This is an optimization exercise on Yosys and OpenROAD, whose aim is small area, not a production implementation. RTL that was checked went through simulation tests only; none was proved equivalent to the original. The series may have gaps, and a smaller design here may also do less where the tests do not look. For runs 2 and 3, only the layout was checked, not whether the RTL still works.

<file path="design/flow/config.mk">
export PLATFORM = sky130hd
export DESIGN_NAME = cordic_vectoring_top
export DESIGN_NICKNAME = cordic_vectoring_top
export VERILOG_FILES = /design/flow/design.v
export SDC_FILE = /design/flow/constraint.sdc
export NUM_CORES = 4
export LEC_CHECK = 0
export CAP_MARGIN = 20
export CORE_MARGIN = 2
export CORE_UTILIZATION = 40
export PLACE_DENSITY = 0.6
export SLEW_MARGIN = 20
</file>
<file path="design/flow/constraint.sdc">
create_clock -name core_clock -period 7.0 [get_ports {clk}]
set_input_delay 1.4000 -clock core_clock [delete_from_list [all_inputs] [get_ports {clk}]]
set_output_delay 1.4000 -clock core_clock [all_outputs]
set_load 0.01 [all_outputs]
</file>
<file path="design/flow/design.v">
`timescale 1ns / 1ps
module vectoring_quadrant_init#(parameter data_width=16)(
    input clk,
    input enable,
    input nreset,
    input signed [data_width-1:0] x_vec_in,
    input signed [data_width-1:0] y_vec_in,
    output reg done,
    output reg signed [data_width-1:0] x_vec_out,
    output reg signed [data_width-1:0] y_vec_out,
    output reg [1:0]quadrant
    );
    always @(posedge clk) begin
        if (~nreset) begin
            x_vec_out <= {data_width{1'b0}};
            y_vec_out <= {data_width{1'b0}};
            quadrant <= 2'b00;
            done <= 1'b0;
        end
        else begin
            if (enable) begin
                if (x_vec_in[data_width-1]==1'b1) begin
                    if (y_vec_in[data_width-1]==1'b1) begin
                        x_vec_out <= -x_vec_in;
                        y_vec_out <= -y_vec_in;
                        quadrant <= 2'b11;
                    end
                    else begin
                        x_vec_out <= -x_vec_in;
                        y_vec_out <= y_vec_in;
                        quadrant <= 2'b10;
                    end
                end
                else begin
                    if (y_vec_in[data_width-1]==1'b1) begin
                        x_vec_out <= x_vec_in;
                        y_vec_out <= -y_vec_in;
                        quadrant <= 2'b01;
                    end
                    else begin
                        x_vec_out <= x_vec_in;
                        y_vec_out <= y_vec_in;
                        quadrant <= 2'b00;
                    end
                end
                done <= 1'b1;
            end
            else begin
                x_vec_out <= {data_width{1'b0}};
                y_vec_out <= {data_width{1'b0}};
                quadrant <= 2'b00;
                done <= 1'b0;
            end
        end
    end
endmodule
`timescale 1ns / 1ps
module assign_inital #(parameter data_width=16,cordic_steps=16)(
    input clk,
    input nreset,
    input enable,
    input signed [data_width-1:0] x_vec_in,
    input signed [data_width-1:0] y_vec_in,
    input [1:0] quad_in,
    output signed [data_width-1:0] x_vec_out,
    output signed [data_width-1:0] y_vec_out,
    output reg [cordic_steps-1:0]micro_rotation_out,
    output reg [1:0] quad_out,
    output reg done
    );
    reg [data_width-1:0]x_temp_out,y_temp_out;
    assign x_vec_out = x_temp_out;
    assign y_vec_out = y_temp_out;
    always @(posedge clk) begin
        if (~nreset) begin
            x_temp_out <= {data_width{1'b0}};
            y_temp_out <= {data_width{1'b0}};
            micro_rotation_out <= {cordic_steps{1'b0}};
            done <= 1'b0;
        end
        else begin
            if (enable) begin
                x_temp_out <= x_vec_in + y_vec_in;
                y_temp_out <= y_vec_in - x_vec_in;
                micro_rotation_out <= {{(cordic_steps-1){1'b0}},1'b1};
                quad_out <= quad_in;
                done <= 1'b1;
            end
            else begin
                done <= 1'b0;
            end
        end
    end
endmodule
`timescale 1ns / 1ps
module stages #(parameter rotation_stage = 1,data_width=16,cordic_steps=16)(
    input clk,
    input nreset,
    input enable,
    input signed [data_width-1:0] x_vec_in,
    input signed [data_width-1:0] y_vec_in,
    input [cordic_steps-1:0] micro_rotation_in,
    input [1:0] quad_in,
    output signed [data_width-1:0] x_vec_out,
    output signed [data_width-1:0] y_vec_out,
    output reg [cordic_steps-1:0] micro_rotation_out,
    output reg [1:0] quad_out,
    output reg done
    );
    reg [data_width-1:0]x_temp_out,y_temp_out;
    assign x_vec_out = x_temp_out;
    assign y_vec_out = y_temp_out;
    always @(posedge clk) begin
        if (~nreset) begin
            x_temp_out <= {data_width{1'b0}};
            y_temp_out <= {data_width{1'b0}};
            micro_rotation_out <= 1'b0;
            done <= 1'b0;
        end
        else begin
            if (enable) begin
                done <= 1'b1;
                if (!y_vec_in[data_width-1]) begin
                    x_temp_out <= x_vec_in + (y_vec_in>>>rotation_stage);
                    y_temp_out <= y_vec_in - (x_vec_in>>>rotation_stage);
                    micro_rotation_out <= {{(cordic_steps-1-rotation_stage){1'b0}},1'b1,micro_rotation_in[rotation_stage-1:0]};
                end
                else begin
                    x_temp_out <= x_vec_in - (y_vec_in>>>rotation_stage);
                    y_temp_out <= y_vec_in + (x_vec_in>>>rotation_stage);
                    micro_rotation_out <= {{(cordic_steps-1-rotation_stage){1'b0}},1'b0,micro_rotation_in[rotation_stage-1:0]};
                end
                quad_out <= quad_in;
            end
            else begin
                done <= 1'b0;
            end
        end
    end
endmodule
`timescale 1ns / 1ps
module micro_to_angle #(parameter cordic_steps=16,angle_width=16)(
    input clk,
    input nreset,
    input enable,
    input [1:0]quadrant,
    input [cordic_steps-1:0]micro_rotation,
    output reg signed [angle_width-1:0]angle_out,
    output reg done
    );
    wire signed [angle_width-1:0] atan [cordic_steps-1:0];
    assign atan[0] = 20'h02000; 
    assign atan[1] = 20'h012E4;
    assign atan[2] = 20'h009FB;
    assign atan[3] = 20'h00511;
    assign atan[4] = 20'h0028B;
    assign atan[5] = 20'h00145;
    assign atan[6] = 20'h000A2;
    assign atan[7] = 20'h00051;
    assign atan[8] = 20'h00028;
    assign atan[9] = 20'h00014;
    assign atan[10] = 20'h0000A;
    assign atan[11] = 20'h00005;
    assign atan[12] = 20'h00002;
    assign atan[13] = 20'h00001;
    assign atan[14] = 20'h00000;
    assign atan[15] = 20'h00000;
    wire signed [angle_width-1:0]angle_temp;
    assign angle_temp = (micro_rotation[0]?atan[0]:$signed(-atan[0])) + (micro_rotation[1]?atan[1]:$signed(-atan[1])) + (micro_rotation[2]?atan[2]:$signed(-atan[2])) + 
    (micro_rotation[3]?atan[3]:$signed(-atan[3])) + (micro_rotation[4]?atan[4]:$signed(-atan[4])) + (micro_rotation[5]?atan[5]:$signed(-atan[5])) +
    (micro_rotation[6]?atan[6]:$signed(-atan[6])) + (micro_rotation[7]?atan[7]:$signed(-atan[7])) + (micro_rotation[8]?atan[8]:$signed(-atan[8])) +
    (micro_rotation[9]?atan[9]:$signed(-atan[9])) + (micro_rotation[10]?atan[10]:$signed(-atan[10])) + (micro_rotation[11]?atan[11]:$signed(-atan[11])) +
    (micro_rotation[12]?atan[12]:$signed(-atan[12])) + (micro_rotation[13]?atan[13]:$signed(-atan[13])) + (micro_rotation[14]?atan[14]:$signed(-atan[14])) +
    (micro_rotation[15]?atan[15]:$signed(-atan[15]));
    always @(posedge clk) begin
        if (~nreset) begin
            angle_out <= {angle_width{1'b0}};
            done <= 1'b0;
        end
        else begin
            if (enable) begin
                if (quadrant == 2'b11) begin
                    angle_out <= $signed(angle_temp) - $signed(20'h08000);
                end
                else if (quadrant == 2'b10) begin
                    angle_out <= $signed(20'h08000) + $signed(-angle_temp);
                end
                else if (quadrant == 2'b01) begin
                    angle_out <= $signed(-angle_temp);
                end
                else begin
                    angle_out <= angle_temp;
                end
                done <= 1'b1;
            end
            else begin
                done <= 1'b0;
            end
        end
    end
endmodule
`timescale 1ns / 1ps
module cordic_vectoring_top #(parameter data_width=16,cordic_steps=16,angle_width=20)(
    input clk,
    input nreset,
    input enable,
    input signed [data_width-1:0] x_vec_in,
    input signed [data_width-1:0] y_vec_in,
    output wire signed [data_width-1:0] x_vec_out,
    output [cordic_steps-1:0] micro_rotation,
    output reg signed [angle_width-1:0] angle,
    output reg done
    );
    wire signed [data_width-1:0] x [0:cordic_steps];
    wire signed [data_width-1:0] y [0:cordic_steps];
    wire [0:cordic_steps-1] status;
    wire quad_out;
    wire [1:0] quadrant [0:cordic_steps];
    wire done_angle_conversion;
    wire signed [angle_width-1:0] temp_angle;
    reg counter;
    reg signed [data_width-1+16:0] temp_x_vec_out;
    reg signed [data_width-1:0] x_last;
    reg [cordic_steps-1:0] micro_last, micro_out;
    wire signed [data_width-1:0] temp_x_vec_in;
    wire signed [data_width-1:0] temp_y_vec_in;
    wire [cordic_steps-1:0]temp_micro_rotation[cordic_steps-1:0];
    assign x[0] = temp_x_vec_in;
    assign y[0] = temp_y_vec_in;
    assign micro_rotation = micro_out;
    vectoring_quadrant_init#(16)
    quad(
        .clk(clk),
        .enable(enable),
        .nreset(nreset),
        .x_vec_in(x_vec_in),
        .y_vec_in(y_vec_in),
        .done(quad_out),
        .x_vec_out(temp_x_vec_in),
        .y_vec_out(temp_y_vec_in),
        .quadrant(quadrant[0])
        );
    assign_inital INITIAL(
        .clk(clk),
        .nreset(nreset),
        .enable(quad_out),
        .x_vec_in(x[0]),
        .y_vec_in(y[0]),
        .quad_in(quadrant[0]),
        .x_vec_out(x[1]),
        .y_vec_out(y[1]),
        .quad_out(quadrant[1]),
        .micro_rotation_out(temp_micro_rotation[0]),
        .done(status[0])
        );
    genvar i;
    generate
        for (i=1;i<cordic_steps;i=i+1) begin:gen_vectoring
            stages #(
                .data_width(data_width),
                .rotation_stage(i),
                .cordic_steps(cordic_steps)
            )
            STAGE(
                .clk(clk),
                .nreset(nreset),
                .enable(status[i-1]),
                .x_vec_in(x[i]),
                .y_vec_in(y[i]),
                .quad_in(quadrant[i]),
                .micro_rotation_in(temp_micro_rotation[i-1]),
                .x_vec_out(x[i+1]),
                .y_vec_out(y[i+1]),
                .quad_out(quadrant[i+1]),
                .micro_rotation_out(temp_micro_rotation[i]),
                .done(status[i])
                );
        end
    endgenerate
    micro_to_angle #(
        .cordic_steps(cordic_steps),
        .angle_width(angle_width)
    )
    angle_conversion(
        .clk(clk),
        .nreset(nreset),
        .enable(status[cordic_steps-1]),
        .micro_rotation(temp_micro_rotation[cordic_steps-1]),
        .quadrant(quadrant[cordic_steps]),
        .angle_out(temp_angle),
        .done(done_angle_conversion)
        );
    assign x_vec_out = temp_x_vec_out[data_width+7:8];
    always @(posedge clk) begin
        if (status[cordic_steps-1]) begin
            x_last <= x[cordic_steps];
            micro_last <= temp_micro_rotation[cordic_steps-1];
        end
    end
    always @(posedge clk) begin
        if (~nreset) begin
            done <= 1'b0;
        end
        else begin
            done <= done_angle_conversion;
            if (done_angle_conversion) begin
                    temp_x_vec_out <= x_last*(16'b0000000010011011);
                    micro_out <= micro_last;
                    angle <= temp_angle;
            end
        end
    end
endmodule
</file>
<file path="design/flow/run.sh">
#!/bin/bash
# synth_recipe.tcl (not shown) runs the flow's synth.tcl, then flattens the netlist and writes it again
# the make line also repeats each setting of config.mk as NAME=value (left out here)
make -C /OpenROAD-flow-scripts/flow DESIGN_CONFIG=/design/flow/config.mk WORK_HOME=/design/flow/orfs CLKGATE_MAP_FILE= SYNTH_SCRIPT=/design/flow/synth_recipe.tcl finish
</file>
Fig. 1: run 1, finished layout with every layer on
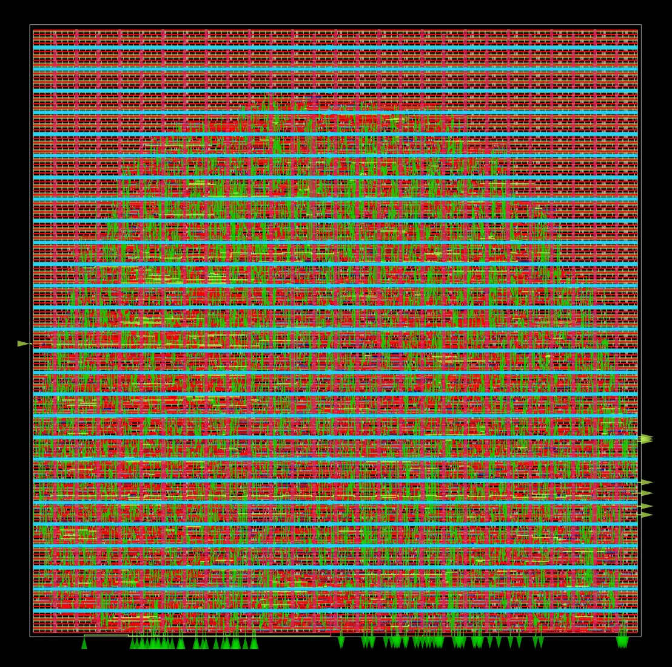
Routed WL: 130.9 mm
Final Non-Filler Cells: 8487
final instance area: 0.06386 mm^2

Fig. 2: run 1, cell area per tile
Drawn at 1 px/um. The die is cut into 38 by 38 equal tiles; white is low, dark blue is high, 0 to 100% covered.
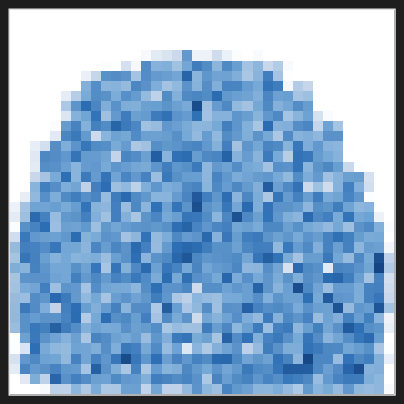
The emptiest ninth of the die: upper right. 4.4% of the tiles are over 75% full. 23% of the tiles are nearly empty.

==> flow_metrics.py, run 1 <==
metrics = {
    "clock_network": {
        "cts_buffer_depth": 3,
        "hold_buffers": 0,
        "htreeDepth": 3,
        "insertion_delay_ps": 690,
        "cts_tree": "built",
        "clockRootBuffer": "clkbuf_16",
        "postCtsSetupBuffers": 0,
    },
    "outcome": {
        "status": "complete, no violations",
    },
    "logic_synthesis": {
        "synth.area.mux_share_pct": 7.906,
        "ys_async_sr_fraction_pct": 0,
        "syn-cell-area_mm2": 0.05783,
        "synthXorXnorAreaFrac_pct": 8.996,
        "ys_top_cells_by_count": "1011 x nor2_1, 689 x dfxtp_1, 602 x ha_1, 441 x mux2i_1, 423 x inv_1",
        "synth_cells": 6504,
        "ys_types": 84,
        "synth-seq-cells": 805,
        "synth_seq_area_share_pct": 29.88,
        "synth_edf_count": 116,
        "yosys.area_share.simple_pct": 15.66,
        "ys_warn_count": 19,
        "synthAdderAreaFrac_pct": 19.36,
        "synth.avg_cell_area_um2": 8.891,
        "synth.largest_area_cell": "dfxtp_1",
        "ys.flop_type": "dfxtp_1",
    },
    "cells_and_area": {
        "area_delta_synth_final_pct": 10.44,
        "largest_reg_flops": 240,
        "largest_class": "multi-input gates",
        "buf_share_pct": 1.940,
        "regArea_mm2": 0.01729,
        "fill_cells": 13980,
        "top_regs": "gen_vectoring.STAGE.x_temp_out (240), gen_vectoring.STAGE.y_temp_out (209), gen_vectoring.STAGE.micro_rotation_out (135)",
        "final_cell_mix": "1011 x nor2_1, 675 x dfxtp_1, 602 x ha_1",
        "nClkBuffers": 116,
        "nNonClkInverters": 429,
        "multiInputGateArea_mm2": 0.03814,
        "num-nonclk-buffers": 133,
        "final_util_pct": 44.51,
        "multi_input_area_share_pct": 59.72,
        "design.seq.count": 805,
        "clock_area_share_pct": 5.002,
        "top_register": "gen_vectoring.STAGE.x_temp_out",
        "antenna_cells": 0,
    },
    "timing": {
        "setup-tns-final_ps": 0,
        "fmax_mhz": 153.0,
        "slew_violations": 0,
        "hold_viol_final": 0,
        "rsz0062_at_grt": "false",
        "finalCriticalPeriod_ps": 6537,
        "setup_violations": 0,
        "skew_ps": 21.22,
        "fin_crit_sh_pct": 93.38,
    },
    "worst_setup_path": {
        "critical_path.slowest_cell": "fa_1",
        "critPathMaxStageDelay_ps": 680,
        "worstSetupEndpointType": "flip-flop",
        "required_ps": 7600,
        "cp_top_family": "adder cells",
        "worstPathArrival_ps": 7140,
        "cp_cell_sequence": "inv_2, fa_2, inv_1, fa_1, inv_2, fa_1, fa_1, fa_1, ha_1, ha_1, nor2b_1, o2111ai_1, nand3_1, a31oi_1, o21bai_1, xor2_1, inv_1, ha_1, nor2b_1, o22ai_1, xor2_1, a211oi_1",
        "start_kind": "flip-flop",
        "crit_type": "flip-flop to flip-flop",
        "path_buf_inv": 4,
    },
    "floorplanning": {
        "start_util_pct": 40.30,
        "row_count": 139,
        "io_pins": 88,
        "taps": 1903,
        "fp.dieW_um": 384.2,
        "die-area_mm2": 0.1476,
        "core_mm2": 0.1435,
    },
    "routing": {
        "antenna_left": 0,
        "drtIter0Drc": 2207,
        "drt-pass1-iter-count": 5,
        "drcViolationCount": 0,
        "wl_per_cell_um": 15.43,
        "vias_per_cell": 5.267,
    },
    "grt": {
        "grt_use_met2_pct": 28.65,
        "grt_start_max_net_pins": 149,
        "gr-usage-met3_pct": 2.184,
        "grt.busiest_layer": "met2",
        "grt.total_usage_pct": 17.52,
        "grt_pass1_vias": 42650,
        "grt_overflow_total": 0,
    },
    "place": {
        "port-buffer-count": 87,
        "gp_congestion": 0.8421,
        "dp.cells": 8321,
    },
    "hold_path": {
        "hp-class": "flip-flop to flip-flop",
    },
    "run": {
        "cap_violations": 0,
    },
}
Fig. 3: run 1, routed clock nets over the placement
Drawn at 1 px/um.
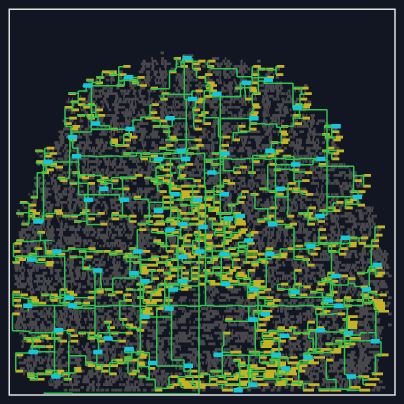
Key: cyan = clock drivers [count 90]; green = clock wires [length 11900 um]; yellow = flip-flops [count 805]
There are 91 routed clock nets.

Fig. 4: run 1, clock nets
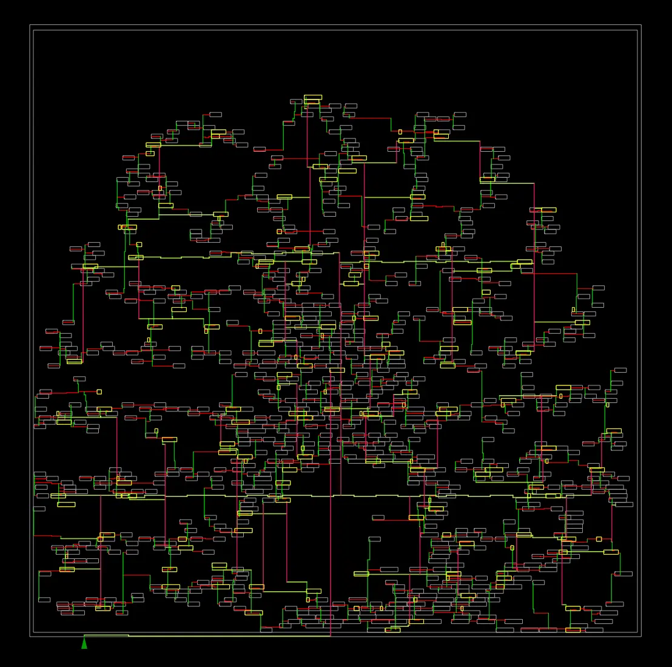
total CTS buffers: 90
CTS sink count: 805

-- run 1: stage by stage --
step | cell area (um^2) | hold slack (ps) | worst slack [ps]
final | 63860 | 417.1 | 463.2
after global routing | 63860 | 416.5 | 4.293
after CTS | 63850 | 413.5 | 242.2
after detailed placement | 60650 | 404.5 | 300.2
after global placement | 60650 | 402.5 | 310.3
after floorplan | 57830 | 385.5 | 716.5
-- run 1: worst paths after layout --
check,cells past startpoint,slack [ps],end,startpoint
setup / recovery,22,460,angle_conversion.angle_out[17],gen_vectoring[15].STAGE.micro_rotation_out[11]
hold / removal,0,420,gen_vectoring[7].STAGE.quad_out[1],gen_vectoring[6].STAGE.quad_out[1]
setup reg to reg,22,460,angle_conversion.angle_out[17],gen_vectoring[15].STAGE.micro_rotation_out[11]
hold reg to reg,0,420,gen_vectoring[7].STAGE.quad_out[1],gen_vectoring[6].STAGE.quad_out[1]
--- run 2 (changed files replaced; the others as in run 1) ---
==> design/flow/design.v <==
`timescale 1ns / 1ps
module cordic_vectoring_top #(parameter data_width=16,cordic_steps=16,angle_width=20)(
    input clk,
    input nreset,
    input enable,
    input signed [data_width-1:0] x_vec_in,
    input signed [data_width-1:0] y_vec_in,
    output wire signed [data_width-1:0] x_vec_out,
    output [cordic_steps-1:0] micro_rotation,
    output signed [angle_width-1:0] angle,
    output done
    );
    wire sx0 = x_vec_in[15], sy0 = y_vec_in[15];
    wire [15:0] ux = x_vec_in ^ {16{sx0}};
    wire [15:0] uy = y_vec_in ^ {16{sy0}};
    wire [15:0] ax = ux + {15'd0, sx0};
    wire [15:0] x_1, y_1;
    cv_add_sk #(16) a0x (.a(ax), .b(uy), .ci(sy0), .s(x_1));
    wire [15:0] axm = ax - {15'd0, sy0};
    cv_add_sk #(16) a0y (.a(uy), .b(~axm), .ci(1'b1), .s(y_1));
    wire n_1 = y_1[15];
    wire [14:0] z_1 = y_1[14:0] ^ {15{n_1}};
    wire [1:0] q_1 = {sx0, sx0 ^ sy0};    
    wire v_1 = nreset & enable;
    wire [15:0] m_1 = 16'd1;
    wire [15:0] x_2;
    cv_add_sk #(16) ax_2 (.a(x_1), .b({2'd0, z_1[14:1]}), .ci(n_1), .s(x_2));
    wire signed [15:0] xs_2 = $signed(x_1) >>> 1;
    wire [15:0] w_2;
    cv_add_sk #(16) aw_2 (.a({1'b0, z_1}), .b(~xs_2), .ci(1'b1), .s(w_2));
    wire n_2 = n_1 ^ w_2[15];
    wire [14:0] z_2 = w_2[14:0] ^ {15{w_2[15]}};
    wire [15:0] m_2 = m_1 | {14'd0, ~n_1, 1'd0};
    wire [1:0] q_2 = q_1;
    wire v_2 = v_1;
    reg [15:0] xr_2; reg [14:0] zr_2; reg nr_2; reg [1:0] qr_2; reg vr_2;
    reg [1:1] mr_2;
    always @(posedge clk) begin
        xr_2 <= x_2; zr_2 <= z_2; nr_2 <= n_2; qr_2 <= q_2;
        mr_2 <= m_2[1:1];
        vr_2 <= nreset & v_2;
    end
    wire [15:0] x_3;
    cv_add_sk #(16) ax_3 (.a(xr_2), .b({3'd0, zr_2[14:2]}), .ci(nr_2), .s(x_3));
    wire signed [15:0] xs_3 = $signed(xr_2) >>> 2;
    wire [15:0] w_3;
    cv_add_sk #(16) aw_3 (.a({1'b0, zr_2}), .b(~xs_3), .ci(1'b1), .s(w_3));
    wire n_3 = nr_2 ^ w_3[15];
    wire [14:0] z_3 = w_3[14:0] ^ {15{w_3[15]}};
    wire [15:0] m_3 = {14'd0, mr_2, 1'b1} | {13'd0, ~nr_2, 2'd0};
    wire [1:0] q_3 = qr_2;
    wire v_3 = vr_2;
    wire [15:0] x_4;
    cv_add_sk #(16) ax_4 (.a(x_3), .b({4'd0, z_3[14:3]}), .ci(n_3), .s(x_4));
    wire signed [15:0] xs_4 = $signed(x_3) >>> 3;
    wire [15:0] w_4;
    cv_add_sk #(16) aw_4 (.a({1'b0, z_3}), .b(~xs_4), .ci(1'b1), .s(w_4));
    wire n_4 = n_3 ^ w_4[15];
    wire [14:0] z_4 = w_4[14:0] ^ {15{w_4[15]}};
    wire [15:0] m_4 = m_3 | {12'd0, ~n_3, 3'd0};
    wire [1:0] q_4 = q_3;
    wire v_4 = v_3;
    wire [15:0] x_5;
    cv_add_sk #(16) ax_5 (.a(x_4), .b({5'd0, z_4[14:4]}), .ci(n_4), .s(x_5));
    wire signed [15:0] xs_5 = $signed(x_4) >>> 4;
    wire [15:0] w_5;
    cv_add_sk #(16) aw_5 (.a({1'b0, z_4}), .b(~xs_5), .ci(1'b1), .s(w_5));
    wire n_5 = n_4 ^ w_5[15];
    wire [14:0] z_5 = w_5[14:0] ^ {15{w_5[15]}};
    wire [15:0] m_5 = m_4 | {11'd0, ~n_4, 4'd0};
    wire [1:0] q_5 = q_4;
    wire v_5 = v_4;
    reg [15:0] xr_5; reg [14:0] zr_5; reg nr_5; reg [1:0] qr_5; reg vr_5;
    reg [4:1] mr_5;
    always @(posedge clk) begin
        xr_5 <= x_5; zr_5 <= z_5; nr_5 <= n_5; qr_5 <= q_5;
        mr_5 <= m_5[4:1];
        vr_5 <= nreset & v_5;
    end
    wire [15:0] x_6;
    cv_add_sk #(16) ax_6 (.a(xr_5), .b({6'd0, zr_5[14:5]}), .ci(nr_5), .s(x_6));
    wire signed [15:0] xs_6 = $signed(xr_5) >>> 5;
    wire [15:0] w_6;
    cv_add_sk #(16) aw_6 (.a({1'b0, zr_5}), .b(~xs_6), .ci(1'b1), .s(w_6));
    wire n_6 = nr_5 ^ w_6[15];
    wire [14:0] z_6 = w_6[14:0] ^ {15{w_6[15]}};
    wire [15:0] m_6 = {11'd0, mr_5, 1'b1} | {10'd0, ~nr_5, 5'd0};
    wire [1:0] q_6 = qr_5;
    wire v_6 = vr_5;
    wire [15:0] x_7;
    cv_add_sk #(16) ax_7 (.a(x_6), .b({7'd0, z_6[14:6]}), .ci(n_6), .s(x_7));
    wire signed [15:0] xs_7 = $signed(x_6) >>> 6;
    wire [15:0] w_7;
    cv_add_sk #(16) aw_7 (.a({1'b0, z_6}), .b(~xs_7), .ci(1'b1), .s(w_7));
    wire n_7 = n_6 ^ w_7[15];
    wire [14:0] z_7 = w_7[14:0] ^ {15{w_7[15]}};
    wire [15:0] m_7 = m_6 | {9'd0, ~n_6, 6'd0};
    wire [1:0] q_7 = q_6;
    wire v_7 = v_6;
    wire [15:0] x_8;
    cv_add_sk #(16) ax_8 (.a(x_7), .b({8'd0, z_7[14:7]}), .ci(n_7), .s(x_8));
    wire signed [15:0] xs_8 = $signed(x_7) >>> 7;
    wire [15:0] w_8;
    cv_add_sk #(16) aw_8 (.a({1'b0, z_7}), .b(~xs_8), .ci(1'b1), .s(w_8));
    wire n_8 = n_7 ^ w_8[15];
    wire [14:0] z_8 = w_8[14:0] ^ {15{w_8[15]}};
    wire [15:0] m_8 = m_7 | {8'd0, ~n_7, 7'd0};
    wire [1:0] q_8 = q_7;
    wire v_8 = v_7;
    reg [15:0] xr_8; reg [14:0] zr_8; reg nr_8; reg [1:0] qr_8; reg vr_8;
    reg [7:1] mr_8;
    always @(posedge clk) begin
        xr_8 <= x_8; zr_8 <= z_8; nr_8 <= n_8; qr_8 <= q_8;
        mr_8 <= m_8[7:1];
        vr_8 <= nreset & v_8;
    end
    wire [15:0] x_9;
    cv_add_sk #(16) ax_9 (.a(xr_8), .b({9'd0, zr_8[14:8]}), .ci(nr_8), .s(x_9));
    wire signed [15:0] xs_9 = $signed(xr_8) >>> 8;
    wire [15:0] w_9;
    cv_add_sk #(16) aw_9 (.a({1'b0, zr_8}), .b(~xs_9), .ci(1'b1), .s(w_9));
    wire n_9 = nr_8 ^ w_9[15];
    wire [14:0] z_9 = w_9[14:0] ^ {15{w_9[15]}};
    wire [15:0] m_9 = {8'd0, mr_8, 1'b1} | {7'd0, ~nr_8, 8'd0};
    wire [1:0] q_9 = qr_8;
    wire v_9 = vr_8;
    wire [15:0] x_10;
    cv_add_sk #(16) ax_10 (.a(x_9), .b({10'd0, z_9[14:9]}), .ci(n_9), .s(x_10));
    wire signed [15:0] xs_10 = $signed(x_9) >>> 9;
    wire [15:0] w_10;
    cv_add_sk #(16) aw_10 (.a({1'b0, z_9}), .b(~xs_10), .ci(1'b1), .s(w_10));
    wire n_10 = n_9 ^ w_10[15];
    wire [14:0] z_10 = w_10[14:0] ^ {15{w_10[15]}};
    wire [15:0] m_10 = m_9 | {6'd0, ~n_9, 9'd0};
    wire [1:0] q_10 = q_9;
    wire v_10 = v_9;
    wire [15:0] x_11;
    cv_add_sk #(16) ax_11 (.a(x_10), .b({11'd0, z_10[14:10]}), .ci(n_10), .s(x_11));
    wire signed [15:0] xs_11 = $signed(x_10) >>> 10;
    wire [15:0] w_11;
    cv_add_sk #(16) aw_11 (.a({1'b0, z_10}), .b(~xs_11), .ci(1'b1), .s(w_11));
    wire n_11 = n_10 ^ w_11[15];
    wire [14:0] z_11 = w_11[14:0] ^ {15{w_11[15]}};
    wire [15:0] m_11 = m_10 | {5'd0, ~n_10, 10'd0};
    wire [1:0] q_11 = q_10;
    wire v_11 = v_10;
    reg [15:0] xr_11; reg [14:0] zr_11; reg nr_11; reg [1:0] qr_11; reg vr_11;
    reg [10:1] mr_11;
    always @(posedge clk) begin
        xr_11 <= x_11; zr_11 <= z_11; nr_11 <= n_11; qr_11 <= q_11;
        mr_11 <= m_11[10:1];
        vr_11 <= nreset & v_11;
    end
    wire [15:0] x_12;
    cv_add_sk #(16) ax_12 (.a(xr_11), .b({12'd0, zr_11[14:11]}), .ci(nr_11), .s(x_12));
    wire signed [15:0] xs_12 = $signed(xr_11) >>> 11;
    wire [15:0] w_12;
    cv_add_sk #(16) aw_12 (.a({1'b0, zr_11}), .b(~xs_12), .ci(1'b1), .s(w_12));
    wire n_12 = nr_11 ^ w_12[15];
    wire [14:0] z_12 = w_12[14:0] ^ {15{w_12[15]}};
    wire [15:0] m_12 = {5'd0, mr_11, 1'b1} | {4'd0, ~nr_11, 11'd0};
    wire [1:0] q_12 = qr_11;
    wire v_12 = vr_11;
    wire [15:0] x_13;
    cv_add_sk #(16) ax_13 (.a(x_12), .b({13'd0, z_12[14:12]}), .ci(n_12), .s(x_13));
    wire signed [15:0] xs_13 = $signed(x_12) >>> 12;
    wire [15:0] w_13;
    cv_add_sk #(16) aw_13 (.a({1'b0, z_12}), .b(~xs_13), .ci(1'b1), .s(w_13));
    wire n_13 = n_12 ^ w_13[15];
    wire [14:0] z_13 = w_13[14:0] ^ {15{w_13[15]}};
    wire [15:0] m_13 = m_12 | {3'd0, ~n_12, 12'd0};
    wire [1:0] q_13 = q_12;
    wire v_13 = v_12;
    wire [15:0] x_14;
    cv_add_sk #(16) ax_14 (.a(x_13), .b({14'd0, z_13[14:13]}), .ci(n_13), .s(x_14));
    wire signed [15:0] xs_14 = $signed(x_13) >>> 13;
    wire [15:0] w_14;
    cv_add_sk #(16) aw_14 (.a({1'b0, z_13}), .b(~xs_14), .ci(1'b1), .s(w_14));
    wire n_14 = n_13 ^ w_14[15];
    wire [14:0] z_14 = w_14[14:0] ^ {15{w_14[15]}};
    wire [15:0] m_14 = m_13 | {2'd0, ~n_13, 13'd0};
    wire [1:0] q_14 = q_13;
    wire v_14 = v_13;
    reg [15:0] xr_14; reg [14:0] zr_14; reg nr_14; reg [1:0] qr_14; reg vr_14;
    reg [13:1] mr_14;
    always @(posedge clk) begin
        xr_14 <= x_14; zr_14 <= z_14; nr_14 <= n_14; qr_14 <= q_14;
        mr_14 <= m_14[13:1];
        vr_14 <= nreset & v_14;
    end
    wire [15:0] x_15;
    cv_add_sk #(16) ax_15 (.a(xr_14), .b({15'd0, zr_14[14:14]}), .ci(nr_14), .s(x_15));
    wire signed [15:0] xs_15 = $signed(xr_14) >>> 14;
    wire [15:0] w_15;
    cv_add_sk #(16) aw_15 (.a({1'b0, zr_14}), .b(~xs_15), .ci(1'b1), .s(w_15));
    wire n_15 = nr_14 ^ w_15[15];
    wire [14:0] z_15 = w_15[14:0] ^ {15{w_15[15]}};
    wire [15:0] m_15 = {2'd0, mr_14, 1'b1} | {1'd0, ~nr_14, 14'd0};
    wire [1:0] q_15 = qr_14;
    wire v_15 = vr_14;
    wire [15:0] x_16;
    assign x_16 = x_15 + {15'd0, n_15};
    wire [15:0] m_16 = m_15 | {~n_15, 15'd0};
    wire [1:0] q_16 = q_15;
    wire v_16 = v_15;
    reg [15:0] xr_16, mr_16; reg [1:0] qr_16; reg vr_16;
    always @(posedge clk) begin xr_16 <= x_16; mr_16 <= m_16; qr_16 <= q_16; vr_16 <= nreset & v_16; end
    assign micro_rotation = mr_16;
    assign done = vr_16;
    wire mt_s0 = ~xr_16[0] ^ ~xr_16[2] ^ 1'b1;
    wire mt_c0 = (~xr_16[0] & ~xr_16[2]) | (~xr_16[0] & 1'b1) | (~xr_16[2] & 1'b1);
    wire mt_s1 = xr_16[0] ^ ~xr_16[3] ^ ~xr_16[5];
    wire mt_c1 = (xr_16[0] & ~xr_16[3]) | (xr_16[0] & ~xr_16[5]) | (~xr_16[3] & ~xr_16[5]);
    wire mt_s2 = xr_16[1] ^ ~xr_16[4] ^ ~xr_16[6];
    wire mt_c2 = (xr_16[1] & ~xr_16[4]) | (xr_16[1] & ~xr_16[6]) | (~xr_16[4] & ~xr_16[6]);
    wire mt_s3 = xr_16[0] ^ xr_16[2] ^ ~xr_16[5];
    wire mt_c3 = (xr_16[0] & xr_16[2]) | (xr_16[0] & ~xr_16[5]) | (xr_16[2] & ~xr_16[5]);
    wire mt_s4 = xr_16[1] ^ xr_16[3] ^ ~xr_16[6];
    wire mt_c4 = (xr_16[1] & xr_16[3]) | (xr_16[1] & ~xr_16[6]) | (xr_16[3] & ~xr_16[6]);
    wire mt_s5 = xr_16[2] ^ xr_16[4] ^ ~xr_16[7];
    wire mt_c5 = (xr_16[2] & xr_16[4]) | (xr_16[2] & ~xr_16[7]) | (xr_16[4] & ~xr_16[7]);
    wire mt_s6 = xr_16[3] ^ xr_16[5] ^ ~xr_16[8];
    wire mt_c6 = (xr_16[3] & xr_16[5]) | (xr_16[3] & ~xr_16[8]) | (xr_16[5] & ~xr_16[8]);
    wire mt_s7 = xr_16[4] ^ xr_16[6] ^ ~xr_16[9];
    wire mt_c7 = (xr_16[4] & xr_16[6]) | (xr_16[4] & ~xr_16[9]) | (xr_16[6] & ~xr_16[9]);
    wire mt_s8 = xr_16[5] ^ xr_16[7] ^ ~xr_16[10];
    wire mt_c8 = (xr_16[5] & xr_16[7]) | (xr_16[5] & ~xr_16[10]) | (xr_16[7] & ~xr_16[10]);
    wire mt_s9 = xr_16[6] ^ xr_16[8] ^ ~xr_16[11];
    wire mt_c9 = (xr_16[6] & xr_16[8]) | (xr_16[6] & ~xr_16[11]) | (xr_16[8] & ~xr_16[11]);
    wire mt_s10 = xr_16[7] ^ xr_16[9] ^ ~xr_16[12];
    wire mt_c10 = (xr_16[7] & xr_16[9]) | (xr_16[7] & ~xr_16[12]) | (xr_16[9] & ~xr_16[12]);
    wire mt_s11 = xr_16[8] ^ xr_16[10] ^ ~xr_16[13];
    wire mt_c11 = (xr_16[8] & xr_16[10]) | (xr_16[8] & ~xr_16[13]) | (xr_16[10] & ~xr_16[13]);
    wire mt_s12 = xr_16[9] ^ xr_16[11] ^ ~xr_16[14];
    wire mt_c12 = (xr_16[9] & xr_16[11]) | (xr_16[9] & ~xr_16[14]) | (xr_16[11] & ~xr_16[14]);
    wire mt_s13 = xr_16[10] ^ xr_16[12] ^ ~xr_16[15];
    wire mt_c13 = (xr_16[10] & xr_16[12]) | (xr_16[10] & ~xr_16[15]) | (xr_16[12] & ~xr_16[15]);
    wire mt_s14 = xr_16[12] ^ xr_16[14] ^ 1'b1;
    wire mt_c14 = (xr_16[12] & xr_16[14]) | (xr_16[12] & 1'b1) | (xr_16[14] & 1'b1);
    wire mt_s15 = xr_16[13] ^ xr_16[15] ^ 1'b1;
    wire mt_c15 = (xr_16[13] & xr_16[15]) | (xr_16[13] & 1'b1) | (xr_16[15] & 1'b1);
    wire mt_s16 = mt_c0 ^ ~xr_16[1] ^ ~xr_16[3];
    wire mt_c16 = (mt_c0 & ~xr_16[1]) | (mt_c0 & ~xr_16[3]) | (~xr_16[1] & ~xr_16[3]);
    wire mt_s17 = mt_c2 ^ mt_s3 ^ ~xr_16[7];
    wire mt_c17 = (mt_c2 & mt_s3) | (mt_c2 & ~xr_16[7]) | (mt_s3 & ~xr_16[7]);
    wire mt_s18 = mt_c3 ^ mt_s4 ^ ~xr_16[8];
    wire mt_c18 = (mt_c3 & mt_s4) | (mt_c3 & ~xr_16[8]) | (mt_s4 & ~xr_16[8]);
    wire mt_s19 = mt_c4 ^ mt_s5 ^ ~xr_16[9];
    wire mt_c19 = (mt_c4 & mt_s5) | (mt_c4 & ~xr_16[9]) | (mt_s5 & ~xr_16[9]);
    wire mt_s20 = mt_c5 ^ mt_s6 ^ ~xr_16[10];
    wire mt_c20 = (mt_c5 & mt_s6) | (mt_c5 & ~xr_16[10]) | (mt_s6 & ~xr_16[10]);
    wire mt_s21 = mt_c6 ^ mt_s7 ^ ~xr_16[11];
    wire mt_c21 = (mt_c6 & mt_s7) | (mt_c6 & ~xr_16[11]) | (mt_s7 & ~xr_16[11]);
    wire mt_s22 = mt_c7 ^ mt_s8 ^ ~xr_16[12];
    wire mt_c22 = (mt_c7 & mt_s8) | (mt_c7 & ~xr_16[12]) | (mt_s8 & ~xr_16[12]);
    wire mt_s23 = mt_c8 ^ mt_s9 ^ ~xr_16[13];
    wire mt_c23 = (mt_c8 & mt_s9) | (mt_c8 & ~xr_16[13]) | (mt_s9 & ~xr_16[13]);
    wire mt_s24 = mt_c9 ^ mt_s10 ^ ~xr_16[14];
    wire mt_c24 = (mt_c9 & mt_s10) | (mt_c9 & ~xr_16[14]) | (mt_s10 & ~xr_16[14]);
    wire mt_s25 = mt_c10 ^ mt_s11 ^ ~xr_16[15];
    wire mt_c25 = (mt_c10 & mt_s11) | (mt_c10 & ~xr_16[15]) | (mt_s11 & ~xr_16[15]);
    wire mt_s26 = mt_c11 ^ mt_s12 ^ 1'b1;
    wire mt_c26 = (mt_c11 & mt_s12) | (mt_c11 & 1'b1) | (mt_s12 & 1'b1);
    wire mt_s27 = mt_c12 ^ mt_s13 ^ 1'b1;
    wire mt_c27 = (mt_c12 & mt_s13) | (mt_c12 & 1'b1) | (mt_s13 & 1'b1);
    wire mt_s28 = mt_c13 ^ xr_16[11] ^ xr_16[13];
    wire mt_c28 = (mt_c13 & xr_16[11]) | (mt_c13 & xr_16[13]) | (xr_16[11] & xr_16[13]);
    wire mt_s29 = mt_c15 ^ xr_16[14] ^ 1'b1;
    wire mt_c29 = (mt_c15 & xr_16[14]) | (mt_c15 & 1'b1) | (xr_16[14] & 1'b1);
    wire mt_s30 = mt_c16 ^ ~xr_16[2] ^ ~xr_16[4];
    wire mt_c30 = (mt_c16 & ~xr_16[2]) | (mt_c16 & ~xr_16[4]) | (~xr_16[2] & ~xr_16[4]);
    wire mt_s31 = mt_c29 ^ xr_16[15] ^ 1'b1;
    wire mt_c31 = (mt_c29 & xr_16[15]) | (mt_c29 & 1'b1) | (xr_16[15] & 1'b1);
    wire [23:0] mp_a = {mt_c31, mt_s31, mt_s29, mt_c14, mt_c28, mt_c27, mt_c26, mt_c25, mt_c24, mt_c23, mt_c22, mt_c21, mt_c20, mt_c19, mt_c18, mt_c17, mt_s17, mt_c1, mt_c30, mt_s30, mt_s16, mt_s0, ~xr_16[1], ~xr_16[0]};
    wire [23:0] mp_b = {1'b1, 1'b0, 1'b0, mt_s15, mt_s14, mt_s28, mt_s27, mt_s26, mt_s25, mt_s24, mt_s23, mt_s22, mt_s21, mt_s20, mt_s19, mt_s18, 1'b0, mt_s2, mt_s1, 1'b0, 1'b0, 1'b0, 1'b0, 1'b1};
    wire [23:0] mp_r;
    cv_add_ks #(24) mp_add (.a(mp_a), .b(mp_b), .ci(1'b0), .s(mp_r));
    assign x_vec_out = mp_r[23:8];
    wire neg = qr_16[0];
    wire [13:1] mq = mr_16[13:1] ^ {13{neg}};
    reg [19:0] kq;
    always @* case (qr_16) 2'd0: kq = 20'hff8ff; 2'd1: kq = 20'hfb8ff; 2'd2: kq = 20'hf78ff; default: kq = 20'h038ff; endcase
    wire at_s32 = mq[2] ^ mq[3] ^ mq[4];
    wire at_c32 = (mq[2] & mq[3]) | (mq[2] & mq[4]) | (mq[3] & mq[4]);
    wire at_s33 = mq[5] ^ mq[7] ^ mq[11];
    wire at_c33 = (mq[5] & mq[7]) | (mq[5] & mq[11]) | (mq[7] & mq[11]);
    wire at_s34 = mq[2] ^ mq[4] ^ mq[6];
    wire at_c34 = (mq[2] & mq[4]) | (mq[2] & mq[6]) | (mq[4] & mq[6]);
    wire at_s35 = mq[10] ^ mq[12] ^ 1'b1;
    wire at_c35 = (mq[10] & mq[12]) | (mq[10] & 1'b1) | (mq[12] & 1'b1);
    wire at_s36 = mq[1] ^ mq[5] ^ mq[9];
    wire at_c36 = (mq[1] & mq[5]) | (mq[1] & mq[9]) | (mq[5] & mq[9]);
    wire at_s37 = mq[2] ^ mq[4] ^ mq[8];
    wire at_c37 = (mq[2] & mq[4]) | (mq[2] & mq[8]) | (mq[4] & mq[8]);
    wire at_s38 = mq[2] ^ mq[3] ^ mq[7];
    wire at_c38 = (mq[2] & mq[3]) | (mq[2] & mq[7]) | (mq[3] & mq[7]);
    wire at_s39 = mq[1] ^ mq[2] ^ mq[6];
    wire at_c39 = (mq[1] & mq[2]) | (mq[1] & mq[6]) | (mq[2] & mq[6]);
    wire at_s40 = mq[1] ^ mq[2] ^ mq[5];
    wire at_c40 = (mq[1] & mq[2]) | (mq[1] & mq[5]) | (mq[2] & mq[5]);
    wire at_s41 = mq[1] ^ mq[2] ^ mq[4];
    wire at_c41 = (mq[1] & mq[2]) | (mq[1] & mq[4]) | (mq[2] & mq[4]);
    wire at_s42 = mq[2] ^ mq[3] ^ mq[5];
    wire at_c42 = (mq[2] & mq[3]) | (mq[2] & mq[5]) | (mq[3] & mq[5]);
    wire at_s43 = at_s32 ^ at_s33 ^ mq[13];
    wire at_c43 = (at_s32 & at_s33) | (at_s32 & mq[13]) | (at_s33 & mq[13]);
    wire at_s44 = at_c32 ^ at_c33 ^ at_s34;
    wire at_c44 = (at_c32 & at_c33) | (at_c32 & at_s34) | (at_c33 & at_s34);
    wire at_s45 = at_c34 ^ at_c35 ^ at_s36;
    wire at_c45 = (at_c34 & at_c35) | (at_c34 & at_s36) | (at_c35 & at_s36);
    wire at_s46 = at_c36 ^ at_s37 ^ mq[10];
    wire at_c46 = (at_c36 & at_s37) | (at_c36 & mq[10]) | (at_s37 & mq[10]);
    wire at_s47 = at_c37 ^ at_s38 ^ mq[9];
    wire at_c47 = (at_c37 & at_s38) | (at_c37 & mq[9]) | (at_s38 & mq[9]);
    wire at_s48 = at_c38 ^ at_s39 ^ mq[8];
    wire at_c48 = (at_c38 & at_s39) | (at_c38 & mq[8]) | (at_s39 & mq[8]);
    wire at_s49 = at_c39 ^ at_s40 ^ mq[7];
    wire at_c49 = (at_c39 & at_s40) | (at_c39 & mq[7]) | (at_s40 & mq[7]);
    wire at_s50 = at_c40 ^ at_s41 ^ mq[6];
    wire at_c50 = (at_c40 & at_s41) | (at_c40 & mq[6]) | (at_s41 & mq[6]);
    wire at_s51 = at_c42 ^ mq[1] ^ mq[4];
    wire at_c51 = (at_c42 & mq[1]) | (at_c42 & mq[4]) | (mq[1] & mq[4]);
    wire at_s52 = at_c43 ^ at_s44 ^ at_s35;
    wire at_c52 = (at_c43 & at_s44) | (at_c43 & at_s35) | (at_s44 & at_s35);
    wire at_s53 = at_c44 ^ at_s45 ^ mq[11];
    wire at_c53 = (at_c44 & at_s45) | (at_c44 & mq[11]) | (at_s45 & mq[11]);
    wire at_s54 = at_c45 ^ at_s46 ^ 1'b1;
    wire at_c54 = (at_c45 & at_s46) | (at_c45 & 1'b1) | (at_s46 & 1'b1);
    wire at_s55 = at_c46 ^ at_s47 ^ 1'b1;
    wire at_c55 = (at_c46 & at_s47) | (at_c46 & 1'b1) | (at_s47 & 1'b1);
    wire at_s56 = at_c47 ^ at_s48 ^ 1'b1;
    wire at_c56 = (at_c47 & at_s48) | (at_c47 & 1'b1) | (at_s48 & 1'b1);
    wire at_s57 = at_c48 ^ at_s49 ^ 1'b1;
    wire at_c57 = (at_c48 & at_s49) | (at_c48 & 1'b1) | (at_s49 & 1'b1);
    wire at_s58 = at_c50 ^ at_c41 ^ at_s42;
    wire at_c58 = (at_c50 & at_c41) | (at_c50 & at_s42) | (at_c41 & at_s42);
    wire at_s59 = at_c51 ^ mq[3] ^ 1'b1;
    wire at_c59 = (at_c51 & mq[3]) | (at_c51 & 1'b1) | (mq[3] & 1'b1);
    wire at_s60 = at_c52 ^ at_s53 ^ 1'b1;
    wire at_c60 = (at_c52 & at_s53) | (at_c52 & 1'b1) | (at_s53 & 1'b1);
    wire at_s61 = at_c57 ^ at_c49 ^ at_s50;
    wire at_c61 = (at_c57 & at_c49) | (at_c57 & at_s50) | (at_c49 & at_s50);
    wire at_s62 = at_c59 ^ mq[2] ^ 1'b1;
    wire at_c62 = (at_c59 & mq[2]) | (at_c59 & 1'b1) | (mq[2] & 1'b1);
    wire at_s63 = at_c60 ^ at_c53 ^ at_s54;
    wire at_c63 = (at_c60 & at_c53) | (at_c60 & at_s54) | (at_c53 & at_s54);
    wire at_s64 = at_c62 ^ mq[1] ^ 1'b1;
    wire at_c64 = (at_c62 & mq[1]) | (at_c62 & 1'b1) | (mq[1] & 1'b1);
    wire at_s65 = at_c63 ^ at_c54 ^ at_s55;
    wire at_c65 = (at_c63 & at_c54) | (at_c63 & at_s55) | (at_c54 & at_s55);
    wire at_s66 = at_c65 ^ at_c55 ^ at_s56;
    wire at_c66 = (at_c65 & at_c55) | (at_c65 & at_s56) | (at_c55 & at_s56);
    wire at_s67 = at_c66 ^ at_c56 ^ at_s57;
    wire at_c67 = (at_c66 & at_c56) | (at_c66 & at_s57) | (at_c56 & at_s57);
    wire [19:0] ap_a = {kq[19], kq[18], kq[17], kq[16], kq[15], at_c64, at_s64, at_s62, at_s59, at_c58, at_c61, at_c67, at_s67, at_s66, at_s65, at_s63, at_s60, at_s52, at_s43, 1'b1};
    wire [19:0] ap_b = {1'b0, 1'b0, 1'b0, 1'b0, 1'b0, kq[14], 1'b0, 1'b0, 1'b0, at_s51, at_s58, at_s61, 1'b0, 1'b0, 1'b0, 1'b0, 1'b0, 1'b0, 1'b1, 1'b0};
    wire [19:0] ap_r;
    cv_add_ks #(20) ap_add (.a(ap_a), .b(ap_b), .ci(1'b0), .s(ap_r));
    assign angle = ap_r;
endmodule
module cv_add_ks #(parameter W=16) (input [W-1:0] a, input [W-1:0] b, input ci, output [W-1:0] s);
    reg [W-1:0] p, g, pp, gg;
    integer i, j;
    always @* begin
        p = a ^ b;
        g = a & b;
        gg = g; pp = p;
        gg[0] = g[0] | (p[0] & ci);
        for (i = 0; (1 << i) < W; i = i + 1)
            for (j = W - 1; j >= (1 << i); j = j - 1) begin
                gg[j] = gg[j] | pp[j] & gg[j - (1 << i)];
                pp[j] = pp[j] & pp[j - (1 << i)];
            end
    end
    assign s = p ^ {gg[W-2:0], ci};
endmodule
module cv_add_sk #(parameter W=16) (input [W-1:0] a, input [W-1:0] b, input ci, output [W-1:0] s);
    reg [W-1:0] p, g, pp, gg;
    integer i, j;
    always @* begin
        p = a ^ b;
        g = a & b;
        gg = g; pp = p;
        gg[0] = g[0] | (p[0] & ci);
        for (i = 0; (1 << i) < W; i = i + 1)
            for (j = 0; j < W; j = j + 1)
                if (j & (1 << i)) begin
                    gg[j] = gg[j] | pp[j] & gg[((j >> i) << i) - 1];
                    pp[j] = pp[j] & pp[((j >> i) << i) - 1];
                end
    end
    assign s = p ^ {gg[W-2:0], ci};
endmodule
==> design/flow/config.mk <==
export PLATFORM = sky130hd
export DESIGN_NAME = cordic_vectoring_top
export DESIGN_NICKNAME = cordic_vectoring_top
export VERILOG_FILES = /design/flow/design.v
export SDC_FILE = /design/flow/constraint.sdc
export NUM_CORES = 4
export LEC_CHECK = 0
export ABC_AREA = 1
export CAP_MARGIN = 20
export CORE_MARGIN = 2
export CORE_UTILIZATION = 50
export PLACE_DENSITY = 0.65
export SLEW_MARGIN = 20
==> flow_metrics.py, run 2 <==
metrics = {
    "cells_and_area": {
        "regArea_mm2": 0.004900,
        "antenna_cells": 0,
        "multiInputGateArea_mm2": 0.01974,
        "fin_area_mm2": 0.03249,
        "area_delta_synth_final_pct": 24.68,
        "mostFrequentLayoutCell": "inv_1",
        "final_cell_count_no_fill": 4405,
        "fill_cells": 4377,
        "final_util_pct": 63.21,
        "layout-drive-gt1-share_pct": 19.68,
        "final_cell_mix": "616 x inv_1, 564 x nand2_1, 339 x ha_1",
    },
    "floorplanning": {
        "start_util_pct": 50.69,
        "row_count": 83,
        "fp.dieW_um": 232.3,
        "die_y_um": 232.3,
        "die-area_mm2": 0.05396,
        "io_pins": 88,
        "core_mm2": 0.05141,
    },
    "routing": {
        "antenna_left": 0,
        "drcViolationCount": 0,
        "drt-pass1-iter-count": 6,
        "top_layer": "met4",
        "vias_per_cell": 4.870,
        "drtIter0Drc": 833,
        "via_count": 21450,
        "met3_length_mm": 1.367,
        "wl_per_cell_um": 13.81,
        "drt-total-wl_mm": 60.82,
    },
    "worst_setup_path": {
        "required_ps": 5600,
        "reg2reg_depth": 51,
        "crit_type": "flip-flop to primary output",
        "cp_top_family": "adder cells",
        "cp_num_cells": 25,
        "critical_path.slowest_cell": "fa_2",
        "worstSetupEndpointType": "primary output",
        "r2r_end": "zr_11[14]",
        "path_buf_inv": 7,
        "worstPathArrival_ps": 5740,
        "startpoint": "qr_16[0]",
        "critPathMaxFanout": 5,
        "critPathMaxStageDelay_ps": 580,
        "r2r-start": "xr_8[8]",
        "endpoint": "angle[14]",
        "reg2reg_slack_ps": 410,
        "start_kind": "flip-flop",
    },
    "logic_synthesis": {
        "synth.avg_cell_area_um2": 8.001,
        "synth.largest_area_cell": "dfxtp_1",
        "synth-seq-cells": 244,
        "ys_top_cells_by_count": "627 x inv_1, 613 x nand2_1, 353 x ha_1, 311 x xor2_1, 244 x dfxtp_1",
        "synth_seq_area_share_pct": 18.74,
        "ys_types": 60,
        "synth_top_family_by_area": "adder cells",
        "ys.flop_type": "dfxtp_1",
        "yosys.area_share.simple_pct": 17.52,
        "synth.area.mux_share_pct": 0,
        "synth_edf_count": 0,
        "synth_cells": 3257,
        "syn-cell-area_mm2": 0.02606,
        "synthXorXnorAreaFrac_pct": 17.47,
        "synthAdderAreaFrac_pct": 29.55,
        "ys_async_sr_fraction_pct": 0,
        "ys_warn_count": 4,
    },
    "grt": {
        "grt_start_max_net_pins": 17,
        "grt.busiest_layer": "met2",
        "grt_use_met2_pct": 42.76,
        "grt_pass1_vias": 22140,
        "gr-usage-met3_pct": 2.198,
        "grt_overflow_total": 0,
        "grt.total_usage_pct": 22.60,
        "grtUsageMet1_pct": 26.81,
        "grt_pass1_wl_mm": 101.1,
    },
    "hold_path": {
        "min_to": "mr_11[4]",
        "hp-class": "flip-flop to flip-flop",
        "hold_depth": 0,
        "hp-start": "mr_8[4]",
    },
    "timing": {
        "relSlewSlack_pct": 56.86,
        "slew_violations": 0,
        "setup_slack_ps": -144.7,
        "finalCriticalPeriod_ps": 7145,
        "skew_ps": 27.25,
        "setup-tns-final_ps": -709.6,
        "fmax_mhz": 140.0,
        "hold_slack_ps": 302.8,
        "setup_violations": 7,
        "fin_crit_sh_pct": 102.1,
        "rsz0062_at_grt": "true",
        "hold_viol_final": 0,
    },
    "clock_network": {
        "cts_buffers": 28,
        "cts_tree": "built",
        "htreeDepth": 1,
        "insertion_delay_ps": 570,
        "cts_buffer_depth": 3,
        "clockRootBuffer": "clkbuf_16",
        "cts_num_sinks": 244,
        "cts.clk_slew.worst_paths_ps": 60,
    },
    "run": {
        "cap_violations": 0,
    },
    "place": {
        "post_dp_cell_area_mm2": 0.03009,
        "dp.cells": 4316,
        "gp_congestion": 0.9222,
        "dp_worst_setup_slack_ps": -584.0,
        "port-buffer-count": 85,
    },
    "outcome": {
        "so_faults": "negative setup slack",
        "status": "finished with violations",
    },
}
==> run 2: changes by cell type in the layout (fill, tap and decap cells not counted), sizes merged, moves of 163 or more <==
cell,before,now
nor3,198,25
ha,602,353
nand2,263,644
a21oi,357,151
o21ai,213,50
xnor2,409,184
dfxtp,689,244
nor2,1011,133
buf,47,366
inv,430,630
mux2i,441,0
==> run 2: area by class of cell <==
cell class / instances / share of cell area [%]
clock buffers: 35 / 2.391
clock inverters: 16 / 0.6662
inverters: 629 / 7.278
multi-input cells: 2359 / 60.74
flip-flops and latches: 244 / 15.08
well taps: 680 / 2.619
repair buffers: 442 / 11.22
==> run 2: what timing repair did <==
item                       4_1_cts  5_1_grt
setup endpoints to repair       75      127
setup buffers                    7       32
pin swaps                       20       88
gates resized for setup         83      238
cloned                           0        2
hold buffers                     0        0
Fig. 5: run 2, pin placement
Drawn at 2 px/um. Pins as bars across the die edge, other pins in grey.
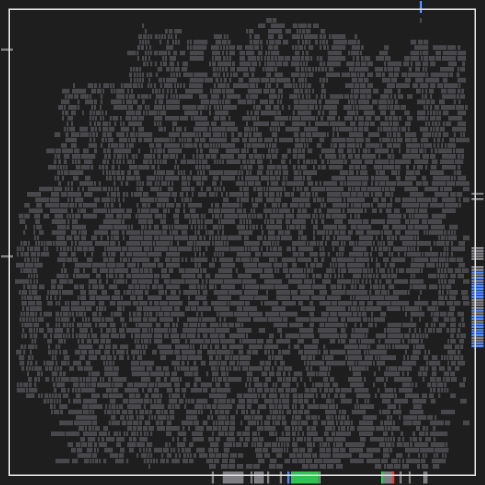
Key: green = `x_vec_in` [pins 16, direction input, edge bottom]; blue = `angle` [pins 20, direction output, edge 18 right, 1 top, 1 bottom]; red = `nreset` [pins 1, direction input, edge bottom]
All pins by edge: 48 bottom, 37 right, 2 left, 1 top.

Fig. 6: run 2, cell area per tile
Drawn at 1.5 px/um. The die is cut into 23 by 23 equal tiles; white is low, dark blue is high, 0 to 100% covered.
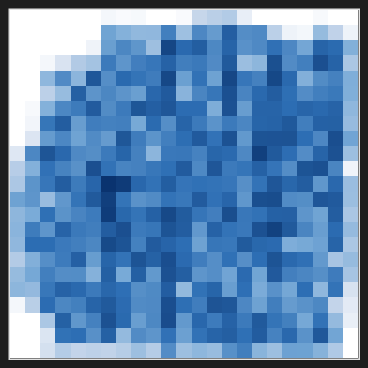
30% of the tiles are over 75% full. The mean over all tiles is 59%. The emptiest ninth of the die: upper left. 7.9% of the tiles are nearly empty. The fullest tile reaches 99%.

Fig. 7: run 2, routed clock nets over the placement
Drawn at 1.5 px/um.
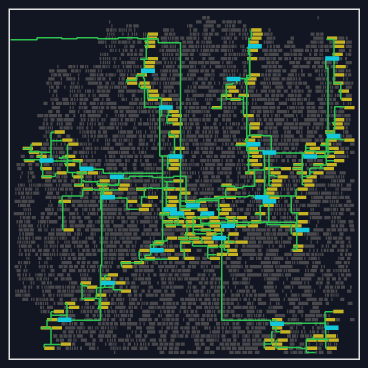
Key: green = clock wires [length 3200 um]; yellow = flip-flops [count 244]; cyan = clock drivers [count 28]
There are 29 routed clock nets. Position of the flops: all over the die.

==> run 2 -> run 3 <==
--- a/design/flow/design.v
+++ b/design/flow/design.v
@@ -25,29 +25,27 @@
     wire [15:0] m_1 = 16'd1;
+    reg [15:0] xr_1; reg [14:0] zr_1; reg nr_1; reg [1:0] qr_1; reg vr_1;
+    always @(posedge clk) begin
+        xr_1 <= x_1; zr_1 <= z_1; nr_1 <= n_1; qr_1 <= q_1;
+        vr_1 <= nreset & v_1;
+    end
     wire [15:0] x_2;
-    cv_add_sk #(16) ax_2 (.a(x_1), .b({2'd0, z_1[14:1]}), .ci(n_1), .s(x_2));
-    wire signed [15:0] xs_2 = $signed(x_1) >>> 1;
+    cv_add_sk #(16) ax_2 (.a(xr_1), .b({2'd0, zr_1[14:1]}), .ci(nr_1), .s(x_2));
+    wire signed [15:0] xs_2 = $signed(xr_1) >>> 1;
     wire [15:0] w_2;
-    cv_add_sk #(16) aw_2 (.a({1'b0, z_1}), .b(~xs_2), .ci(1'b1), .s(w_2));
-    wire n_2 = n_1 ^ w_2[15];
+    cv_add_sk #(16) aw_2 (.a({1'b0, zr_1}), .b(~xs_2), .ci(1'b1), .s(w_2));
+    wire n_2 = nr_1 ^ w_2[15];
     wire [14:0] z_2 = w_2[14:0] ^ {15{w_2[15]}};
-    wire [15:0] m_2 = m_1 | {14'd0, ~n_1, 1'd0};
-    wire [1:0] q_2 = q_1;
-    wire v_2 = v_1;
-    reg [15:0] xr_2; reg [14:0] zr_2; reg nr_2; reg [1:0] qr_2; reg vr_2;
-    reg [1:1] mr_2;
-    always @(posedge clk) begin
-        xr_2 <= x_2; zr_2 <= z_2; nr_2 <= n_2; qr_2 <= q_2;
-        mr_2 <= m_2[1:1];
-        vr_2 <= nreset & v_2;
-    end
+    wire [15:0] m_2 = 16'd1 | {14'd0, ~nr_1, 1'd0};
+    wire [1:0] q_2 = qr_1;
+    wire v_2 = vr_1;
     wire [15:0] x_3;
-    cv_add_sk #(16) ax_3 (.a(xr_2), .b({3'd0, zr_2[14:2]}), .ci(nr_2), .s(x_3));
-    wire signed [15:0] xs_3 = $signed(xr_2) >>> 2;
+    cv_add_sk #(16) ax_3 (.a(x_2), .b({3'd0, z_2[14:2]}), .ci(n_2), .s(x_3));
+    wire signed [15:0] xs_3 = $signed(x_2) >>> 2;
     wire [15:0] w_3;
-    cv_add_sk #(16) aw_3 (.a({1'b0, zr_2}), .b(~xs_3), .ci(1'b1), .s(w_3));
-    wire n_3 = nr_2 ^ w_3[15];
+    cv_add_sk #(16) aw_3 (.a({1'b0, z_2}), .b(~xs_3), .ci(1'b1), .s(w_3));
+    wire n_3 = n_2 ^ w_3[15];
     wire [14:0] z_3 = w_3[14:0] ^ {15{w_3[15]}};
-    wire [15:0] m_3 = {14'd0, mr_2, 1'b1} | {13'd0, ~nr_2, 2'd0};
-    wire [1:0] q_3 = qr_2;
-    wire v_3 = vr_2;
+    wire [15:0] m_3 = m_2 | {13'd0, ~n_2, 2'd0};
+    wire [1:0] q_3 = q_2;
+    wire v_3 = v_2;
     wire [15:0] x_4;
@@ -62,29 +60,29 @@
     wire v_4 = v_3;
+    reg [15:0] xr_4; reg [14:0] zr_4; reg nr_4; reg [1:0] qr_4; reg vr_4;
+    reg [3:1] mr_4;
+    always @(posedge clk) begin
+        xr_4 <= x_4; zr_4 <= z_4; nr_4 <= n_4; qr_4 <= q_4;
+        mr_4 <= m_4[3:1];
+        vr_4 <= nreset & v_4;
+    end
     wire [15:0] x_5;
-    cv_add_sk #(16) ax_5 (.a(x_4), .b({5'd0, z_4[14:4]}), .ci(n_4), .s(x_5));
-    wire signed [15:0] xs_5 = $signed(x_4) >>> 4;
+    cv_add_sk #(16) ax_5 (.a(xr_4), .b({5'd0, zr_4[14:4]}), .ci(nr_4), .s(x_5));
+    wire signed [15:0] xs_5 = $signed(xr_4) >>> 4;
     wire [15:0] w_5;
-    cv_add_sk #(16) aw_5 (.a({1'b0, z_4}), .b(~xs_5), .ci(1'b1), .s(w_5));
-    wire n_5 = n_4 ^ w_5[15];
+    cv_add_sk #(16) aw_5 (.a({1'b0, zr_4}), .b(~xs_5), .ci(1'b1), .s(w_5));
+    wire n_5 = nr_4 ^ w_5[15];
     wire [14:0] z_5 = w_5[14:0] ^ {15{w_5[15]}};
-    wire [15:0] m_5 = m_4 | {11'd0, ~n_4, 4'd0};
-    wire [1:0] q_5 = q_4;
-    wire v_5 = v_4;
-    reg [15:0] xr_5; reg [14:0] zr_5; reg nr_5; reg [1:0] qr_5; reg vr_5;
-    reg [4:1] mr_5;
-    always @(posedge clk) begin
-        xr_5 <= x_5; zr_5 <= z_5; nr_5 <= n_5; qr_5 <= q_5;
-        mr_5 <= m_5[4:1];
-        vr_5 <= nreset & v_5;
-    end
+    wire [15:0] m_5 = {12'd0, mr_4, 1'b1} | {11'd0, ~nr_4, 4'd0};
+    wire [1:0] q_5 = qr_4;
+    wire v_5 = vr_4;
     wire [15:0] x_6;
-    cv_add_sk #(16) ax_6 (.a(xr_5), .b({6'd0, zr_5[14:5]}), .ci(nr_5), .s(x_6));
-    wire signed [15:0] xs_6 = $signed(xr_5) >>> 5;
+    cv_add_sk #(16) ax_6 (.a(x_5), .b({6'd0, z_5[14:5]}), .ci(n_5), .s(x_6));
+    wire signed [15:0] xs_6 = $signed(x_5) >>> 5;
     wire [15:0] w_6;
-    cv_add_sk #(16) aw_6 (.a({1'b0, zr_5}), .b(~xs_6), .ci(1'b1), .s(w_6));
-    wire n_6 = nr_5 ^ w_6[15];
+    cv_add_sk #(16) aw_6 (.a({1'b0, z_5}), .b(~xs_6), .ci(1'b1), .s(w_6));
+    wire n_6 = n_5 ^ w_6[15];
     wire [14:0] z_6 = w_6[14:0] ^ {15{w_6[15]}};
-    wire [15:0] m_6 = {11'd0, mr_5, 1'b1} | {10'd0, ~nr_5, 5'd0};
-    wire [1:0] q_6 = qr_5;
-    wire v_6 = vr_5;
+    wire [15:0] m_6 = m_5 | {10'd0, ~n_5, 5'd0};
+    wire [1:0] q_6 = q_5;
+    wire v_6 = v_5;
     wire [15:0] x_7;
@@ -99,29 +97,29 @@
     wire v_7 = v_6;
+    reg [15:0] xr_7; reg [14:0] zr_7; reg nr_7; reg [1:0] qr_7; reg vr_7;
+    reg [6:1] mr_7;
+    always @(posedge clk) begin
+        xr_7 <= x_7; zr_7 <= z_7; nr_7 <= n_7; qr_7 <= q_7;
+        mr_7 <= m_7[6:1];
+        vr_7 <= nreset & v_7;
+    end
     wire [15:0] x_8;
-    cv_add_sk #(16) ax_8 (.a(x_7), .b({8'd0, z_7[14:7]}), .ci(n_7), .s(x_8));
-    wire signed [15:0] xs_8 = $signed(x_7) >>> 7;
+    cv_add_sk #(16) ax_8 (.a(xr_7), .b({8'd0, zr_7[14:7]}), .ci(nr_7), .s(x_8));
+    wire signed [15:0] xs_8 = $signed(xr_7) >>> 7;
     wire [15:0] w_8;
-    cv_add_sk #(16) aw_8 (.a({1'b0, z_7}), .b(~xs_8), .ci(1'b1), .s(w_8));
-    wire n_8 = n_7 ^ w_8[15];
+    cv_add_sk #(16) aw_8 (.a({1'b0, zr_7}), .b(~xs_8), .ci(1'b1), .s(w_8));
+    wire n_8 = nr_7 ^ w_8[15];
     wire [14:0] z_8 = w_8[14:0] ^ {15{w_8[15]}};
-    wire [15:0] m_8 = m_7 | {8'd0, ~n_7, 7'd0};
-    wire [1:0] q_8 = q_7;
-    wire v_8 = v_7;
-    reg [15:0] xr_8; reg [14:0] zr_8; reg nr_8; reg [1:0] qr_8; reg vr_8;
-    reg [7:1] mr_8;
-    always @(posedge clk) begin
-        xr_8 <= x_8; zr_8 <= z_8; nr_8 <= n_8; qr_8 <= q_8;
-        mr_8 <= m_8[7:1];
-        vr_8 <= nreset & v_8;
-    end
+    wire [15:0] m_8 = {9'd0, mr_7, 1'b1} | {8'd0, ~nr_7, 7'd0};
+    wire [1:0] q_8 = qr_7;
+    wire v_8 = vr_7;
     wire [15:0] x_9;
-    cv_add_sk #(16) ax_9 (.a(xr_8), .b({9'd0, zr_8[14:8]}), .ci(nr_8), .s(x_9));
-    wire signed [15:0] xs_9 = $signed(xr_8) >>> 8;
+    cv_add_sk #(16) ax_9 (.a(x_8), .b({9'd0, z_8[14:8]}), .ci(n_8), .s(x_9));
+    wire signed [15:0] xs_9 = $signed(x_8) >>> 8;
     wire [15:0] w_9;
-    cv_add_sk #(16) aw_9 (.a({1'b0, zr_8}), .b(~xs_9), .ci(1'b1), .s(w_9));
-    wire n_9 = nr_8 ^ w_9[15];
+    cv_add_sk #(16) aw_9 (.a({1'b0, z_8}), .b(~xs_9), .ci(1'b1), .s(w_9));
+    wire n_9 = n_8 ^ w_9[15];
     wire [14:0] z_9 = w_9[14:0] ^ {15{w_9[15]}};
-    wire [15:0] m_9 = {8'd0, mr_8, 1'b1} | {7'd0, ~nr_8, 8'd0};
-    wire [1:0] q_9 = qr_8;
-    wire v_9 = vr_8;
+    wire [15:0] m_9 = m_8 | {7'd0, ~n_8, 8'd0};
+    wire [1:0] q_9 = q_8;
+    wire v_9 = v_8;
     wire [15:0] x_10;
@@ -136,29 +134,29 @@
     wire v_10 = v_9;
+    reg [15:0] xr_10; reg [14:0] zr_10; reg nr_10; reg [1:0] qr_10; reg vr_10;
+    reg [9:1] mr_10;
+    always @(posedge clk) begin
+        xr_10 <= x_10; zr_10 <= z_10; nr_10 <= n_10; qr_10 <= q_10;
+        mr_10 <= m_10[9:1];
+        vr_10 <= nreset & v_10;
+    end
     wire [15:0] x_11;
-    cv_add_sk #(16) ax_11 (.a(x_10), .b({11'd0, z_10[14:10]}), .ci(n_10), .s(x_11));
-    wire signed [15:0] xs_11 = $signed(x_10) >>> 10;
+    cv_add_sk #(16) ax_11 (.a(xr_10), .b({11'd0, zr_10[14:10]}), .ci(nr_10), .s(x_11));
+    wire signed [15:0] xs_11 = $signed(xr_10) >>> 10;
     wire [15:0] w_11;
-    cv_add_sk #(16) aw_11 (.a({1'b0, z_10}), .b(~xs_11), .ci(1'b1), .s(w_11));
-    wire n_11 = n_10 ^ w_11[15];
+    cv_add_sk #(16) aw_11 (.a({1'b0, zr_10}), .b(~xs_11), .ci(1'b1), .s(w_11));
+    wire n_11 = nr_10 ^ w_11[15];
     wire [14:0] z_11 = w_11[14:0] ^ {15{w_11[15]}};
-    wire [15:0] m_11 = m_10 | {5'd0, ~n_10, 10'd0};
-    wire [1:0] q_11 = q_10;
-    wire v_11 = v_10;
-    reg [15:0] xr_11; reg [14:0] zr_11; reg nr_11; reg [1:0] qr_11; reg vr_11;
-    reg [10:1] mr_11;
-    always @(posedge clk) begin
-        xr_11 <= x_11; zr_11 <= z_11; nr_11 <= n_11; qr_11 <= q_11;
-        mr_11 <= m_11[10:1];
-        vr_11 <= nreset & v_11;
-    end
+    wire [15:0] m_11 = {6'd0, mr_10, 1'b1} | {5'd0, ~nr_10, 10'd0};
+    wire [1:0] q_11 = qr_10;
+    wire v_11 = vr_10;
     wire [15:0] x_12;
-    cv_add_sk #(16) ax_12 (.a(xr_11), .b({12'd0, zr_11[14:11]}), .ci(nr_11), .s(x_12));
-    wire signed [15:0] xs_12 = $signed(xr_11) >>> 11;
+    cv_add_sk #(16) ax_12 (.a(x_11), .b({12'd0, z_11[14:11]}), .ci(n_11), .s(x_12));
+    wire signed [15:0] xs_12 = $signed(x_11) >>> 11;
     wire [15:0] w_12;
-    cv_add_sk #(16) aw_12 (.a({1'b0, zr_11}), .b(~xs_12), .ci(1'b1), .s(w_12));
-    wire n_12 = nr_11 ^ w_12[15];
+    cv_add_sk #(16) aw_12 (.a({1'b0, z_11}), .b(~xs_12), .ci(1'b1), .s(w_12));
+    wire n_12 = n_11 ^ w_12[15];
     wire [14:0] z_12 = w_12[14:0] ^ {15{w_12[15]}};
-    wire [15:0] m_12 = {5'd0, mr_11, 1'b1} | {4'd0, ~nr_11, 11'd0};
-    wire [1:0] q_12 = qr_11;
-    wire v_12 = vr_11;
+    wire [15:0] m_12 = m_11 | {4'd0, ~n_11, 11'd0};
+    wire [1:0] q_12 = q_11;
+    wire v_12 = v_11;
     wire [15:0] x_13;
@@ -173,29 +171,29 @@
     wire v_13 = v_12;
+    reg [15:0] xr_13; reg [14:0] zr_13; reg nr_13; reg [1:0] qr_13; reg vr_13;
+    reg [12:1] mr_13;
+    always @(posedge clk) begin
+        xr_13 <= x_13; zr_13 <= z_13; nr_13 <= n_13; qr_13 <= q_13;
+        mr_13 <= m_13[12:1];
+        vr_13 <= nreset & v_13;
+    end
     wire [15:0] x_14;
-    cv_add_sk #(16) ax_14 (.a(x_13), .b({14'd0, z_13[14:13]}), .ci(n_13), .s(x_14));
-    wire signed [15:0] xs_14 = $signed(x_13) >>> 13;
+    cv_add_sk #(16) ax_14 (.a(xr_13), .b({14'd0, zr_13[14:13]}), .ci(nr_13), .s(x_14));
+    wire signed [15:0] xs_14 = $signed(xr_13) >>> 13;
     wire [15:0] w_14;
-    cv_add_sk #(16) aw_14 (.a({1'b0, z_13}), .b(~xs_14), .ci(1'b1), .s(w_14));
-    wire n_14 = n_13 ^ w_14[15];
+    cv_add_sk #(16) aw_14 (.a({1'b0, zr_13}), .b(~xs_14), .ci(1'b1), .s(w_14));
+    wire n_14 = nr_13 ^ w_14[15];
     wire [14:0] z_14 = w_14[14:0] ^ {15{w_14[15]}};
-    wire [15:0] m_14 = m_13 | {2'd0, ~n_13, 13'd0};
-    wire [1:0] q_14 = q_13;
-    wire v_14 = v_13;
-    reg [15:0] xr_14; reg [14:0] zr_14; reg nr_14; reg [1:0] qr_14; reg vr_14;
-    reg [13:1] mr_14;
-    always @(posedge clk) begin
-        xr_14 <= x_14; zr_14 <= z_14; nr_14 <= n_14; qr_14 <= q_14;
-        mr_14 <= m_14[13:1];
-        vr_14 <= nreset & v_14;
-    end
+    wire [15:0] m_14 = {3'd0, mr_13, 1'b1} | {2'd0, ~nr_13, 13'd0};
+    wire [1:0] q_14 = qr_13;
+    wire v_14 = vr_13;
     wire [15:0] x_15;
-    cv_add_sk #(16) ax_15 (.a(xr_14), .b({15'd0, zr_14[14:14]}), .ci(nr_14), .s(x_15));
-    wire signed [15:0] xs_15 = $signed(xr_14) >>> 14;
+    cv_add_sk #(16) ax_15 (.a(x_14), .b({15'd0, z_14[14:14]}), .ci(n_14), .s(x_15));
+    wire signed [15:0] xs_15 = $signed(x_14) >>> 14;
     wire [15:0] w_15;
-    cv_add_sk #(16) aw_15 (.a({1'b0, zr_14}), .b(~xs_15), .ci(1'b1), .s(w_15));
-    wire n_15 = nr_14 ^ w_15[15];
+    cv_add_sk #(16) aw_15 (.a({1'b0, z_14}), .b(~xs_15), .ci(1'b1), .s(w_15));
+    wire n_15 = n_14 ^ w_15[15];
     wire [14:0] z_15 = w_15[14:0] ^ {15{w_15[15]}};
-    wire [15:0] m_15 = {2'd0, mr_14, 1'b1} | {1'd0, ~nr_14, 14'd0};
-    wire [1:0] q_15 = qr_14;
-    wire v_15 = vr_14;
+    wire [15:0] m_15 = m_14 | {1'd0, ~n_14, 14'd0};
+    wire [1:0] q_15 = q_14;
+    wire v_15 = v_14;
     wire [15:0] x_16;
==> flow_metrics.py, run 3 <==
metrics = {
    "grt": {
        "grt_pass1_wl_mm": 96.87,
        "gr-usage-met3_pct": 1.821,
        "grt_pass1_vias": 21540,
        "grtUsageMet1_pct": 24.36,
        "grt_start_max_net_pins": 19,
        "grt_use_met2_pct": 42.05,
        "grt.total_usage_pct": 21.42,
        "grt_overflow_total": 0,
        "grt.busiest_layer": "met2",
    },
    "logic_synthesis": {
        "synth.largest_area_cell": "dfxtp_1",
        "ys_async_sr_fraction_pct": 0,
        "synth_edf_count": 0,
        "synth_seq_area_share_pct": 18.49,
        "ys_top_cells_by_count": "675 x nand2_1, 589 x inv_1, 352 x ha_1, 323 x xor2_1, 239 x dfxtp_1",
        "yosysMostFrequentCell": "nand2_1",
        "synth.avg_cell_area_um2": 7.841,
        "ys_types": 51,
        "syn-cell-area_mm2": 0.02587,
        "ys_warn_count": 4,
        "synth_cells": 3300,
        "ys.flop_type": "dfxtp_1",
        "synth-seq-cells": 239,
    },
    "floorplanning": {
        "taps": 680,
        "core_mm2": 0.05120,
        "die-area_mm2": 0.05359,
        "io_pins": 88,
        "start_util_pct": 50.54,
    },
    "timing": {
        "fmax_mhz": 141.2,
        "fin_crit_sh_pct": 101.2,
        "slew_violations": 0,
        "relSlewSlack_pct": 59.63,
        "setup-tns-final_ps": -244.1,
        "hold_viol_final": 0,
        "setup_slack_ps": -82.73,
        "rsz0062_at_grt": "true",
        "finalCriticalPeriod_ps": 7083,
        "setup_violations": 4,
        "hold_slack_ps": 312.0,
    },
    "clock_network": {
        "cts_num_sinks": 239,
        "cts.clk_slew.worst_paths_ps": 60,
        "cts_buffers": 28,
        "htreeDepth": 1,
        "clockRootBuffer": "clkbuf_16",
        "cts_buffer_depth": 3,
    },
    "routing": {
        "top_layer": "met4",
        "drt-pass1-iter-count": 5,
        "drcViolationCount": 0,
        "drt-total-wl_mm": 58.07,
        "vias_per_cell": 5.004,
        "drtIter0Drc": 693,
        "met3_length_mm": 1.306,
        "antenna_left": 0,
        "via_count": 21310,
        "wl_per_cell_um": 13.64,
    },
    "cells_and_area": {
        "fin_area_mm2": 0.03075,
        "largest_class": "multi-input gates",
        "num-nonclk-buffers": 260,
        "final_cell_count_no_fill": 4258,
        "antenna_cells": 0,
        "buf_share_pct": 7.303,
        "layout-drive-gt1-share_pct": 13.58,
        "final_cell_mix": "612 x nand2_1, 567 x inv_1, 340 x ha_1",
        "clock_area_share_pct": 2.856,
        "multi_input_area_share_pct": 64.24,
        "final_nets": 4116,
        "mostFrequentLayoutCell": "nand2_1",
        "multiInputGateArea_mm2": 0.01976,
        "nClkBuffers": 40,
        "area_delta_synth_final_pct": 18.86,
        "nNonClkInverters": 589,
        "fill_cells": 4519,
        "design.seq.count": 239,
    },
    "run": {
        "cap_violations": 0,
    },
    "worst_setup_path": {
        "critPathMaxFanout": 4,
        "start_kind": "flip-flop",
        "path_buf_inv": 6,
        "cp_top_family": "adder cells",
        "critical_path.slowest_cell": "fa_2",
        "worstSetupEndpointType": "primary output",
        "worstPathArrival_ps": 5680,
        "critPathMaxStageDelay_ps": 580,
        "required_ps": 5600,
    },
    "place": {
        "dp.cells": 4153,
        "port-buffer-count": 85,
        "dp_worst_setup_slack_ps": -398.9,
        "post_dp_cell_area_mm2": 0.02838,
        "gp_congestion": 0.8938,
    },
    "outcome": {
        "so_faults": "negative setup slack",
        "status": "finished with violations",
    },
    "hold_path": {
        "hp-class": "flip-flop to flip-flop",
    },
}
## run 3: what timing repair did
item,CTS,global route
gates resized for setup,82,233
cloned,0,5
setup buffers,11,46
pin swaps,25,63
endpoints found under the setup margin,52,112
hold buffers,0,0
## run 3: final timing paths
kind            start        end  cells after the start  slack, ps
min reg2reg  qr_10[1]   qr_13[1]                      0        310
max          qr_16[0]  angle[16]                     24        -80
min          qr_10[1]   qr_13[1]                      0        310
max reg2reg  xr_7[15]   zr_10[8]                     45        310
## run 3: cells by family (layout without fill, tap and decap cells)
logic type,count (synthesis),count (layout),synth area share [%]
AND/OR/NAND/NOR,1160,1163,19.56
adder cells (fa/ha/maj),518,518,29.86
other,1,2,0.01449
flip-flops,239,239,18.49
XOR/XNOR,489,489,16.61
AO/OA/AOI/OAI,273,273,6.161
buffers and inverters,620,894,9.299
Fig. 8: run 3, cell classes on the final placement
Drawn at 2 px/um. Fill, decap, tap and diode cells in grey.
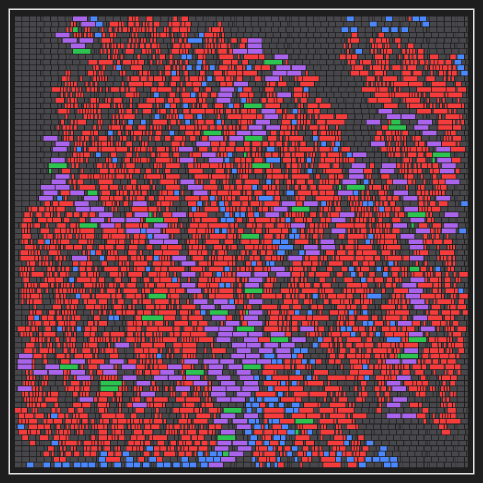
Key: blue = remaining buffers and delay cells [cells 260, share of their area 7.5%]; purple = sequential cells [cells 239, share of their area 16%]; red = combinational and other logic [cells 3034, share of their area 73%]; green = clock drivers and dummy loads [cells 45, share of their area 2.9%]

Fig. 9: run 3, finished layout with every layer on
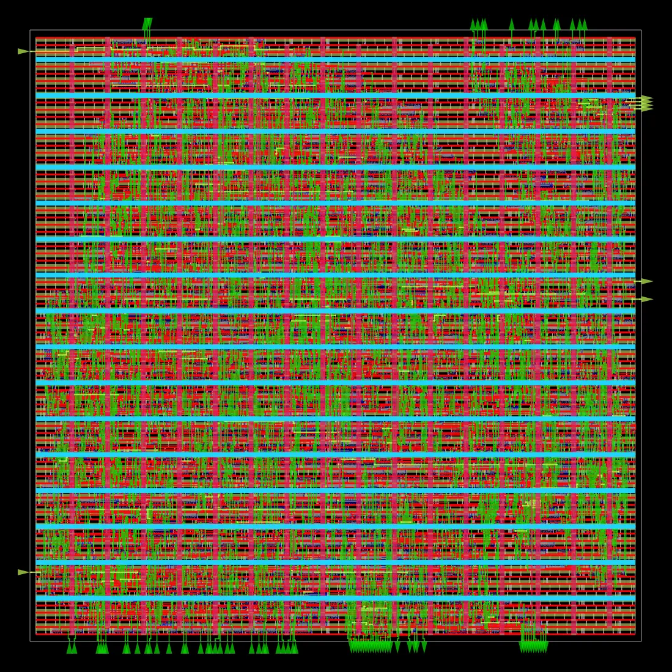
final core occ: 60.07%
die width: 231.5 um
row count: 83

Fig. 10: run 3, clock nets
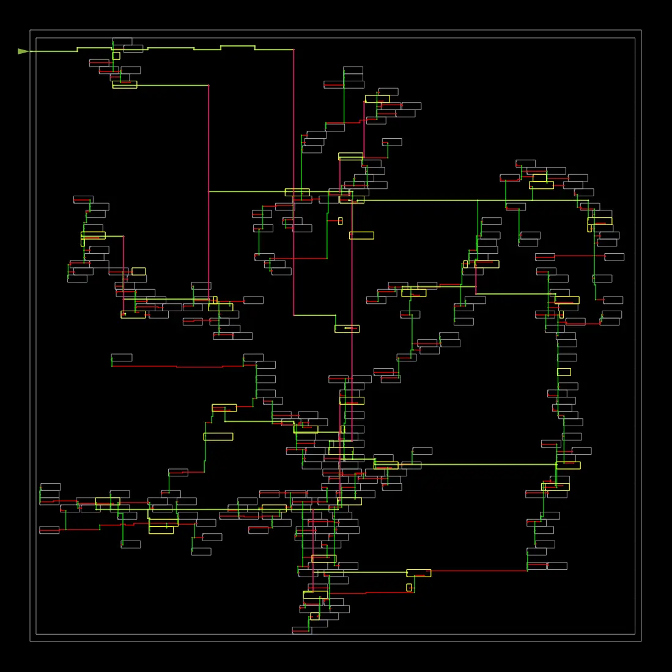
worst skew pair latency: 560 ps
Worst Clk Skew: 31.73 ps

--- run 4: outline of the changes from run 3 ---
design/flow/design.v: 391 -> 400 lines; modules unchanged: 1
  cordic_vectoring_top: edited, 357 -> 361 lines
  cv_add_bk: new, 21 lines
  removed: cv_add_ks
==> module cv_add_bk as of run 4 <==
module cv_add_bk #(parameter W=16) (input [W-1:0] a, input [W-1:0] b, input ci, output [W-1:0] s);
    reg [W-1:0] p, g, pp, gg;
    integer i, j;
    always @* begin
        p = a ^ b;
        g = a & b;
        gg = g; pp = p;
        gg[0] = g[0] | (p[0] & ci);
        for (i = 1; (1 << i) <= W; i = i + 1)
            for (j = (1 << i) - 1; j < W; j = j + (1 << i)) begin
                gg[j] = gg[j] | pp[j] & gg[j - (1 << (i-1))];
                pp[j] = pp[j] & pp[j - (1 << (i-1))];
            end
        for (i = 5; i > 0; i = i - 1)
            for (j = (1 << i) + (1 << (i-1)) - 1; j < W; j = j + (1 << i)) begin
                gg[j] = gg[j] | pp[j] & gg[j - (1 << (i-1))];
                pp[j] = pp[j] & pp[j - (1 << (i-1))];
            end
    end
    assign s = p ^ {gg[W-2:0], ci};
endmodule
==> flow_metrics.py, run 4 <==
metrics = {
    "worst_setup_path": {
        "critical_path.slowest_cell": "fa_1",
        "worstSetupEndpointType": "flip-flop",
        "startpoint": "zr_1[0]",
        "endpoint": "xr_4[7]",
        "r2r-start": "zr_1[0]",
        "critPathMaxFanout": 8,
    },
    "grt": {
        "grtUsageMet1_pct": 25.21,
        "grt_use_met2_pct": 41.37,
        "grt_overflow_total": 0,
        "gr-usage-met3_pct": 1.850,
        "grt_pass1_wl_mm": 96.48,
        "grt.total_usage_pct": 21.32,
        "grt_start_max_net_pins": 19,
        "grt_pass1_vias": 21060,
    },
    "place": {
        "dp_worst_setup_slack_ps": -277.8,
        "post_dp_cell_area_mm2": 0.02814,
        "port-buffer-count": 85,
        "dp.cells": 4071,
        "gp_congestion": 0.8561,
    },
    "routing": {
        "via_count": 20850,
        "top_layer": "met4",
        "antenna_left": 0,
        "drt-pass1-iter-count": 5,
        "vias_per_cell": 4.974,
        "drtIter0Drc": 843,
    },
    "clock_network": {
        "cts.clk_slew.worst_paths_ps": 60,
    },
    "logic_synthesis": {
        "yosysMostFrequentCell": "nand2_1",
        "ys_types": 56,
        "synth.largest_area_cell": "dfxtp_1",
        "ys_async_sr_fraction_pct": 0,
        "synth_seq_area_share_pct": 18.31,
        "ys.flop_type": "dfxtp_1",
    },
    "timing": {
        "setup_slack_ps": 269.1,
        "hold_slack_ps": 320.5,
        "finalCriticalPeriod_ps": 6731,
        "fmax_mhz": 148.6,
        "setup-tns-final_ps": 0,
        "relSlewSlack_pct": 49.96,
        "hold_viol_final": 0,
        "setup_violations": 0,
    },
    "floorplanning": {
        "start_util_pct": 50.74,
        "io_pins": 88,
        "core_mm2": 0.05151,
    },
    "cells_and_area": {
        "final_nets": 4065,
        "final_cell_mix": "602 x nand2_1, 568 x inv_1, 351 x ha_1",
        "antenna_cells": 0,
        "mostFrequentLayoutCell": "nand2_1",
    },
    "outcome": {
        "status": "complete, no violations",
    },
    "hold_path": {
        "hp-class": "flip-flop to flip-flop",
        "hp-start": "qr_7[1]",
    },
    "run": {
        "cap_violations": 0,
    },
}
[run 4: kinds of logic (layout without fill, tap and decap cells)]
group           Yosys count  in the layout  synth area share [%]
flops                   239            239                 18.31
fa+ha+maj               539            539                 30.86
buf+inv                 616            853                 9.264
other cells               1              2               0.01435
simple gates           1119           1122                 18.77
compound gates          274            274                 6.281
xor+xnor                483            483                 16.50
[run 4: cell type report]
type	instances	area (um^2)	share of cell area, %
multi-input combinational	2420	19980	65.02
sequential	239	4801	15.63
inverter	585	2206	7.180
timing repair buffer	217	1917	6.239
tap	680	850.8	2.769
clock buffer	34	763.2	2.484
clock inverter	17	210.2	0.6842
[run 4: critical path: cells and delay by family (launching register included)]
family | cells | cell delay [ps]
flops | 1 | 300
xor+xnor | 3 | 400
buf+inv | 15 | 1340
compound gates | 4 | 760
fa+ha+maj | 6 | 1750
simple gates | 25 | 2090
[run 4: timing repair]
| action | 4_1_cts | 5_1_grt |
|---|---|---|
| resized for setup | 25 | 233 |
| cloned | 2 | 1 |
| endpoints found under the setup margin | 60 | 108 |
| hold buffers | 0 | 0 |
| setup buffers | 15 | 52 |
| pin swaps | 10 | 81 |
Fig. 11: run 4, clock nets
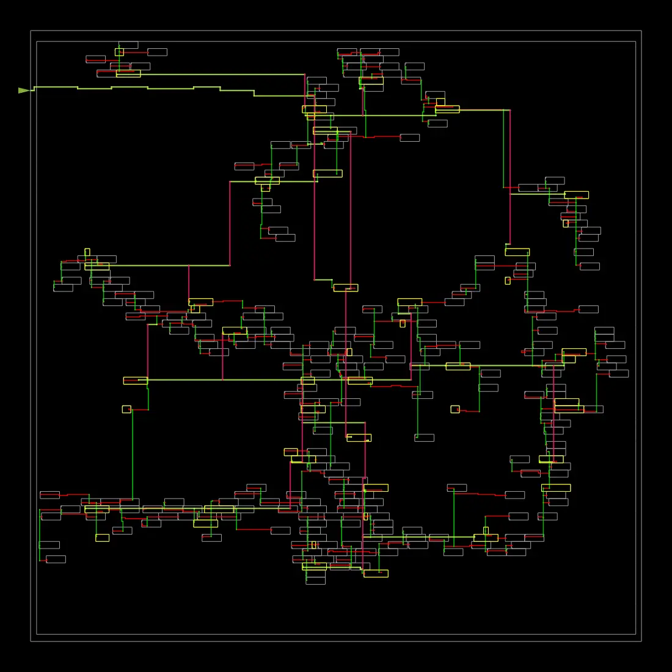
CTS sink count: 239
total CTS buffers: 28
Worst Clk Skew: 53.81 ps

Fig. 12: run 4, routed clock nets over the placement
Drawn at 1.5 px/um.
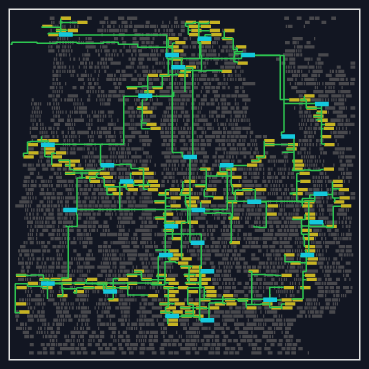
Key: green = clock wires [length 3530 um]; cyan = clock drivers [count 28]; yellow = flip-flops [count 239]
There are 29 routed clock nets.

Fig. 13: run 4, finished layout with every layer on
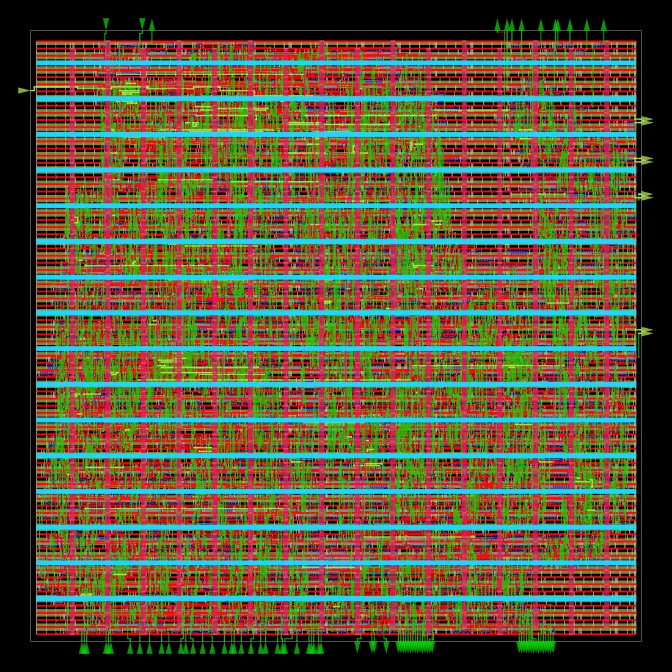
Final Non-Filler Cells: 4192
Routed WL: 58.18 mm
chip height: 232.6 um
final core occ: 59.65%

==> run 4 -> run 5 <==
--- a/design/flow/design.v
+++ b/design/flow/design.v
@@ -33,3 +33,3 @@
     wire [15:0] w_2;
-    cv_add_sk #(16) ax_2 (.a(xr_1), .b({2'd0, zr_1[14:1]}), .ci(nr_1), .s(x_2));
+    cv_add_bk #(16) ax_2 (.a(xr_1), .b({2'd0, zr_1[14:1]}), .ci(nr_1), .s(x_2));
     cv_add_sk #(16) aw_2 (.a({1'b0, zr_1}), .b(~xs_2), .ci(1'b1), .s(w_2));
@@ -43,3 +43,3 @@
     wire [15:0] w_3;
-    cv_add_sk #(16) ax_3 (.a(x_2), .b({3'd0, z_2[14:2]}), .ci(n_2), .s(x_3));
+    cv_add_bk #(16) ax_3 (.a(x_2), .b({3'd0, z_2[14:2]}), .ci(n_2), .s(x_3));
     cv_add_sk #(16) aw_3 (.a({1'b0, z_2}), .b(~xs_3), .ci(1'b1), .s(w_3));
@@ -53,3 +53,3 @@
     wire [15:0] w_4;
-    cv_add_sk #(16) ax_4 (.a(x_3), .b({4'd0, z_3[14:3]}), .ci(n_3), .s(x_4));
+    cv_add_bk #(16) ax_4 (.a(x_3), .b({4'd0, z_3[14:3]}), .ci(n_3), .s(x_4));
     cv_add_sk #(16) aw_4 (.a({1'b0, z_3}), .b(~xs_4), .ci(1'b1), .s(w_4));
@@ -70,3 +70,3 @@
     wire [15:0] w_5;
-    cv_add_sk #(16) ax_5 (.a(xr_4), .b({5'd0, zr_4[14:4]}), .ci(nr_4), .s(x_5));
+    cv_add_bk #(16) ax_5 (.a(xr_4), .b({5'd0, zr_4[14:4]}), .ci(nr_4), .s(x_5));
     cv_add_sk #(16) aw_5 (.a({1'b0, zr_4}), .b(~xs_5), .ci(1'b1), .s(w_5));
@@ -80,3 +80,3 @@
     wire [15:0] w_6;
-    cv_add_sk #(16) ax_6 (.a(x_5), .b({6'd0, z_5[14:5]}), .ci(n_5), .s(x_6));
+    cv_add_bk #(16) ax_6 (.a(x_5), .b({6'd0, z_5[14:5]}), .ci(n_5), .s(x_6));
     cv_add_sk #(16) aw_6 (.a({1'b0, z_5}), .b(~xs_6), .ci(1'b1), .s(w_6));
@@ -90,3 +90,3 @@
     wire [15:0] w_7;
-    cv_add_sk #(16) ax_7 (.a(x_6), .b({7'd0, z_6[14:6]}), .ci(n_6), .s(x_7));
+    cv_add_bk #(16) ax_7 (.a(x_6), .b({7'd0, z_6[14:6]}), .ci(n_6), .s(x_7));
     cv_add_sk #(16) aw_7 (.a({1'b0, z_6}), .b(~xs_7), .ci(1'b1), .s(w_7));
@@ -107,3 +107,3 @@
     wire [15:0] w_8;
-    cv_add_sk #(16) ax_8 (.a(xr_7), .b({8'd0, zr_7[14:7]}), .ci(nr_7), .s(x_8));
+    cv_add_bk #(16) ax_8 (.a(xr_7), .b({8'd0, zr_7[14:7]}), .ci(nr_7), .s(x_8));
     cv_add_sk #(16) aw_8 (.a({1'b0, zr_7}), .b(~xs_8), .ci(1'b1), .s(w_8));
@@ -117,3 +117,3 @@
     wire [15:0] w_9;
-    cv_add_sk #(16) ax_9 (.a(x_8), .b({9'd0, z_8[14:8]}), .ci(n_8), .s(x_9));
+    cv_add_bk #(16) ax_9 (.a(x_8), .b({9'd0, z_8[14:8]}), .ci(n_8), .s(x_9));
     cv_add_sk #(16) aw_9 (.a({1'b0, z_8}), .b(~xs_9), .ci(1'b1), .s(w_9));
@@ -127,3 +127,3 @@
     wire [15:0] w_10;
-    cv_add_sk #(16) ax_10 (.a(x_9), .b({10'd0, z_9[14:9]}), .ci(n_9), .s(x_10));
+    cv_add_bk #(16) ax_10 (.a(x_9), .b({10'd0, z_9[14:9]}), .ci(n_9), .s(x_10));
     cv_add_sk #(16) aw_10 (.a({1'b0, z_9}), .b(~xs_10), .ci(1'b1), .s(w_10));
@@ -144,3 +144,3 @@
     wire [15:0] w_11;
-    cv_add_sk #(16) ax_11 (.a(xr_10), .b({11'd0, zr_10[14:10]}), .ci(nr_10), .s(x_11));
+    cv_add_bk #(16) ax_11 (.a(xr_10), .b({11'd0, zr_10[14:10]}), .ci(nr_10), .s(x_11));
     cv_add_sk #(16) aw_11 (.a({1'b0, zr_10}), .b(~xs_11), .ci(1'b1), .s(w_11));
@@ -154,3 +154,3 @@
     wire [15:0] w_12;
-    cv_add_sk #(16) ax_12 (.a(x_11), .b({12'd0, z_11[14:11]}), .ci(n_11), .s(x_12));
+    cv_add_bk #(16) ax_12 (.a(x_11), .b({12'd0, z_11[14:11]}), .ci(n_11), .s(x_12));
     cv_add_sk #(16) aw_12 (.a({1'b0, z_11}), .b(~xs_12), .ci(1'b1), .s(w_12));
@@ -164,3 +164,3 @@
     wire [15:0] w_13;
-    cv_add_sk #(16) ax_13 (.a(x_12), .b({13'd0, z_12[14:12]}), .ci(n_12), .s(x_13));
+    cv_add_bk #(16) ax_13 (.a(x_12), .b({13'd0, z_12[14:12]}), .ci(n_12), .s(x_13));
     cv_add_sk #(16) aw_13 (.a({1'b0, z_12}), .b(~xs_13), .ci(1'b1), .s(w_13));
@@ -181,3 +181,3 @@
     wire [15:0] w_14;
-    cv_add_sk #(16) ax_14 (.a(xr_13), .b({14'd0, zr_13[14:13]}), .ci(nr_13), .s(x_14));
+    cv_add_bk #(16) ax_14 (.a(xr_13), .b({14'd0, zr_13[14:13]}), .ci(nr_13), .s(x_14));
     cv_add_sk #(16) aw_14 (.a({1'b0, zr_13}), .b(~xs_14), .ci(1'b1), .s(w_14));
@@ -191,3 +191,3 @@
     wire [15:0] w_15;
-    cv_add_sk #(16) ax_15 (.a(x_14), .b({15'd0, z_14[14:14]}), .ci(n_14), .s(x_15));
+    cv_add_bk #(16) ax_15 (.a(x_14), .b({15'd0, z_14[14:14]}), .ci(n_14), .s(x_15));
     cv_add_sk #(16) aw_15 (.a({1'b0, z_14}), .b(~xs_15), .ci(1'b1), .s(w_15));
@@ -274,3 +274,3 @@
     wire [23:0] mp_r;
-    cv_add_bk #(24) mp_add (.a(mp_a), .b(mp_b), .ci(1'b0), .s(mp_r));
+    cv_add_ks #(24) mp_add (.a(mp_a), .b(mp_b), .ci(1'b0), .s(mp_r));
     assign x_vec_out = mp_r[23:8];
@@ -359,3 +359,3 @@
     wire [19:0] ap_r;
-    cv_add_bk #(20) ap_add (.a(ap_a), .b(ap_b), .ci(1'b0), .s(ap_r));
+    cv_add_ks #(20) ap_add (.a(ap_a), .b(ap_b), .ci(1'b0), .s(ap_r));
     assign angle = ap_r;
@@ -380,2 +380,18 @@
             end
+    end
+    assign s = p ^ {gg[W-2:0], ci};
+endmodule
+module cv_add_ks #(parameter W=16) (input [W-1:0] a, input [W-1:0] b, input ci, output [W-1:0] s);
+    reg [W-1:0] p, g, pp, gg;
+    integer i, j;
+    always @* begin
+        p = a ^ b;
+        g = a & b;
+        gg = g; pp = p;
+        gg[0] = g[0] | (p[0] & ci);
+        for (i = 0; (1 << i) < W; i = i + 1)
+            for (j = W - 1; j >= (1 << i); j = j - 1) begin
+                gg[j] = gg[j] | pp[j] & gg[j - (1 << i)];
+                pp[j] = pp[j] & pp[j - (1 << i)];
+            end
     end
--- a/design/flow/config.mk
+++ b/design/flow/config.mk
@@ -8,6 +8,6 @@
 export ABC_AREA = 1
-export CAP_MARGIN = 20
+export CAP_MARGIN = 0
 export CORE_MARGIN = 2
-export CORE_UTILIZATION = 50
-export PLACE_DENSITY = 0.65
-export SLEW_MARGIN = 20
+export CORE_UTILIZATION = 60
+export PLACE_DENSITY = 0.75
+export SLEW_MARGIN = 0
==> flow_metrics.py, run 5 <==
metrics = {
    "floorplanning": {
        "io_pins": 88,
        "start_util_pct": 60.44,
        "die_y_um": 211.6,
        "die-area_mm2": 0.04478,
        "core_mm2": 0.04279,
    },
    "place": {
        "post_dp_cell_area_mm2": 0.02784,
        "dp_worst_setup_slack_ps": -166.6,
        "dp.cells": 3788,
        "gp_congestion": 0.9047,
        "port-buffer-count": 85,
    },
    "logic_synthesis": {
        "ys.flop_type": "dfxtp_1",
        "yosysMostFrequentCell": "inv_1",
        "yosys.area_share.simple_pct": 13.88,
        "synth.largest_area_cell": "ha_1",
        "synth.area.mux_share_pct": 0.07741,
        "synth_cells": 3104,
        "synthXorXnorAreaFrac_pct": 18.46,
        "synth_edf_count": 0,
        "ys_async_sr_fraction_pct": 0,
        "synth-seq-cells": 239,
        "synth_top_area_share_pct": 19.64,
        "synthAdderAreaFrac_pct": 33.34,
        "synth_compound_area_share_pct": 6.633,
        "syn-cell-area_mm2": 0.02586,
        "synth_seq_area_share_pct": 18.50,
        "synth_top_family_by_area": "adder cells",
        "ys_warn_count": 5,
        "ys_types": 58,
    },
    "clock_network": {
        "cts.clk_slew.worst_paths_ps": 70,
        "cts_resized": 19,
        "hold_buffers": 0,
        "cts_num_sinks": 239,
        "postCtsSetupBuffers": 0,
        "cts_buffer_depth": 3,
        "clockRootBuffer": "clkbuf_16",
        "cts_buffers": 28,
    },
    "routing": {
        "via_count": 20230,
        "top_layer": "met4",
        "drtIter0Drc": 743,
        "wl_met2_mm": 31.12,
        "vias_per_cell": 5.199,
        "drt-pass1-iter-count": 5,
        "drt-total-wl_mm": 57.80,
        "antenna_left": 0,
    },
    "grt": {
        "grtUsageMet1_pct": 28.26,
        "gr-usage-met3_pct": 2.670,
        "grt_use_met2_pct": 50.22,
        "grt.busiest_layer": "met2",
        "grt_start_max_net_pins": 19,
        "grt_pass1_wl_mm": 94.32,
        "antenna_found_initial": 0,
        "grt_overflow_total": 0,
        "grt_pass1_vias": 21200,
        "grt.total_usage_pct": 25.50,
    },
    "run": {
        "cap_violations": 0,
    },
    "worst_setup_path": {
        "worstSetupEndpointType": "flip-flop",
        "worstPathArrival_ps": 7190,
        "critical_path.slowest_cell": "fa_1",
        "critPathMaxStageDelay_ps": 530,
        "cp_top_family": "adder cells",
        "critPathMaxFanout": 12,
        "start_kind": "flip-flop",
        "path_buf_inv": 9,
    },
    "timing": {
        "hold_viol_final": 0,
        "relSlewSlack_pct": 41.98,
        "setup_violations": 0,
        "fmax_mhz": 148.2,
        "finalCriticalPeriod_ps": 6747,
        "setup_slack_ps": 252.8,
        "skew_ps": 38.80,
        "setup-tns-final_ps": 0,
        "rsz0062_at_grt": "true",
        "hold_slack_ps": 304.4,
        "tightest_slew_ps": 869.1,
        "slew_violations": 0,
    },
    "cells_and_area": {
        "final_cell_mix": "570 x inv_1, 485 x nand2_1, 390 x ha_1",
        "antenna_cells": 0,
        "layout-drive-gt1-share_pct": 12.61,
        "final_util_pct": 70.42,
        "mostFrequentLayoutCell": "inv_1",
        "final_cell_count_no_fill": 3892,
        "final_nets": 3943,
    },
    "outcome": {
        "status": "complete, no violations",
    },
    "hold_path": {
        "hp-class": "flip-flop to flip-flop",
    },
}
-- run 5: cell families (layout without fill, tap and decap cells) --
family / Yosys count / after routing
mux: 2 / 2
other cells: 1 / 2
buf+inv: 607 / 848
compound gates: 294 / 294
xor+xnor: 536 / 536
flops: 239 / 239
simple gates: 842 / 842
fa+ha+maj: 583 / 583
-- run 5: cell type report --
class                      count  area [um^2]
clock buffer                  34        783.3
sequential                   239         4800
inverter                     584         2198
multi-input combinational   2259        19530
tap                          546        683.2
timing repair buffer         213         1923
fill                        3207        12660
clock inverter                17        210.2
-- run 5: final timing paths --
kind / startpoint / endpoint / slack (ps) / cells past startpoint
worst max register to register: zr_7[0] / zr_10[5] / 250 / 42
worst min-delay path: qr_7[0] / qr_10[0] / 300 / 0
worst max-delay path: zr_7[0] / zr_10[5] / 250 / 42
worst min register to register: qr_7[0] / qr_10[0] / 300 / 0
Fig. 14: run 5, pin placement
Drawn at 2 px/um. Pins as bars across the die edge, other pins in grey.
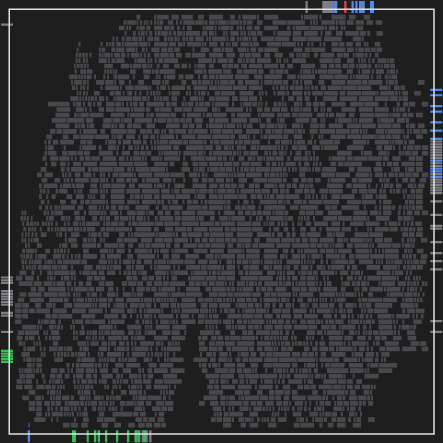
Key: blue = `angle` [pins 20, direction output, edge 11 right, 8 top, 1 bottom]; red = `nreset` [pins 1, direction input, edge top]; green = `x_vec_in` [pins 16, direction input, edge 11 bottom, 5 left]

Fig. 15: run 5, routed clock nets over the placement
Drawn at 2 px/um.
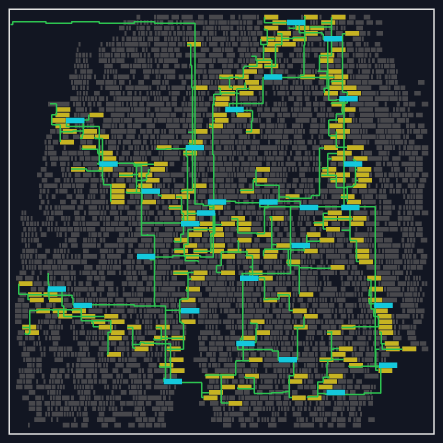
Key: green = clock wires [length 3290 um]; yellow = flip-flops [count 239]; cyan = clock drivers [count 28]
There are 29 routed clock nets. Position of the flops: all over the die.

Fig. 16: run 5, cell classes on the final placement
Drawn at 3 px/um. Fill, decap, tap and diode cells in grey.
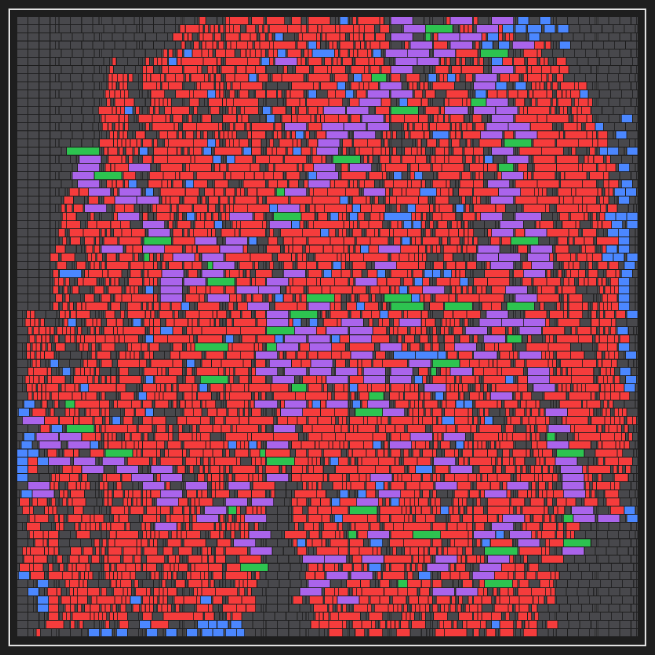
Key: green = clock drivers and dummy loads [cells 51, share of their area 3.4%]; blue = remaining buffers and delay cells [cells 213, share of their area 6.5%]; purple = sequential cells [cells 239, share of their area 16%]; red = combinational and other logic [cells 2843, share of their area 74%]

==> run 5 -> run 6 <==
--- a/design/flow/config.mk
+++ b/design/flow/config.mk
@@ -8,6 +8,6 @@
 export ABC_AREA = 1
-export CAP_MARGIN = 0
+export CAP_MARGIN = 20
 export CORE_MARGIN = 2
-export CORE_UTILIZATION = 60
-export PLACE_DENSITY = 0.75
-export SLEW_MARGIN = 0
+export CORE_UTILIZATION = 40
+export PLACE_DENSITY = 0.5
+export SLEW_MARGIN = 20
==> flow_metrics.py, run 6 <==
metrics = {
    "routing": {
        "wl_met2_mm": 29.66,
        "antenna_left": 0,
        "drtIter0Drc": 617,
        "drt-pass1-iter-count": 5,
        "top_layer": "met4",
        "vias_per_cell": 4.637,
        "via_count": 19670,
    },
    "place": {
        "gp_congestion": 0.8539,
        "dp.cells": 4157,
        "port-buffer-count": 85,
    },
    "grt": {
        "grt_pass1_vias": 20210,
        "antenna_found_initial": 0,
        "grt_start_max_net_pins": 19,
        "grt_overflow_total": 0,
        "grt_pass1_wl_mm": 95.01,
        "grt.total_usage_pct": 17.19,
    },
    "logic_synthesis": {
        "synth.largest_area_cell": "ha_1",
        "ys_async_sr_fraction_pct": 0,
        "synth_seq_area_share_pct": 18.50,
        "syn-cell-area_mm2": 0.02586,
        "synth_edf_count": 0,
        "yosysMostFrequentCell": "inv_1",
        "ys_warn_count": 5,
        "synth_cells": 3104,
        "ys_types": 58,
        "ys.flop_type": "dfxtp_1",
        "synth_top_area_share_pct": 19.64,
        "synth-seq-cells": 239,
    },
    "cells_and_area": {
        "clock_area_share_pct": 3.197,
        "final_cell_mix": "572 x inv_1, 488 x nand2_1, 397 x ha_1",
        "multiInputGateArea_mm2": 0.01948,
        "nMultiInputCombCells": 2259,
        "buf_share_pct": 7.281,
        "final_cell_count_no_fill": 4242,
        "regArea_mm2": 0.004793,
        "final_nets": 3984,
        "mostFrequentLayoutCell": "inv_1",
        "largest_class": "multi-input gates",
        "nNonClkInverters": 584,
        "multi_input_area_share_pct": 63.33,
        "nClkBuffers": 41,
        "antenna_cells": 0,
        "final_util_pct": 47.89,
        "layout-drive-gt1-share_pct": 12.75,
    },
    "worst_setup_path": {
        "r2r_end": "xr_4[15]",
        "reg2reg_slack_ps": 430,
        "r2r-start": "nr_1",
        "start_kind": "flip-flop",
        "reg2reg_depth": 42,
        "critPathMaxFanout": 6,
        "critPathMaxStageDelay_ps": 570,
        "cp_num_cells": 19,
        "cp_top_family": "adder cells",
        "critical_path.slowest_cell": "clkdlybuf4s50_1",
        "worstPathArrival_ps": 5220,
        "path_buf_inv": 4,
    },
    "floorplanning": {
        "taps": 855,
        "io_pins": 88,
        "core_mm2": 0.06423,
        "start_util_pct": 40.26,
        "die_y_um": 258.3,
        "die-area_mm2": 0.06671,
    },
    "clock_network": {
        "cts_buffer_depth": 3,
        "hold_buffers": 0,
        "cts_num_sinks": 239,
    },
    "timing": {
        "rsz0062_at_grt": "true",
        "fmax_mhz": 151.0,
        "setup-tns-final_ps": 0,
        "hold_viol_final": 0,
        "slew_violations": 0,
        "finalCriticalPeriod_ps": 6622,
        "tightest_slew_ps": 817.2,
        "relSlewSlack_pct": 45.02,
    },
    "outcome": {
        "status": "complete, no violations",
    },
    "hold_path": {
        "hp-class": "flip-flop to flip-flop",
        "hold_depth": 0,
        "hp-start": "mr_10[4]",
        "min_to": "mr_13[4]",
    },
}
==> run 6: routing by layer <==
layer	vias up	GRT usage (%)
met5	-	0
met4	0	3.821
li1	10240	-
met2	129	32.27
met1	9248	21.10
met3	58	1.682
==> run 6: logic make-up (layout without fill, tap and decap cells) <==
kind of cell | count (synthesis) | after routing | share of synthesized area, %
buf+inv | 607 | 889 | 9.095
mux | 2 | 2 | 0.07741
compound gates | 294 | 294 | 6.633
flops | 239 | 239 | 18.50
simple gates | 842 | 842 | 13.88
fa+ha+maj | 583 | 583 | 33.34
other cells | 1 | 2 | 0.01450
xor+xnor | 536 | 536 | 18.46
==> run 6: worst max-delay path by stage <==
| stage | start | to | slack (ps) |
|---|---|---|---|
| floorplan | xr_10[10] | zr_13[8] | 10 |
| global placement | nr_7 | xr_10[15] | -180 |
| detailed placement | nr_7 | xr_10[15] | -220 |
| CTS | nr_1 | nr_4 | 0.5 |
| global route | nr_1 | xr_4[15] | -100 |
| finish | mr_16[4] | angle[12] | 380 |
==> run 6: repair_timing <==
| item | CTS | global route |
|---|---|---|
| gates resized for setup | 17 | 178 |
| setup endpoints to repair | 56 | 108 |
| gates cloned | 0 | 2 |
| pin swaps | 1 | 51 |
| buffers inserted | 1 | 31 |
Fig. 17: run 6, cell classes on the final placement
Drawn at 2 px/um. Fill, decap, tap and diode cells in grey.
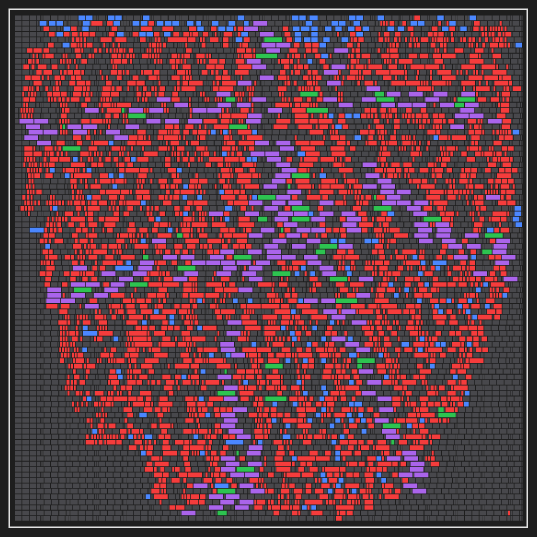
Key: green = clock drivers and dummy loads [cells 51, share of their area 3.3%]; purple = sequential cells [cells 239, share of their area 16%]; red = combinational and other logic [cells 2843, share of their area 73%]; blue = remaining buffers and delay cells [cells 254, share of their area 7.5%]

Fig. 18: run 6, routed clock nets over the placement
Drawn at 1.5 px/um.
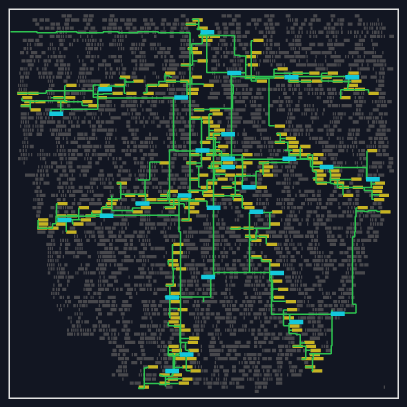
Key: green = clock wires [length 3570 um]; yellow = flip-flops [count 239]; cyan = clock drivers [count 28]
Position of the flops: all over the die.

Fig. 19: run 6, pin placement
Drawn at 2 px/um. Pins as bars across the die edge, other pins in grey.
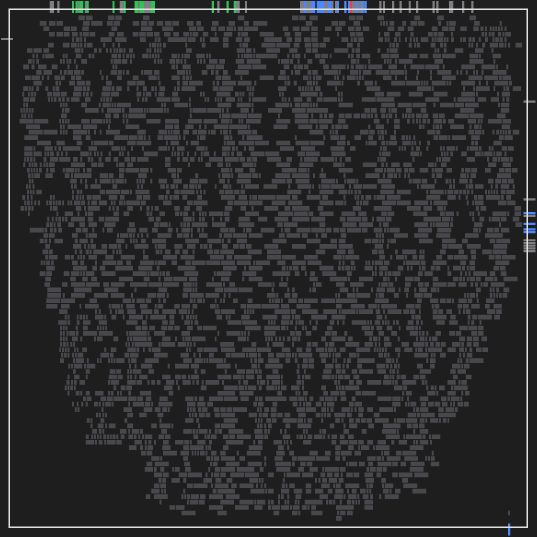
Key: green = `x_vec_in` [pins 16, direction input, edge top]; red = `nreset` [pins 1, direction input, edge top]; blue = `angle` [pins 20, direction output, edge 15 top, 4 right, 1 bottom]

==> run 6 -> run 7 <==
--- a/design/flow/config.mk
+++ b/design/flow/config.mk
@@ -10,4 +10,4 @@
 export CORE_MARGIN = 2
-export CORE_UTILIZATION = 40
-export PLACE_DENSITY = 0.5
+export CORE_UTILIZATION = 50
+export PLACE_DENSITY = 0.65
 export SLEW_MARGIN = 20
==> flow_metrics.py, run 7 <==
metrics = {
    "worst_setup_path": {
        "critical_path.slowest_cell": "clkdlybuf4s50_1",
        "r2r_end": "xr_7[15]",
        "endpoint": "angle[15]",
        "cp_top_family": "adder cells",
        "reg2reg_slack_ps": 360,
        "cp_num_cells": 19,
        "critPathMaxStageDelay_ps": 550,
        "critPathMaxFanout": 6,
        "start_kind": "flip-flop",
        "cp_cell_sequence": "fa_1, fa_1, inv_1, fa_1, fa_1, inv_1, ha_1, nand3_1, nand3_1, a21oi_1, o21bai_1, nand3_1, o21ai_2, nand3_1, nand2_1, nand2_1, a21oi_2, xor2_1, clkdlybuf4s50_1",
        "reg2reg_depth": 42,
        "worstPathArrival_ps": 5290,
        "path_buf_inv": 3,
    },
    "grt": {
        "grt_start_max_net_pins": 19,
        "grt_overflow_total": 0,
        "grt_pass1_vias": 20230,
        "grt_use_met2_pct": 38.94,
        "gr-usage-met3_pct": 1.969,
        "grt.busiest_layer": "met2",
        "antenna_found_initial": 0,
        "grt_pass1_wl_mm": 92.62,
        "grtUsageMet1_pct": 25.21,
        "grt.total_usage_pct": 20.84,
    },
    "floorplanning": {
        "start_util_pct": 50.51,
        "io_pins": 88,
        "die_y_um": 231.4,
        "core_mm2": 0.05120,
    },
    "clock_network": {
        "cts_num_sinks": 239,
    },
    "timing": {
        "setup_violations": 0,
        "rsz0062_at_grt": "true",
        "relSlewSlack_pct": 35.44,
        "tightest_slew_ps": 967.0,
        "slew_violations": 0,
        "finalCriticalPeriod_ps": 6691,
        "hold_viol_final": 0,
        "setup-tns-final_ps": 0,
        "fmax_mhz": 149.5,
    },
    "logic_synthesis": {
        "synthAdderAreaFrac_pct": 33.34,
        "yosysMostFrequentCell": "inv_1",
        "synth_edf_count": 0,
        "synth-seq-cells": 239,
        "syn-cell-area_mm2": 0.02586,
        "ys_warn_count": 5,
        "ys.flop_type": "dfxtp_1",
        "synth.area.mux_share_pct": 0.07741,
        "synthXorXnorAreaFrac_pct": 18.46,
        "synth_top_family_by_area": "adder cells",
        "synth_cells": 3104,
        "yosys.area_share.simple_pct": 13.88,
        "synth.largest_area_cell": "ha_1",
        "ys_async_sr_fraction_pct": 0,
        "synth_top_area_share_pct": 19.64,
        "synth_seq_area_share_pct": 18.50,
        "ys_types": 58,
        "synth_compound_area_share_pct": 6.633,
    },
    "cells_and_area": {
        "mostFrequentLayoutCell": "inv_1",
        "final_cell_count_no_fill": 4042,
        "final_cell_mix": "574 x inv_1, 483 x nand2_1, 396 x ha_1",
        "final_nets": 3959,
        "final_util_pct": 59.24,
        "antenna_cells": 0,
        "fin_area_mm2": 0.03033,
        "layout-drive-gt1-share_pct": 12.52,
    },
    "routing": {
        "drt-total-wl_mm": 56.64,
        "via_count": 20040,
        "drt-pass1-iter-count": 5,
        "vias_per_cell": 4.958,
        "drtIter0Drc": 683,
        "antenna_left": 0,
    },
    "place": {
        "dp.cells": 3953,
        "gp_congestion": 0.8882,
        "port-buffer-count": 85,
    },
    "hold_path": {
        "hp-start": "mr_10[5]",
        "min_to": "mr_13[5]",
        "hold_depth": 0,
        "hp-class": "flip-flop to flip-flop",
    },
    "outcome": {
        "status": "complete, no violations",
    },
}
run 7: cell counts after synthesis:
Identical to the previous run, type by type.
run 7: timing repair:
| item | 4_1_cts | 5_1_grt |
|---|---|---|
| setup buffers | 2 | 34 |
| setup endpoints to repair | 72 | 112 |
| gates resized for setup | 30 | 178 |
| gates cloned | 0 | 2 |
| pin swaps | 2 | 69 |
| hold buffers | 0 | 0 |
run 7: cell type report:
| type | count | area, um^2 | area share [%] |
|---|---|---|---|
| tap | 680 | 850.8 | 2.805 |
| multi-input combinational | 2260 | 19540 | 64.41 |
| sequential | 239 | 4798 | 15.82 |
| timing repair buffer | 228 | 1997 | 6.584 |
| clock inverter | 18 | 203.9 | 0.6724 |
| inverter | 584 | 2195 | 7.235 |
| clock buffer | 33 | 749.5 | 2.471 |
run 7: metal layers:
| metal | wire (um) | part of all wire [%] |
|---|---|---|
| met5 | 0 | 0 |
| met4 | 1385 | 2.4 |
| met3 | 1817 | 3.2 |
| met2 | 28880 | 51 |
| met1 | 24560 | 43 |
Fig. 20: run 7, cell classes on the final placement
Drawn at 2 px/um. Fill, decap, tap and diode cells in grey.
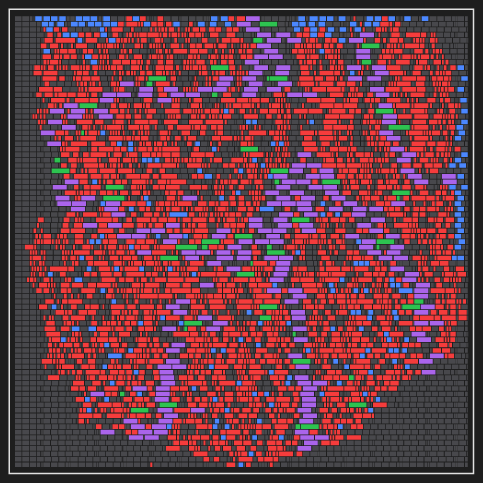
Key: purple = sequential cells [cells 239, share of their area 16%]; green = clock drivers and dummy loads [cells 51, share of their area 3.2%]; red = combinational and other logic [cells 2844, share of their area 74%]; blue = remaining buffers and delay cells [cells 228, share of their area 6.8%]

Fig. 21: run 7, clock nets
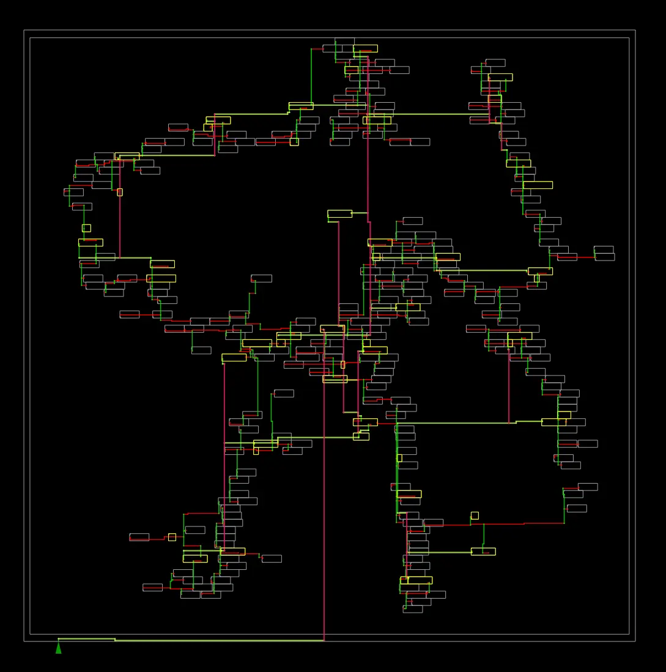
FFs & Latches: 239
clock buf count: 33
Worst Clk Skew: 24.31 ps

Fig. 22: run 7, routed clock nets over the placement
Drawn at 1.5 px/um.
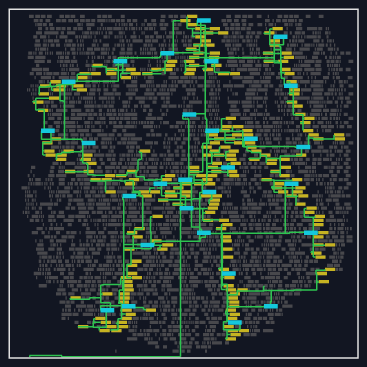
Key: cyan = clock drivers [count 28]; green = clock wires [length 3140 um]; yellow = flip-flops [count 239]
Position of the flops: all over the die. There are 29 routed clock nets.

==> run 7 -> run 8 <==
--- a/design/flow/config.mk
+++ b/design/flow/config.mk
@@ -11,2 +11,4 @@
 export CORE_UTILIZATION = 50
+export CTS_CLUSTER_DIAMETER = 80
+export CTS_CLUSTER_SIZE = 50
 export PLACE_DENSITY = 0.65
==> flow_metrics.py, run 8 <==
metrics = {
    "cells_and_area": {
        "final_nets": 3944,
        "layout-drive-gt1-share_pct": 11.63,
        "fill_cells": 4554,
        "final_cell_mix": "574 x inv_1, 484 x nand2_1, 397 x ha_1",
        "mostFrequentLayoutCell": "inv_1",
        "antenna_cells": 0,
        "area_delta_synth_final_pct": 15.56,
    },
    "logic_synthesis": {
        "ys_top_cells_by_count": "580 x inv_1, 524 x nand2_1, 406 x ha_1, 380 x xor2_1, 239 x dfxtp_1",
        "ys_types": 58,
        "synth_cells": 3104,
        "syn-cell-area_mm2": 0.02586,
        "synth_compound_area_share_pct": 6.633,
        "ys_async_sr_fraction_pct": 0,
        "yosysMostFrequentCell": "inv_1",
        "synth_top_family_by_area": "adder cells",
        "synthAdderAreaFrac_pct": 33.34,
        "synthTopCellsByArea": "ha_1 20%, dfxtp_1 19%, fa_1 14%, xor2_1 13%, inv_1 8.4%",
        "synth.avg_cell_area_um2": 8.332,
        "synth.area.mux_share_pct": 0.07741,
        "yosys.area_share.simple_pct": 13.88,
        "synthXorXnorAreaFrac_pct": 18.46,
        "ys_warn_count": 5,
        "ys.flop_type": "dfxtp_1",
        "synth_edf_count": 0,
        "synth_top_area_share_pct": 19.64,
        "synth_seq_area_share_pct": 18.50,
        "synth-seq-cells": 239,
        "synth.largest_area_cell": "ha_1",
    },
    "timing": {
        "skew_ps": 19.69,
        "hold_viol_final": 0,
        "setup_slack_ps": 285.2,
        "relSlewSlack_pct": 34.26,
        "tightest_slew_ps": 984.8,
        "setup_violations": 0,
        "finalCriticalPeriod_ps": 6715,
        "slew_violations": 0,
        "fin_crit_sh_pct": 95.93,
        "hold_slack_ps": 309.7,
        "fmax_mhz": 148.9,
    },
    "worst_setup_path": {
        "critical_path.slowest_cell": "clkdlybuf4s50_1",
        "endpoint": "angle[15]",
        "startpoint": "mr_16[4]",
        "cp_top_family": "adder cells",
        "reg2reg_depth": 42,
        "worstPathArrival_ps": 5310,
        "r2r_end": "zr_7[1]",
        "critPathMaxStageDelay_ps": 550,
        "reg2reg_slack_ps": 380,
        "worstSetupEndpointType": "primary output",
        "required_ps": 5600,
        "start_kind": "flip-flop",
        "r2r-start": "nr_4",
        "critPathMaxFanout": 6,
        "path_buf_inv": 3,
        "cp_cell_sequence": "fa_1, fa_1, inv_1, fa_1, fa_1, inv_1, ha_1, nand3_1, nand3_1, a21oi_1, o21bai_1, nand3_1, o21ai_1, nand3_1, nand2_1, nand2_1, a21oi_2, xor2_1, clkdlybuf4s50_1",
        "crit_type": "flip-flop to primary output",
        "cp_num_cells": 19,
    },
    "routing": {
        "wl_met2_mm": 28.40,
        "met3_length_mm": 1.430,
        "top_layer": "met4",
        "wl_per_cell_um": 13.88,
        "vias_per_cell": 4.946,
        "drt-pass1-iter-count": 5,
        "antenna_left": 0,
        "drtIter0Drc": 698,
        "drcViolationCount": 0,
        "wl_met1_mm": 24.55,
        "via_count": 19860,
    },
    "floorplanning": {
        "start_util_pct": 50.51,
        "core_mm2": 0.05120,
        "io_pins": 88,
        "die-area_mm2": 0.05356,
        "row_count": 83,
    },
    "place": {
        "port-buffer-count": 85,
        "dp_worst_setup_slack_ps": -341.6,
        "hpwl_mm": 47.83,
        "gp_congestion": 0.8882,
    },
    "grt": {
        "grt_pass1_vias": 19970,
        "grt_use_met2_pct": 38.28,
        "grt_overflow_total": 0,
        "grt_pass1_wl_mm": 91.22,
        "grt_start_max_net_pins": 27,
        "gr-usage-met3_pct": 1.833,
        "grtUsageMet1_pct": 25.10,
        "antenna_found_initial": 0,
        "grt.total_usage_pct": 20.53,
        "grt.busiest_layer": "met2",
    },
    "clock_network": {
        "cts_num_sinks": 239,
        "cts.clk_slew.worst_paths_ps": 90,
        "cts_buffers": 16,
        "htreeDepth": 1,
        "cts_buffer_depth": 3,
        "hold_buffers": 0,
        "insertion_delay_ps": 520,
        "clockRootBuffer": "clkbuf_16",
        "cts_tree": "built",
    },
    "hold_path": {
        "hp-class": "flip-flop to flip-flop",
        "hp-start": "qr_1[1]",
        "hold_depth": 0,
        "min_to": "qr_4[1]",
    },
    "outcome": {
        "status": "complete, no violations",
    },
    "run": {
        "cap_violations": 0,
    },
}
[run 8: cell count changes in the layout (fill, tap and decap cells not counted), sizes merged]
cell | before | now
clkinv | 8 | 1
clkdlybuf4s50 | 84 | 85
clkbuf | 34 | 19
dlymetal6s2s | 1 | 0
buf | 142 | 139
inv | 586 | 591
bufinv | 3 | 1
clkinvlp | 5 | 0
[run 8: area by class of cell]
class                           count  area (um^2)  share of cell area (%)
Clock buffer                       18        439.2                   1.469
Clock inverter                      9        135.1                  0.4521
Inverter                          584         2195                   7.343
Multi-Input combinational cell   2260        19500                   65.23
Sequential cell                   239         4802                   16.07
Tap cell                          680        850.8                   2.847
Timing Repair Buffer              225         1968                   6.585
[run 8: metrics by stage]
step / setup TNS (ps) / area, um^2 / util, % / instances
after CTS: 0 / 28940 / 56.53 / 3982
after global placement: -855.0 / 28240 / 55.17 / 3953
after floorplan: 0 / 25870 / - / 3105
after detailed placement: -8917 / 28240 / 55.17 / 3953
final: 0 / 29890 / 58.37 / 4015
after global routing: -1986 / 29890 / 58.37 / 4015
[run 8: timing repair]
action / in CTS / in global routing
gates cloned: 0 / 2
setup endpoints to repair: 70 / 113
buffers inserted: 2 / 31
pin swaps: 2 / 60
resized for setup: 24 / 176
Fig. 23: run 8, finished layout with every layer on
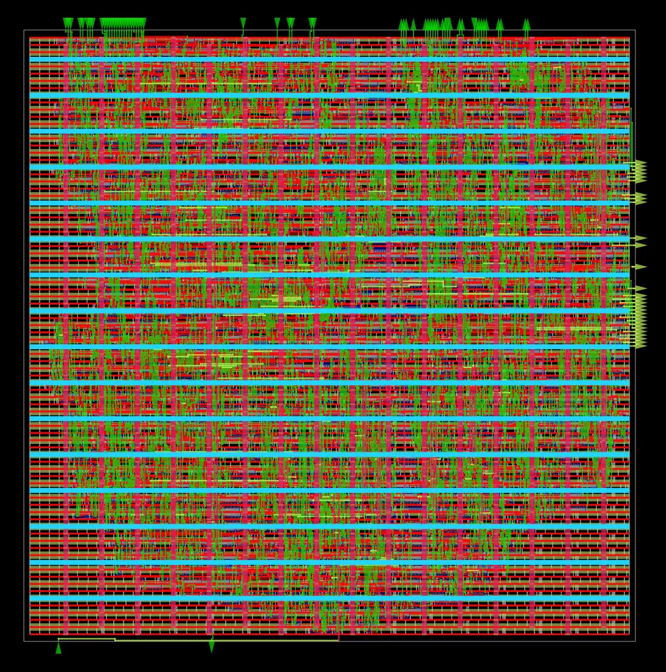
chip height: 231.4 um
die width: 231.4 um
Routed WL: 55.74 mm
Final Non-Filler Cells: 4015

Fig. 24: run 8, cell area per tile
Drawn at 1.5 px/um. The die is cut into 23 by 23 equal tiles; white is low, dark blue is high, 0 to 100% covered.
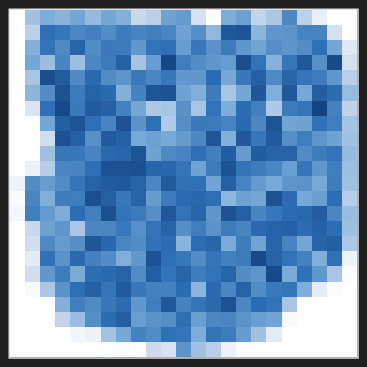
The mean over all tiles is 54%. The fullest tile reaches 92%. 12% of the tiles are nearly empty. 22% of the tiles are over 75% full.

Fig. 25: run 8, cell classes on the final placement
Drawn at 2 px/um. Fill, decap, tap and diode cells in grey.
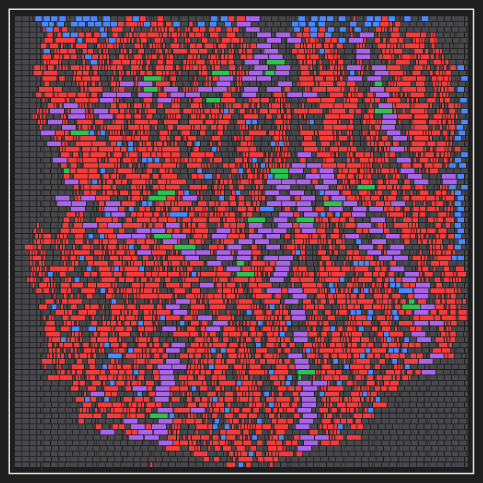
Key: purple = sequential cells [cells 239, share of their area 17%]; red = combinational and other logic [cells 2844, share of their area 75%]; blue = remaining buffers and delay cells [cells 225, share of their area 6.8%]; green = clock drivers and dummy loads [cells 27, share of their area 2.0%]

## re-timing with driven ports
The flow's constraints put no driver on any port. The routed layouts listed below were extracted and timed again, unchanged, in two steps. Step 1 (the two cells are an assumption about what drives the block):
set clk [get_ports {clk}]
set_driving_cell -lib_cell sky130_fd_sc_hd__clkbuf_16 $clk
set_driving_cell -lib_cell sky130_fd_sc_hd__buf_2 [delete_from_list [all_inputs] $clk]
Step 2 moves the port delays by t, midway between the first and last clock arrival at a register: inputs arrive t later, outputs are due t later. That takes back most of the time a late clock gives input paths. a / b / c = ideal / step 1 / step 2; a / b = the first two.
| run | shift t [ns] | slack for setup (ns) | worst hold slack (ns) | latest minus earliest clock arrival (ns) | cell pins on the clock port's net |
|---|---|---|---|---|---|
| run 1 | 0.740 | 0.463 / 0.463 / 0.463 | 0.417 / 0.417 / 0.417 | 0.028 / 0.028 | 1 |
| run 2 | 0.617 | -0.145 / -0.204 / -0.277 | 0.303 / 0.303 / 0.303 | 0.027 / 0.027 | 1 |
| run 3 | 0.609 | -0.083 / -0.145 / 0.308 | 0.312 / 0.312 / 0.312 | 0.036 / 0.035 | 1 |
| run 4 | 0.639 | 0.269 / 0.220 / 0.269 | 0.320 / 0.320 / 0.320 | 0.055 / 0.055 | 1 |
| run 5 | 0.628 | 0.253 / 0.253 / 0.253 | 0.304 / 0.304 / 0.304 | 0.039 / 0.040 | 1 |
| run 6 | 0.633 | 0.378 / 0.315 / 0.435 | 0.307 / 0.307 / 0.307 | 0.032 / 0.033 | 1 |
| run 7 | 0.609 | 0.309 / 0.254 / 0.359 | 0.310 / 0.310 / 0.310 | 0.026 / 0.027 | 1 |
| run 8 | 0.566 | 0.285 / 0.229 / 0.379 | 0.310 / 0.310 / 0.310 | 0.021 / 0.021 | 1 |
The setup slack of run 2, which loses most, moves by -0.059 ns with the drivers and by -0.132 ns with both steps.
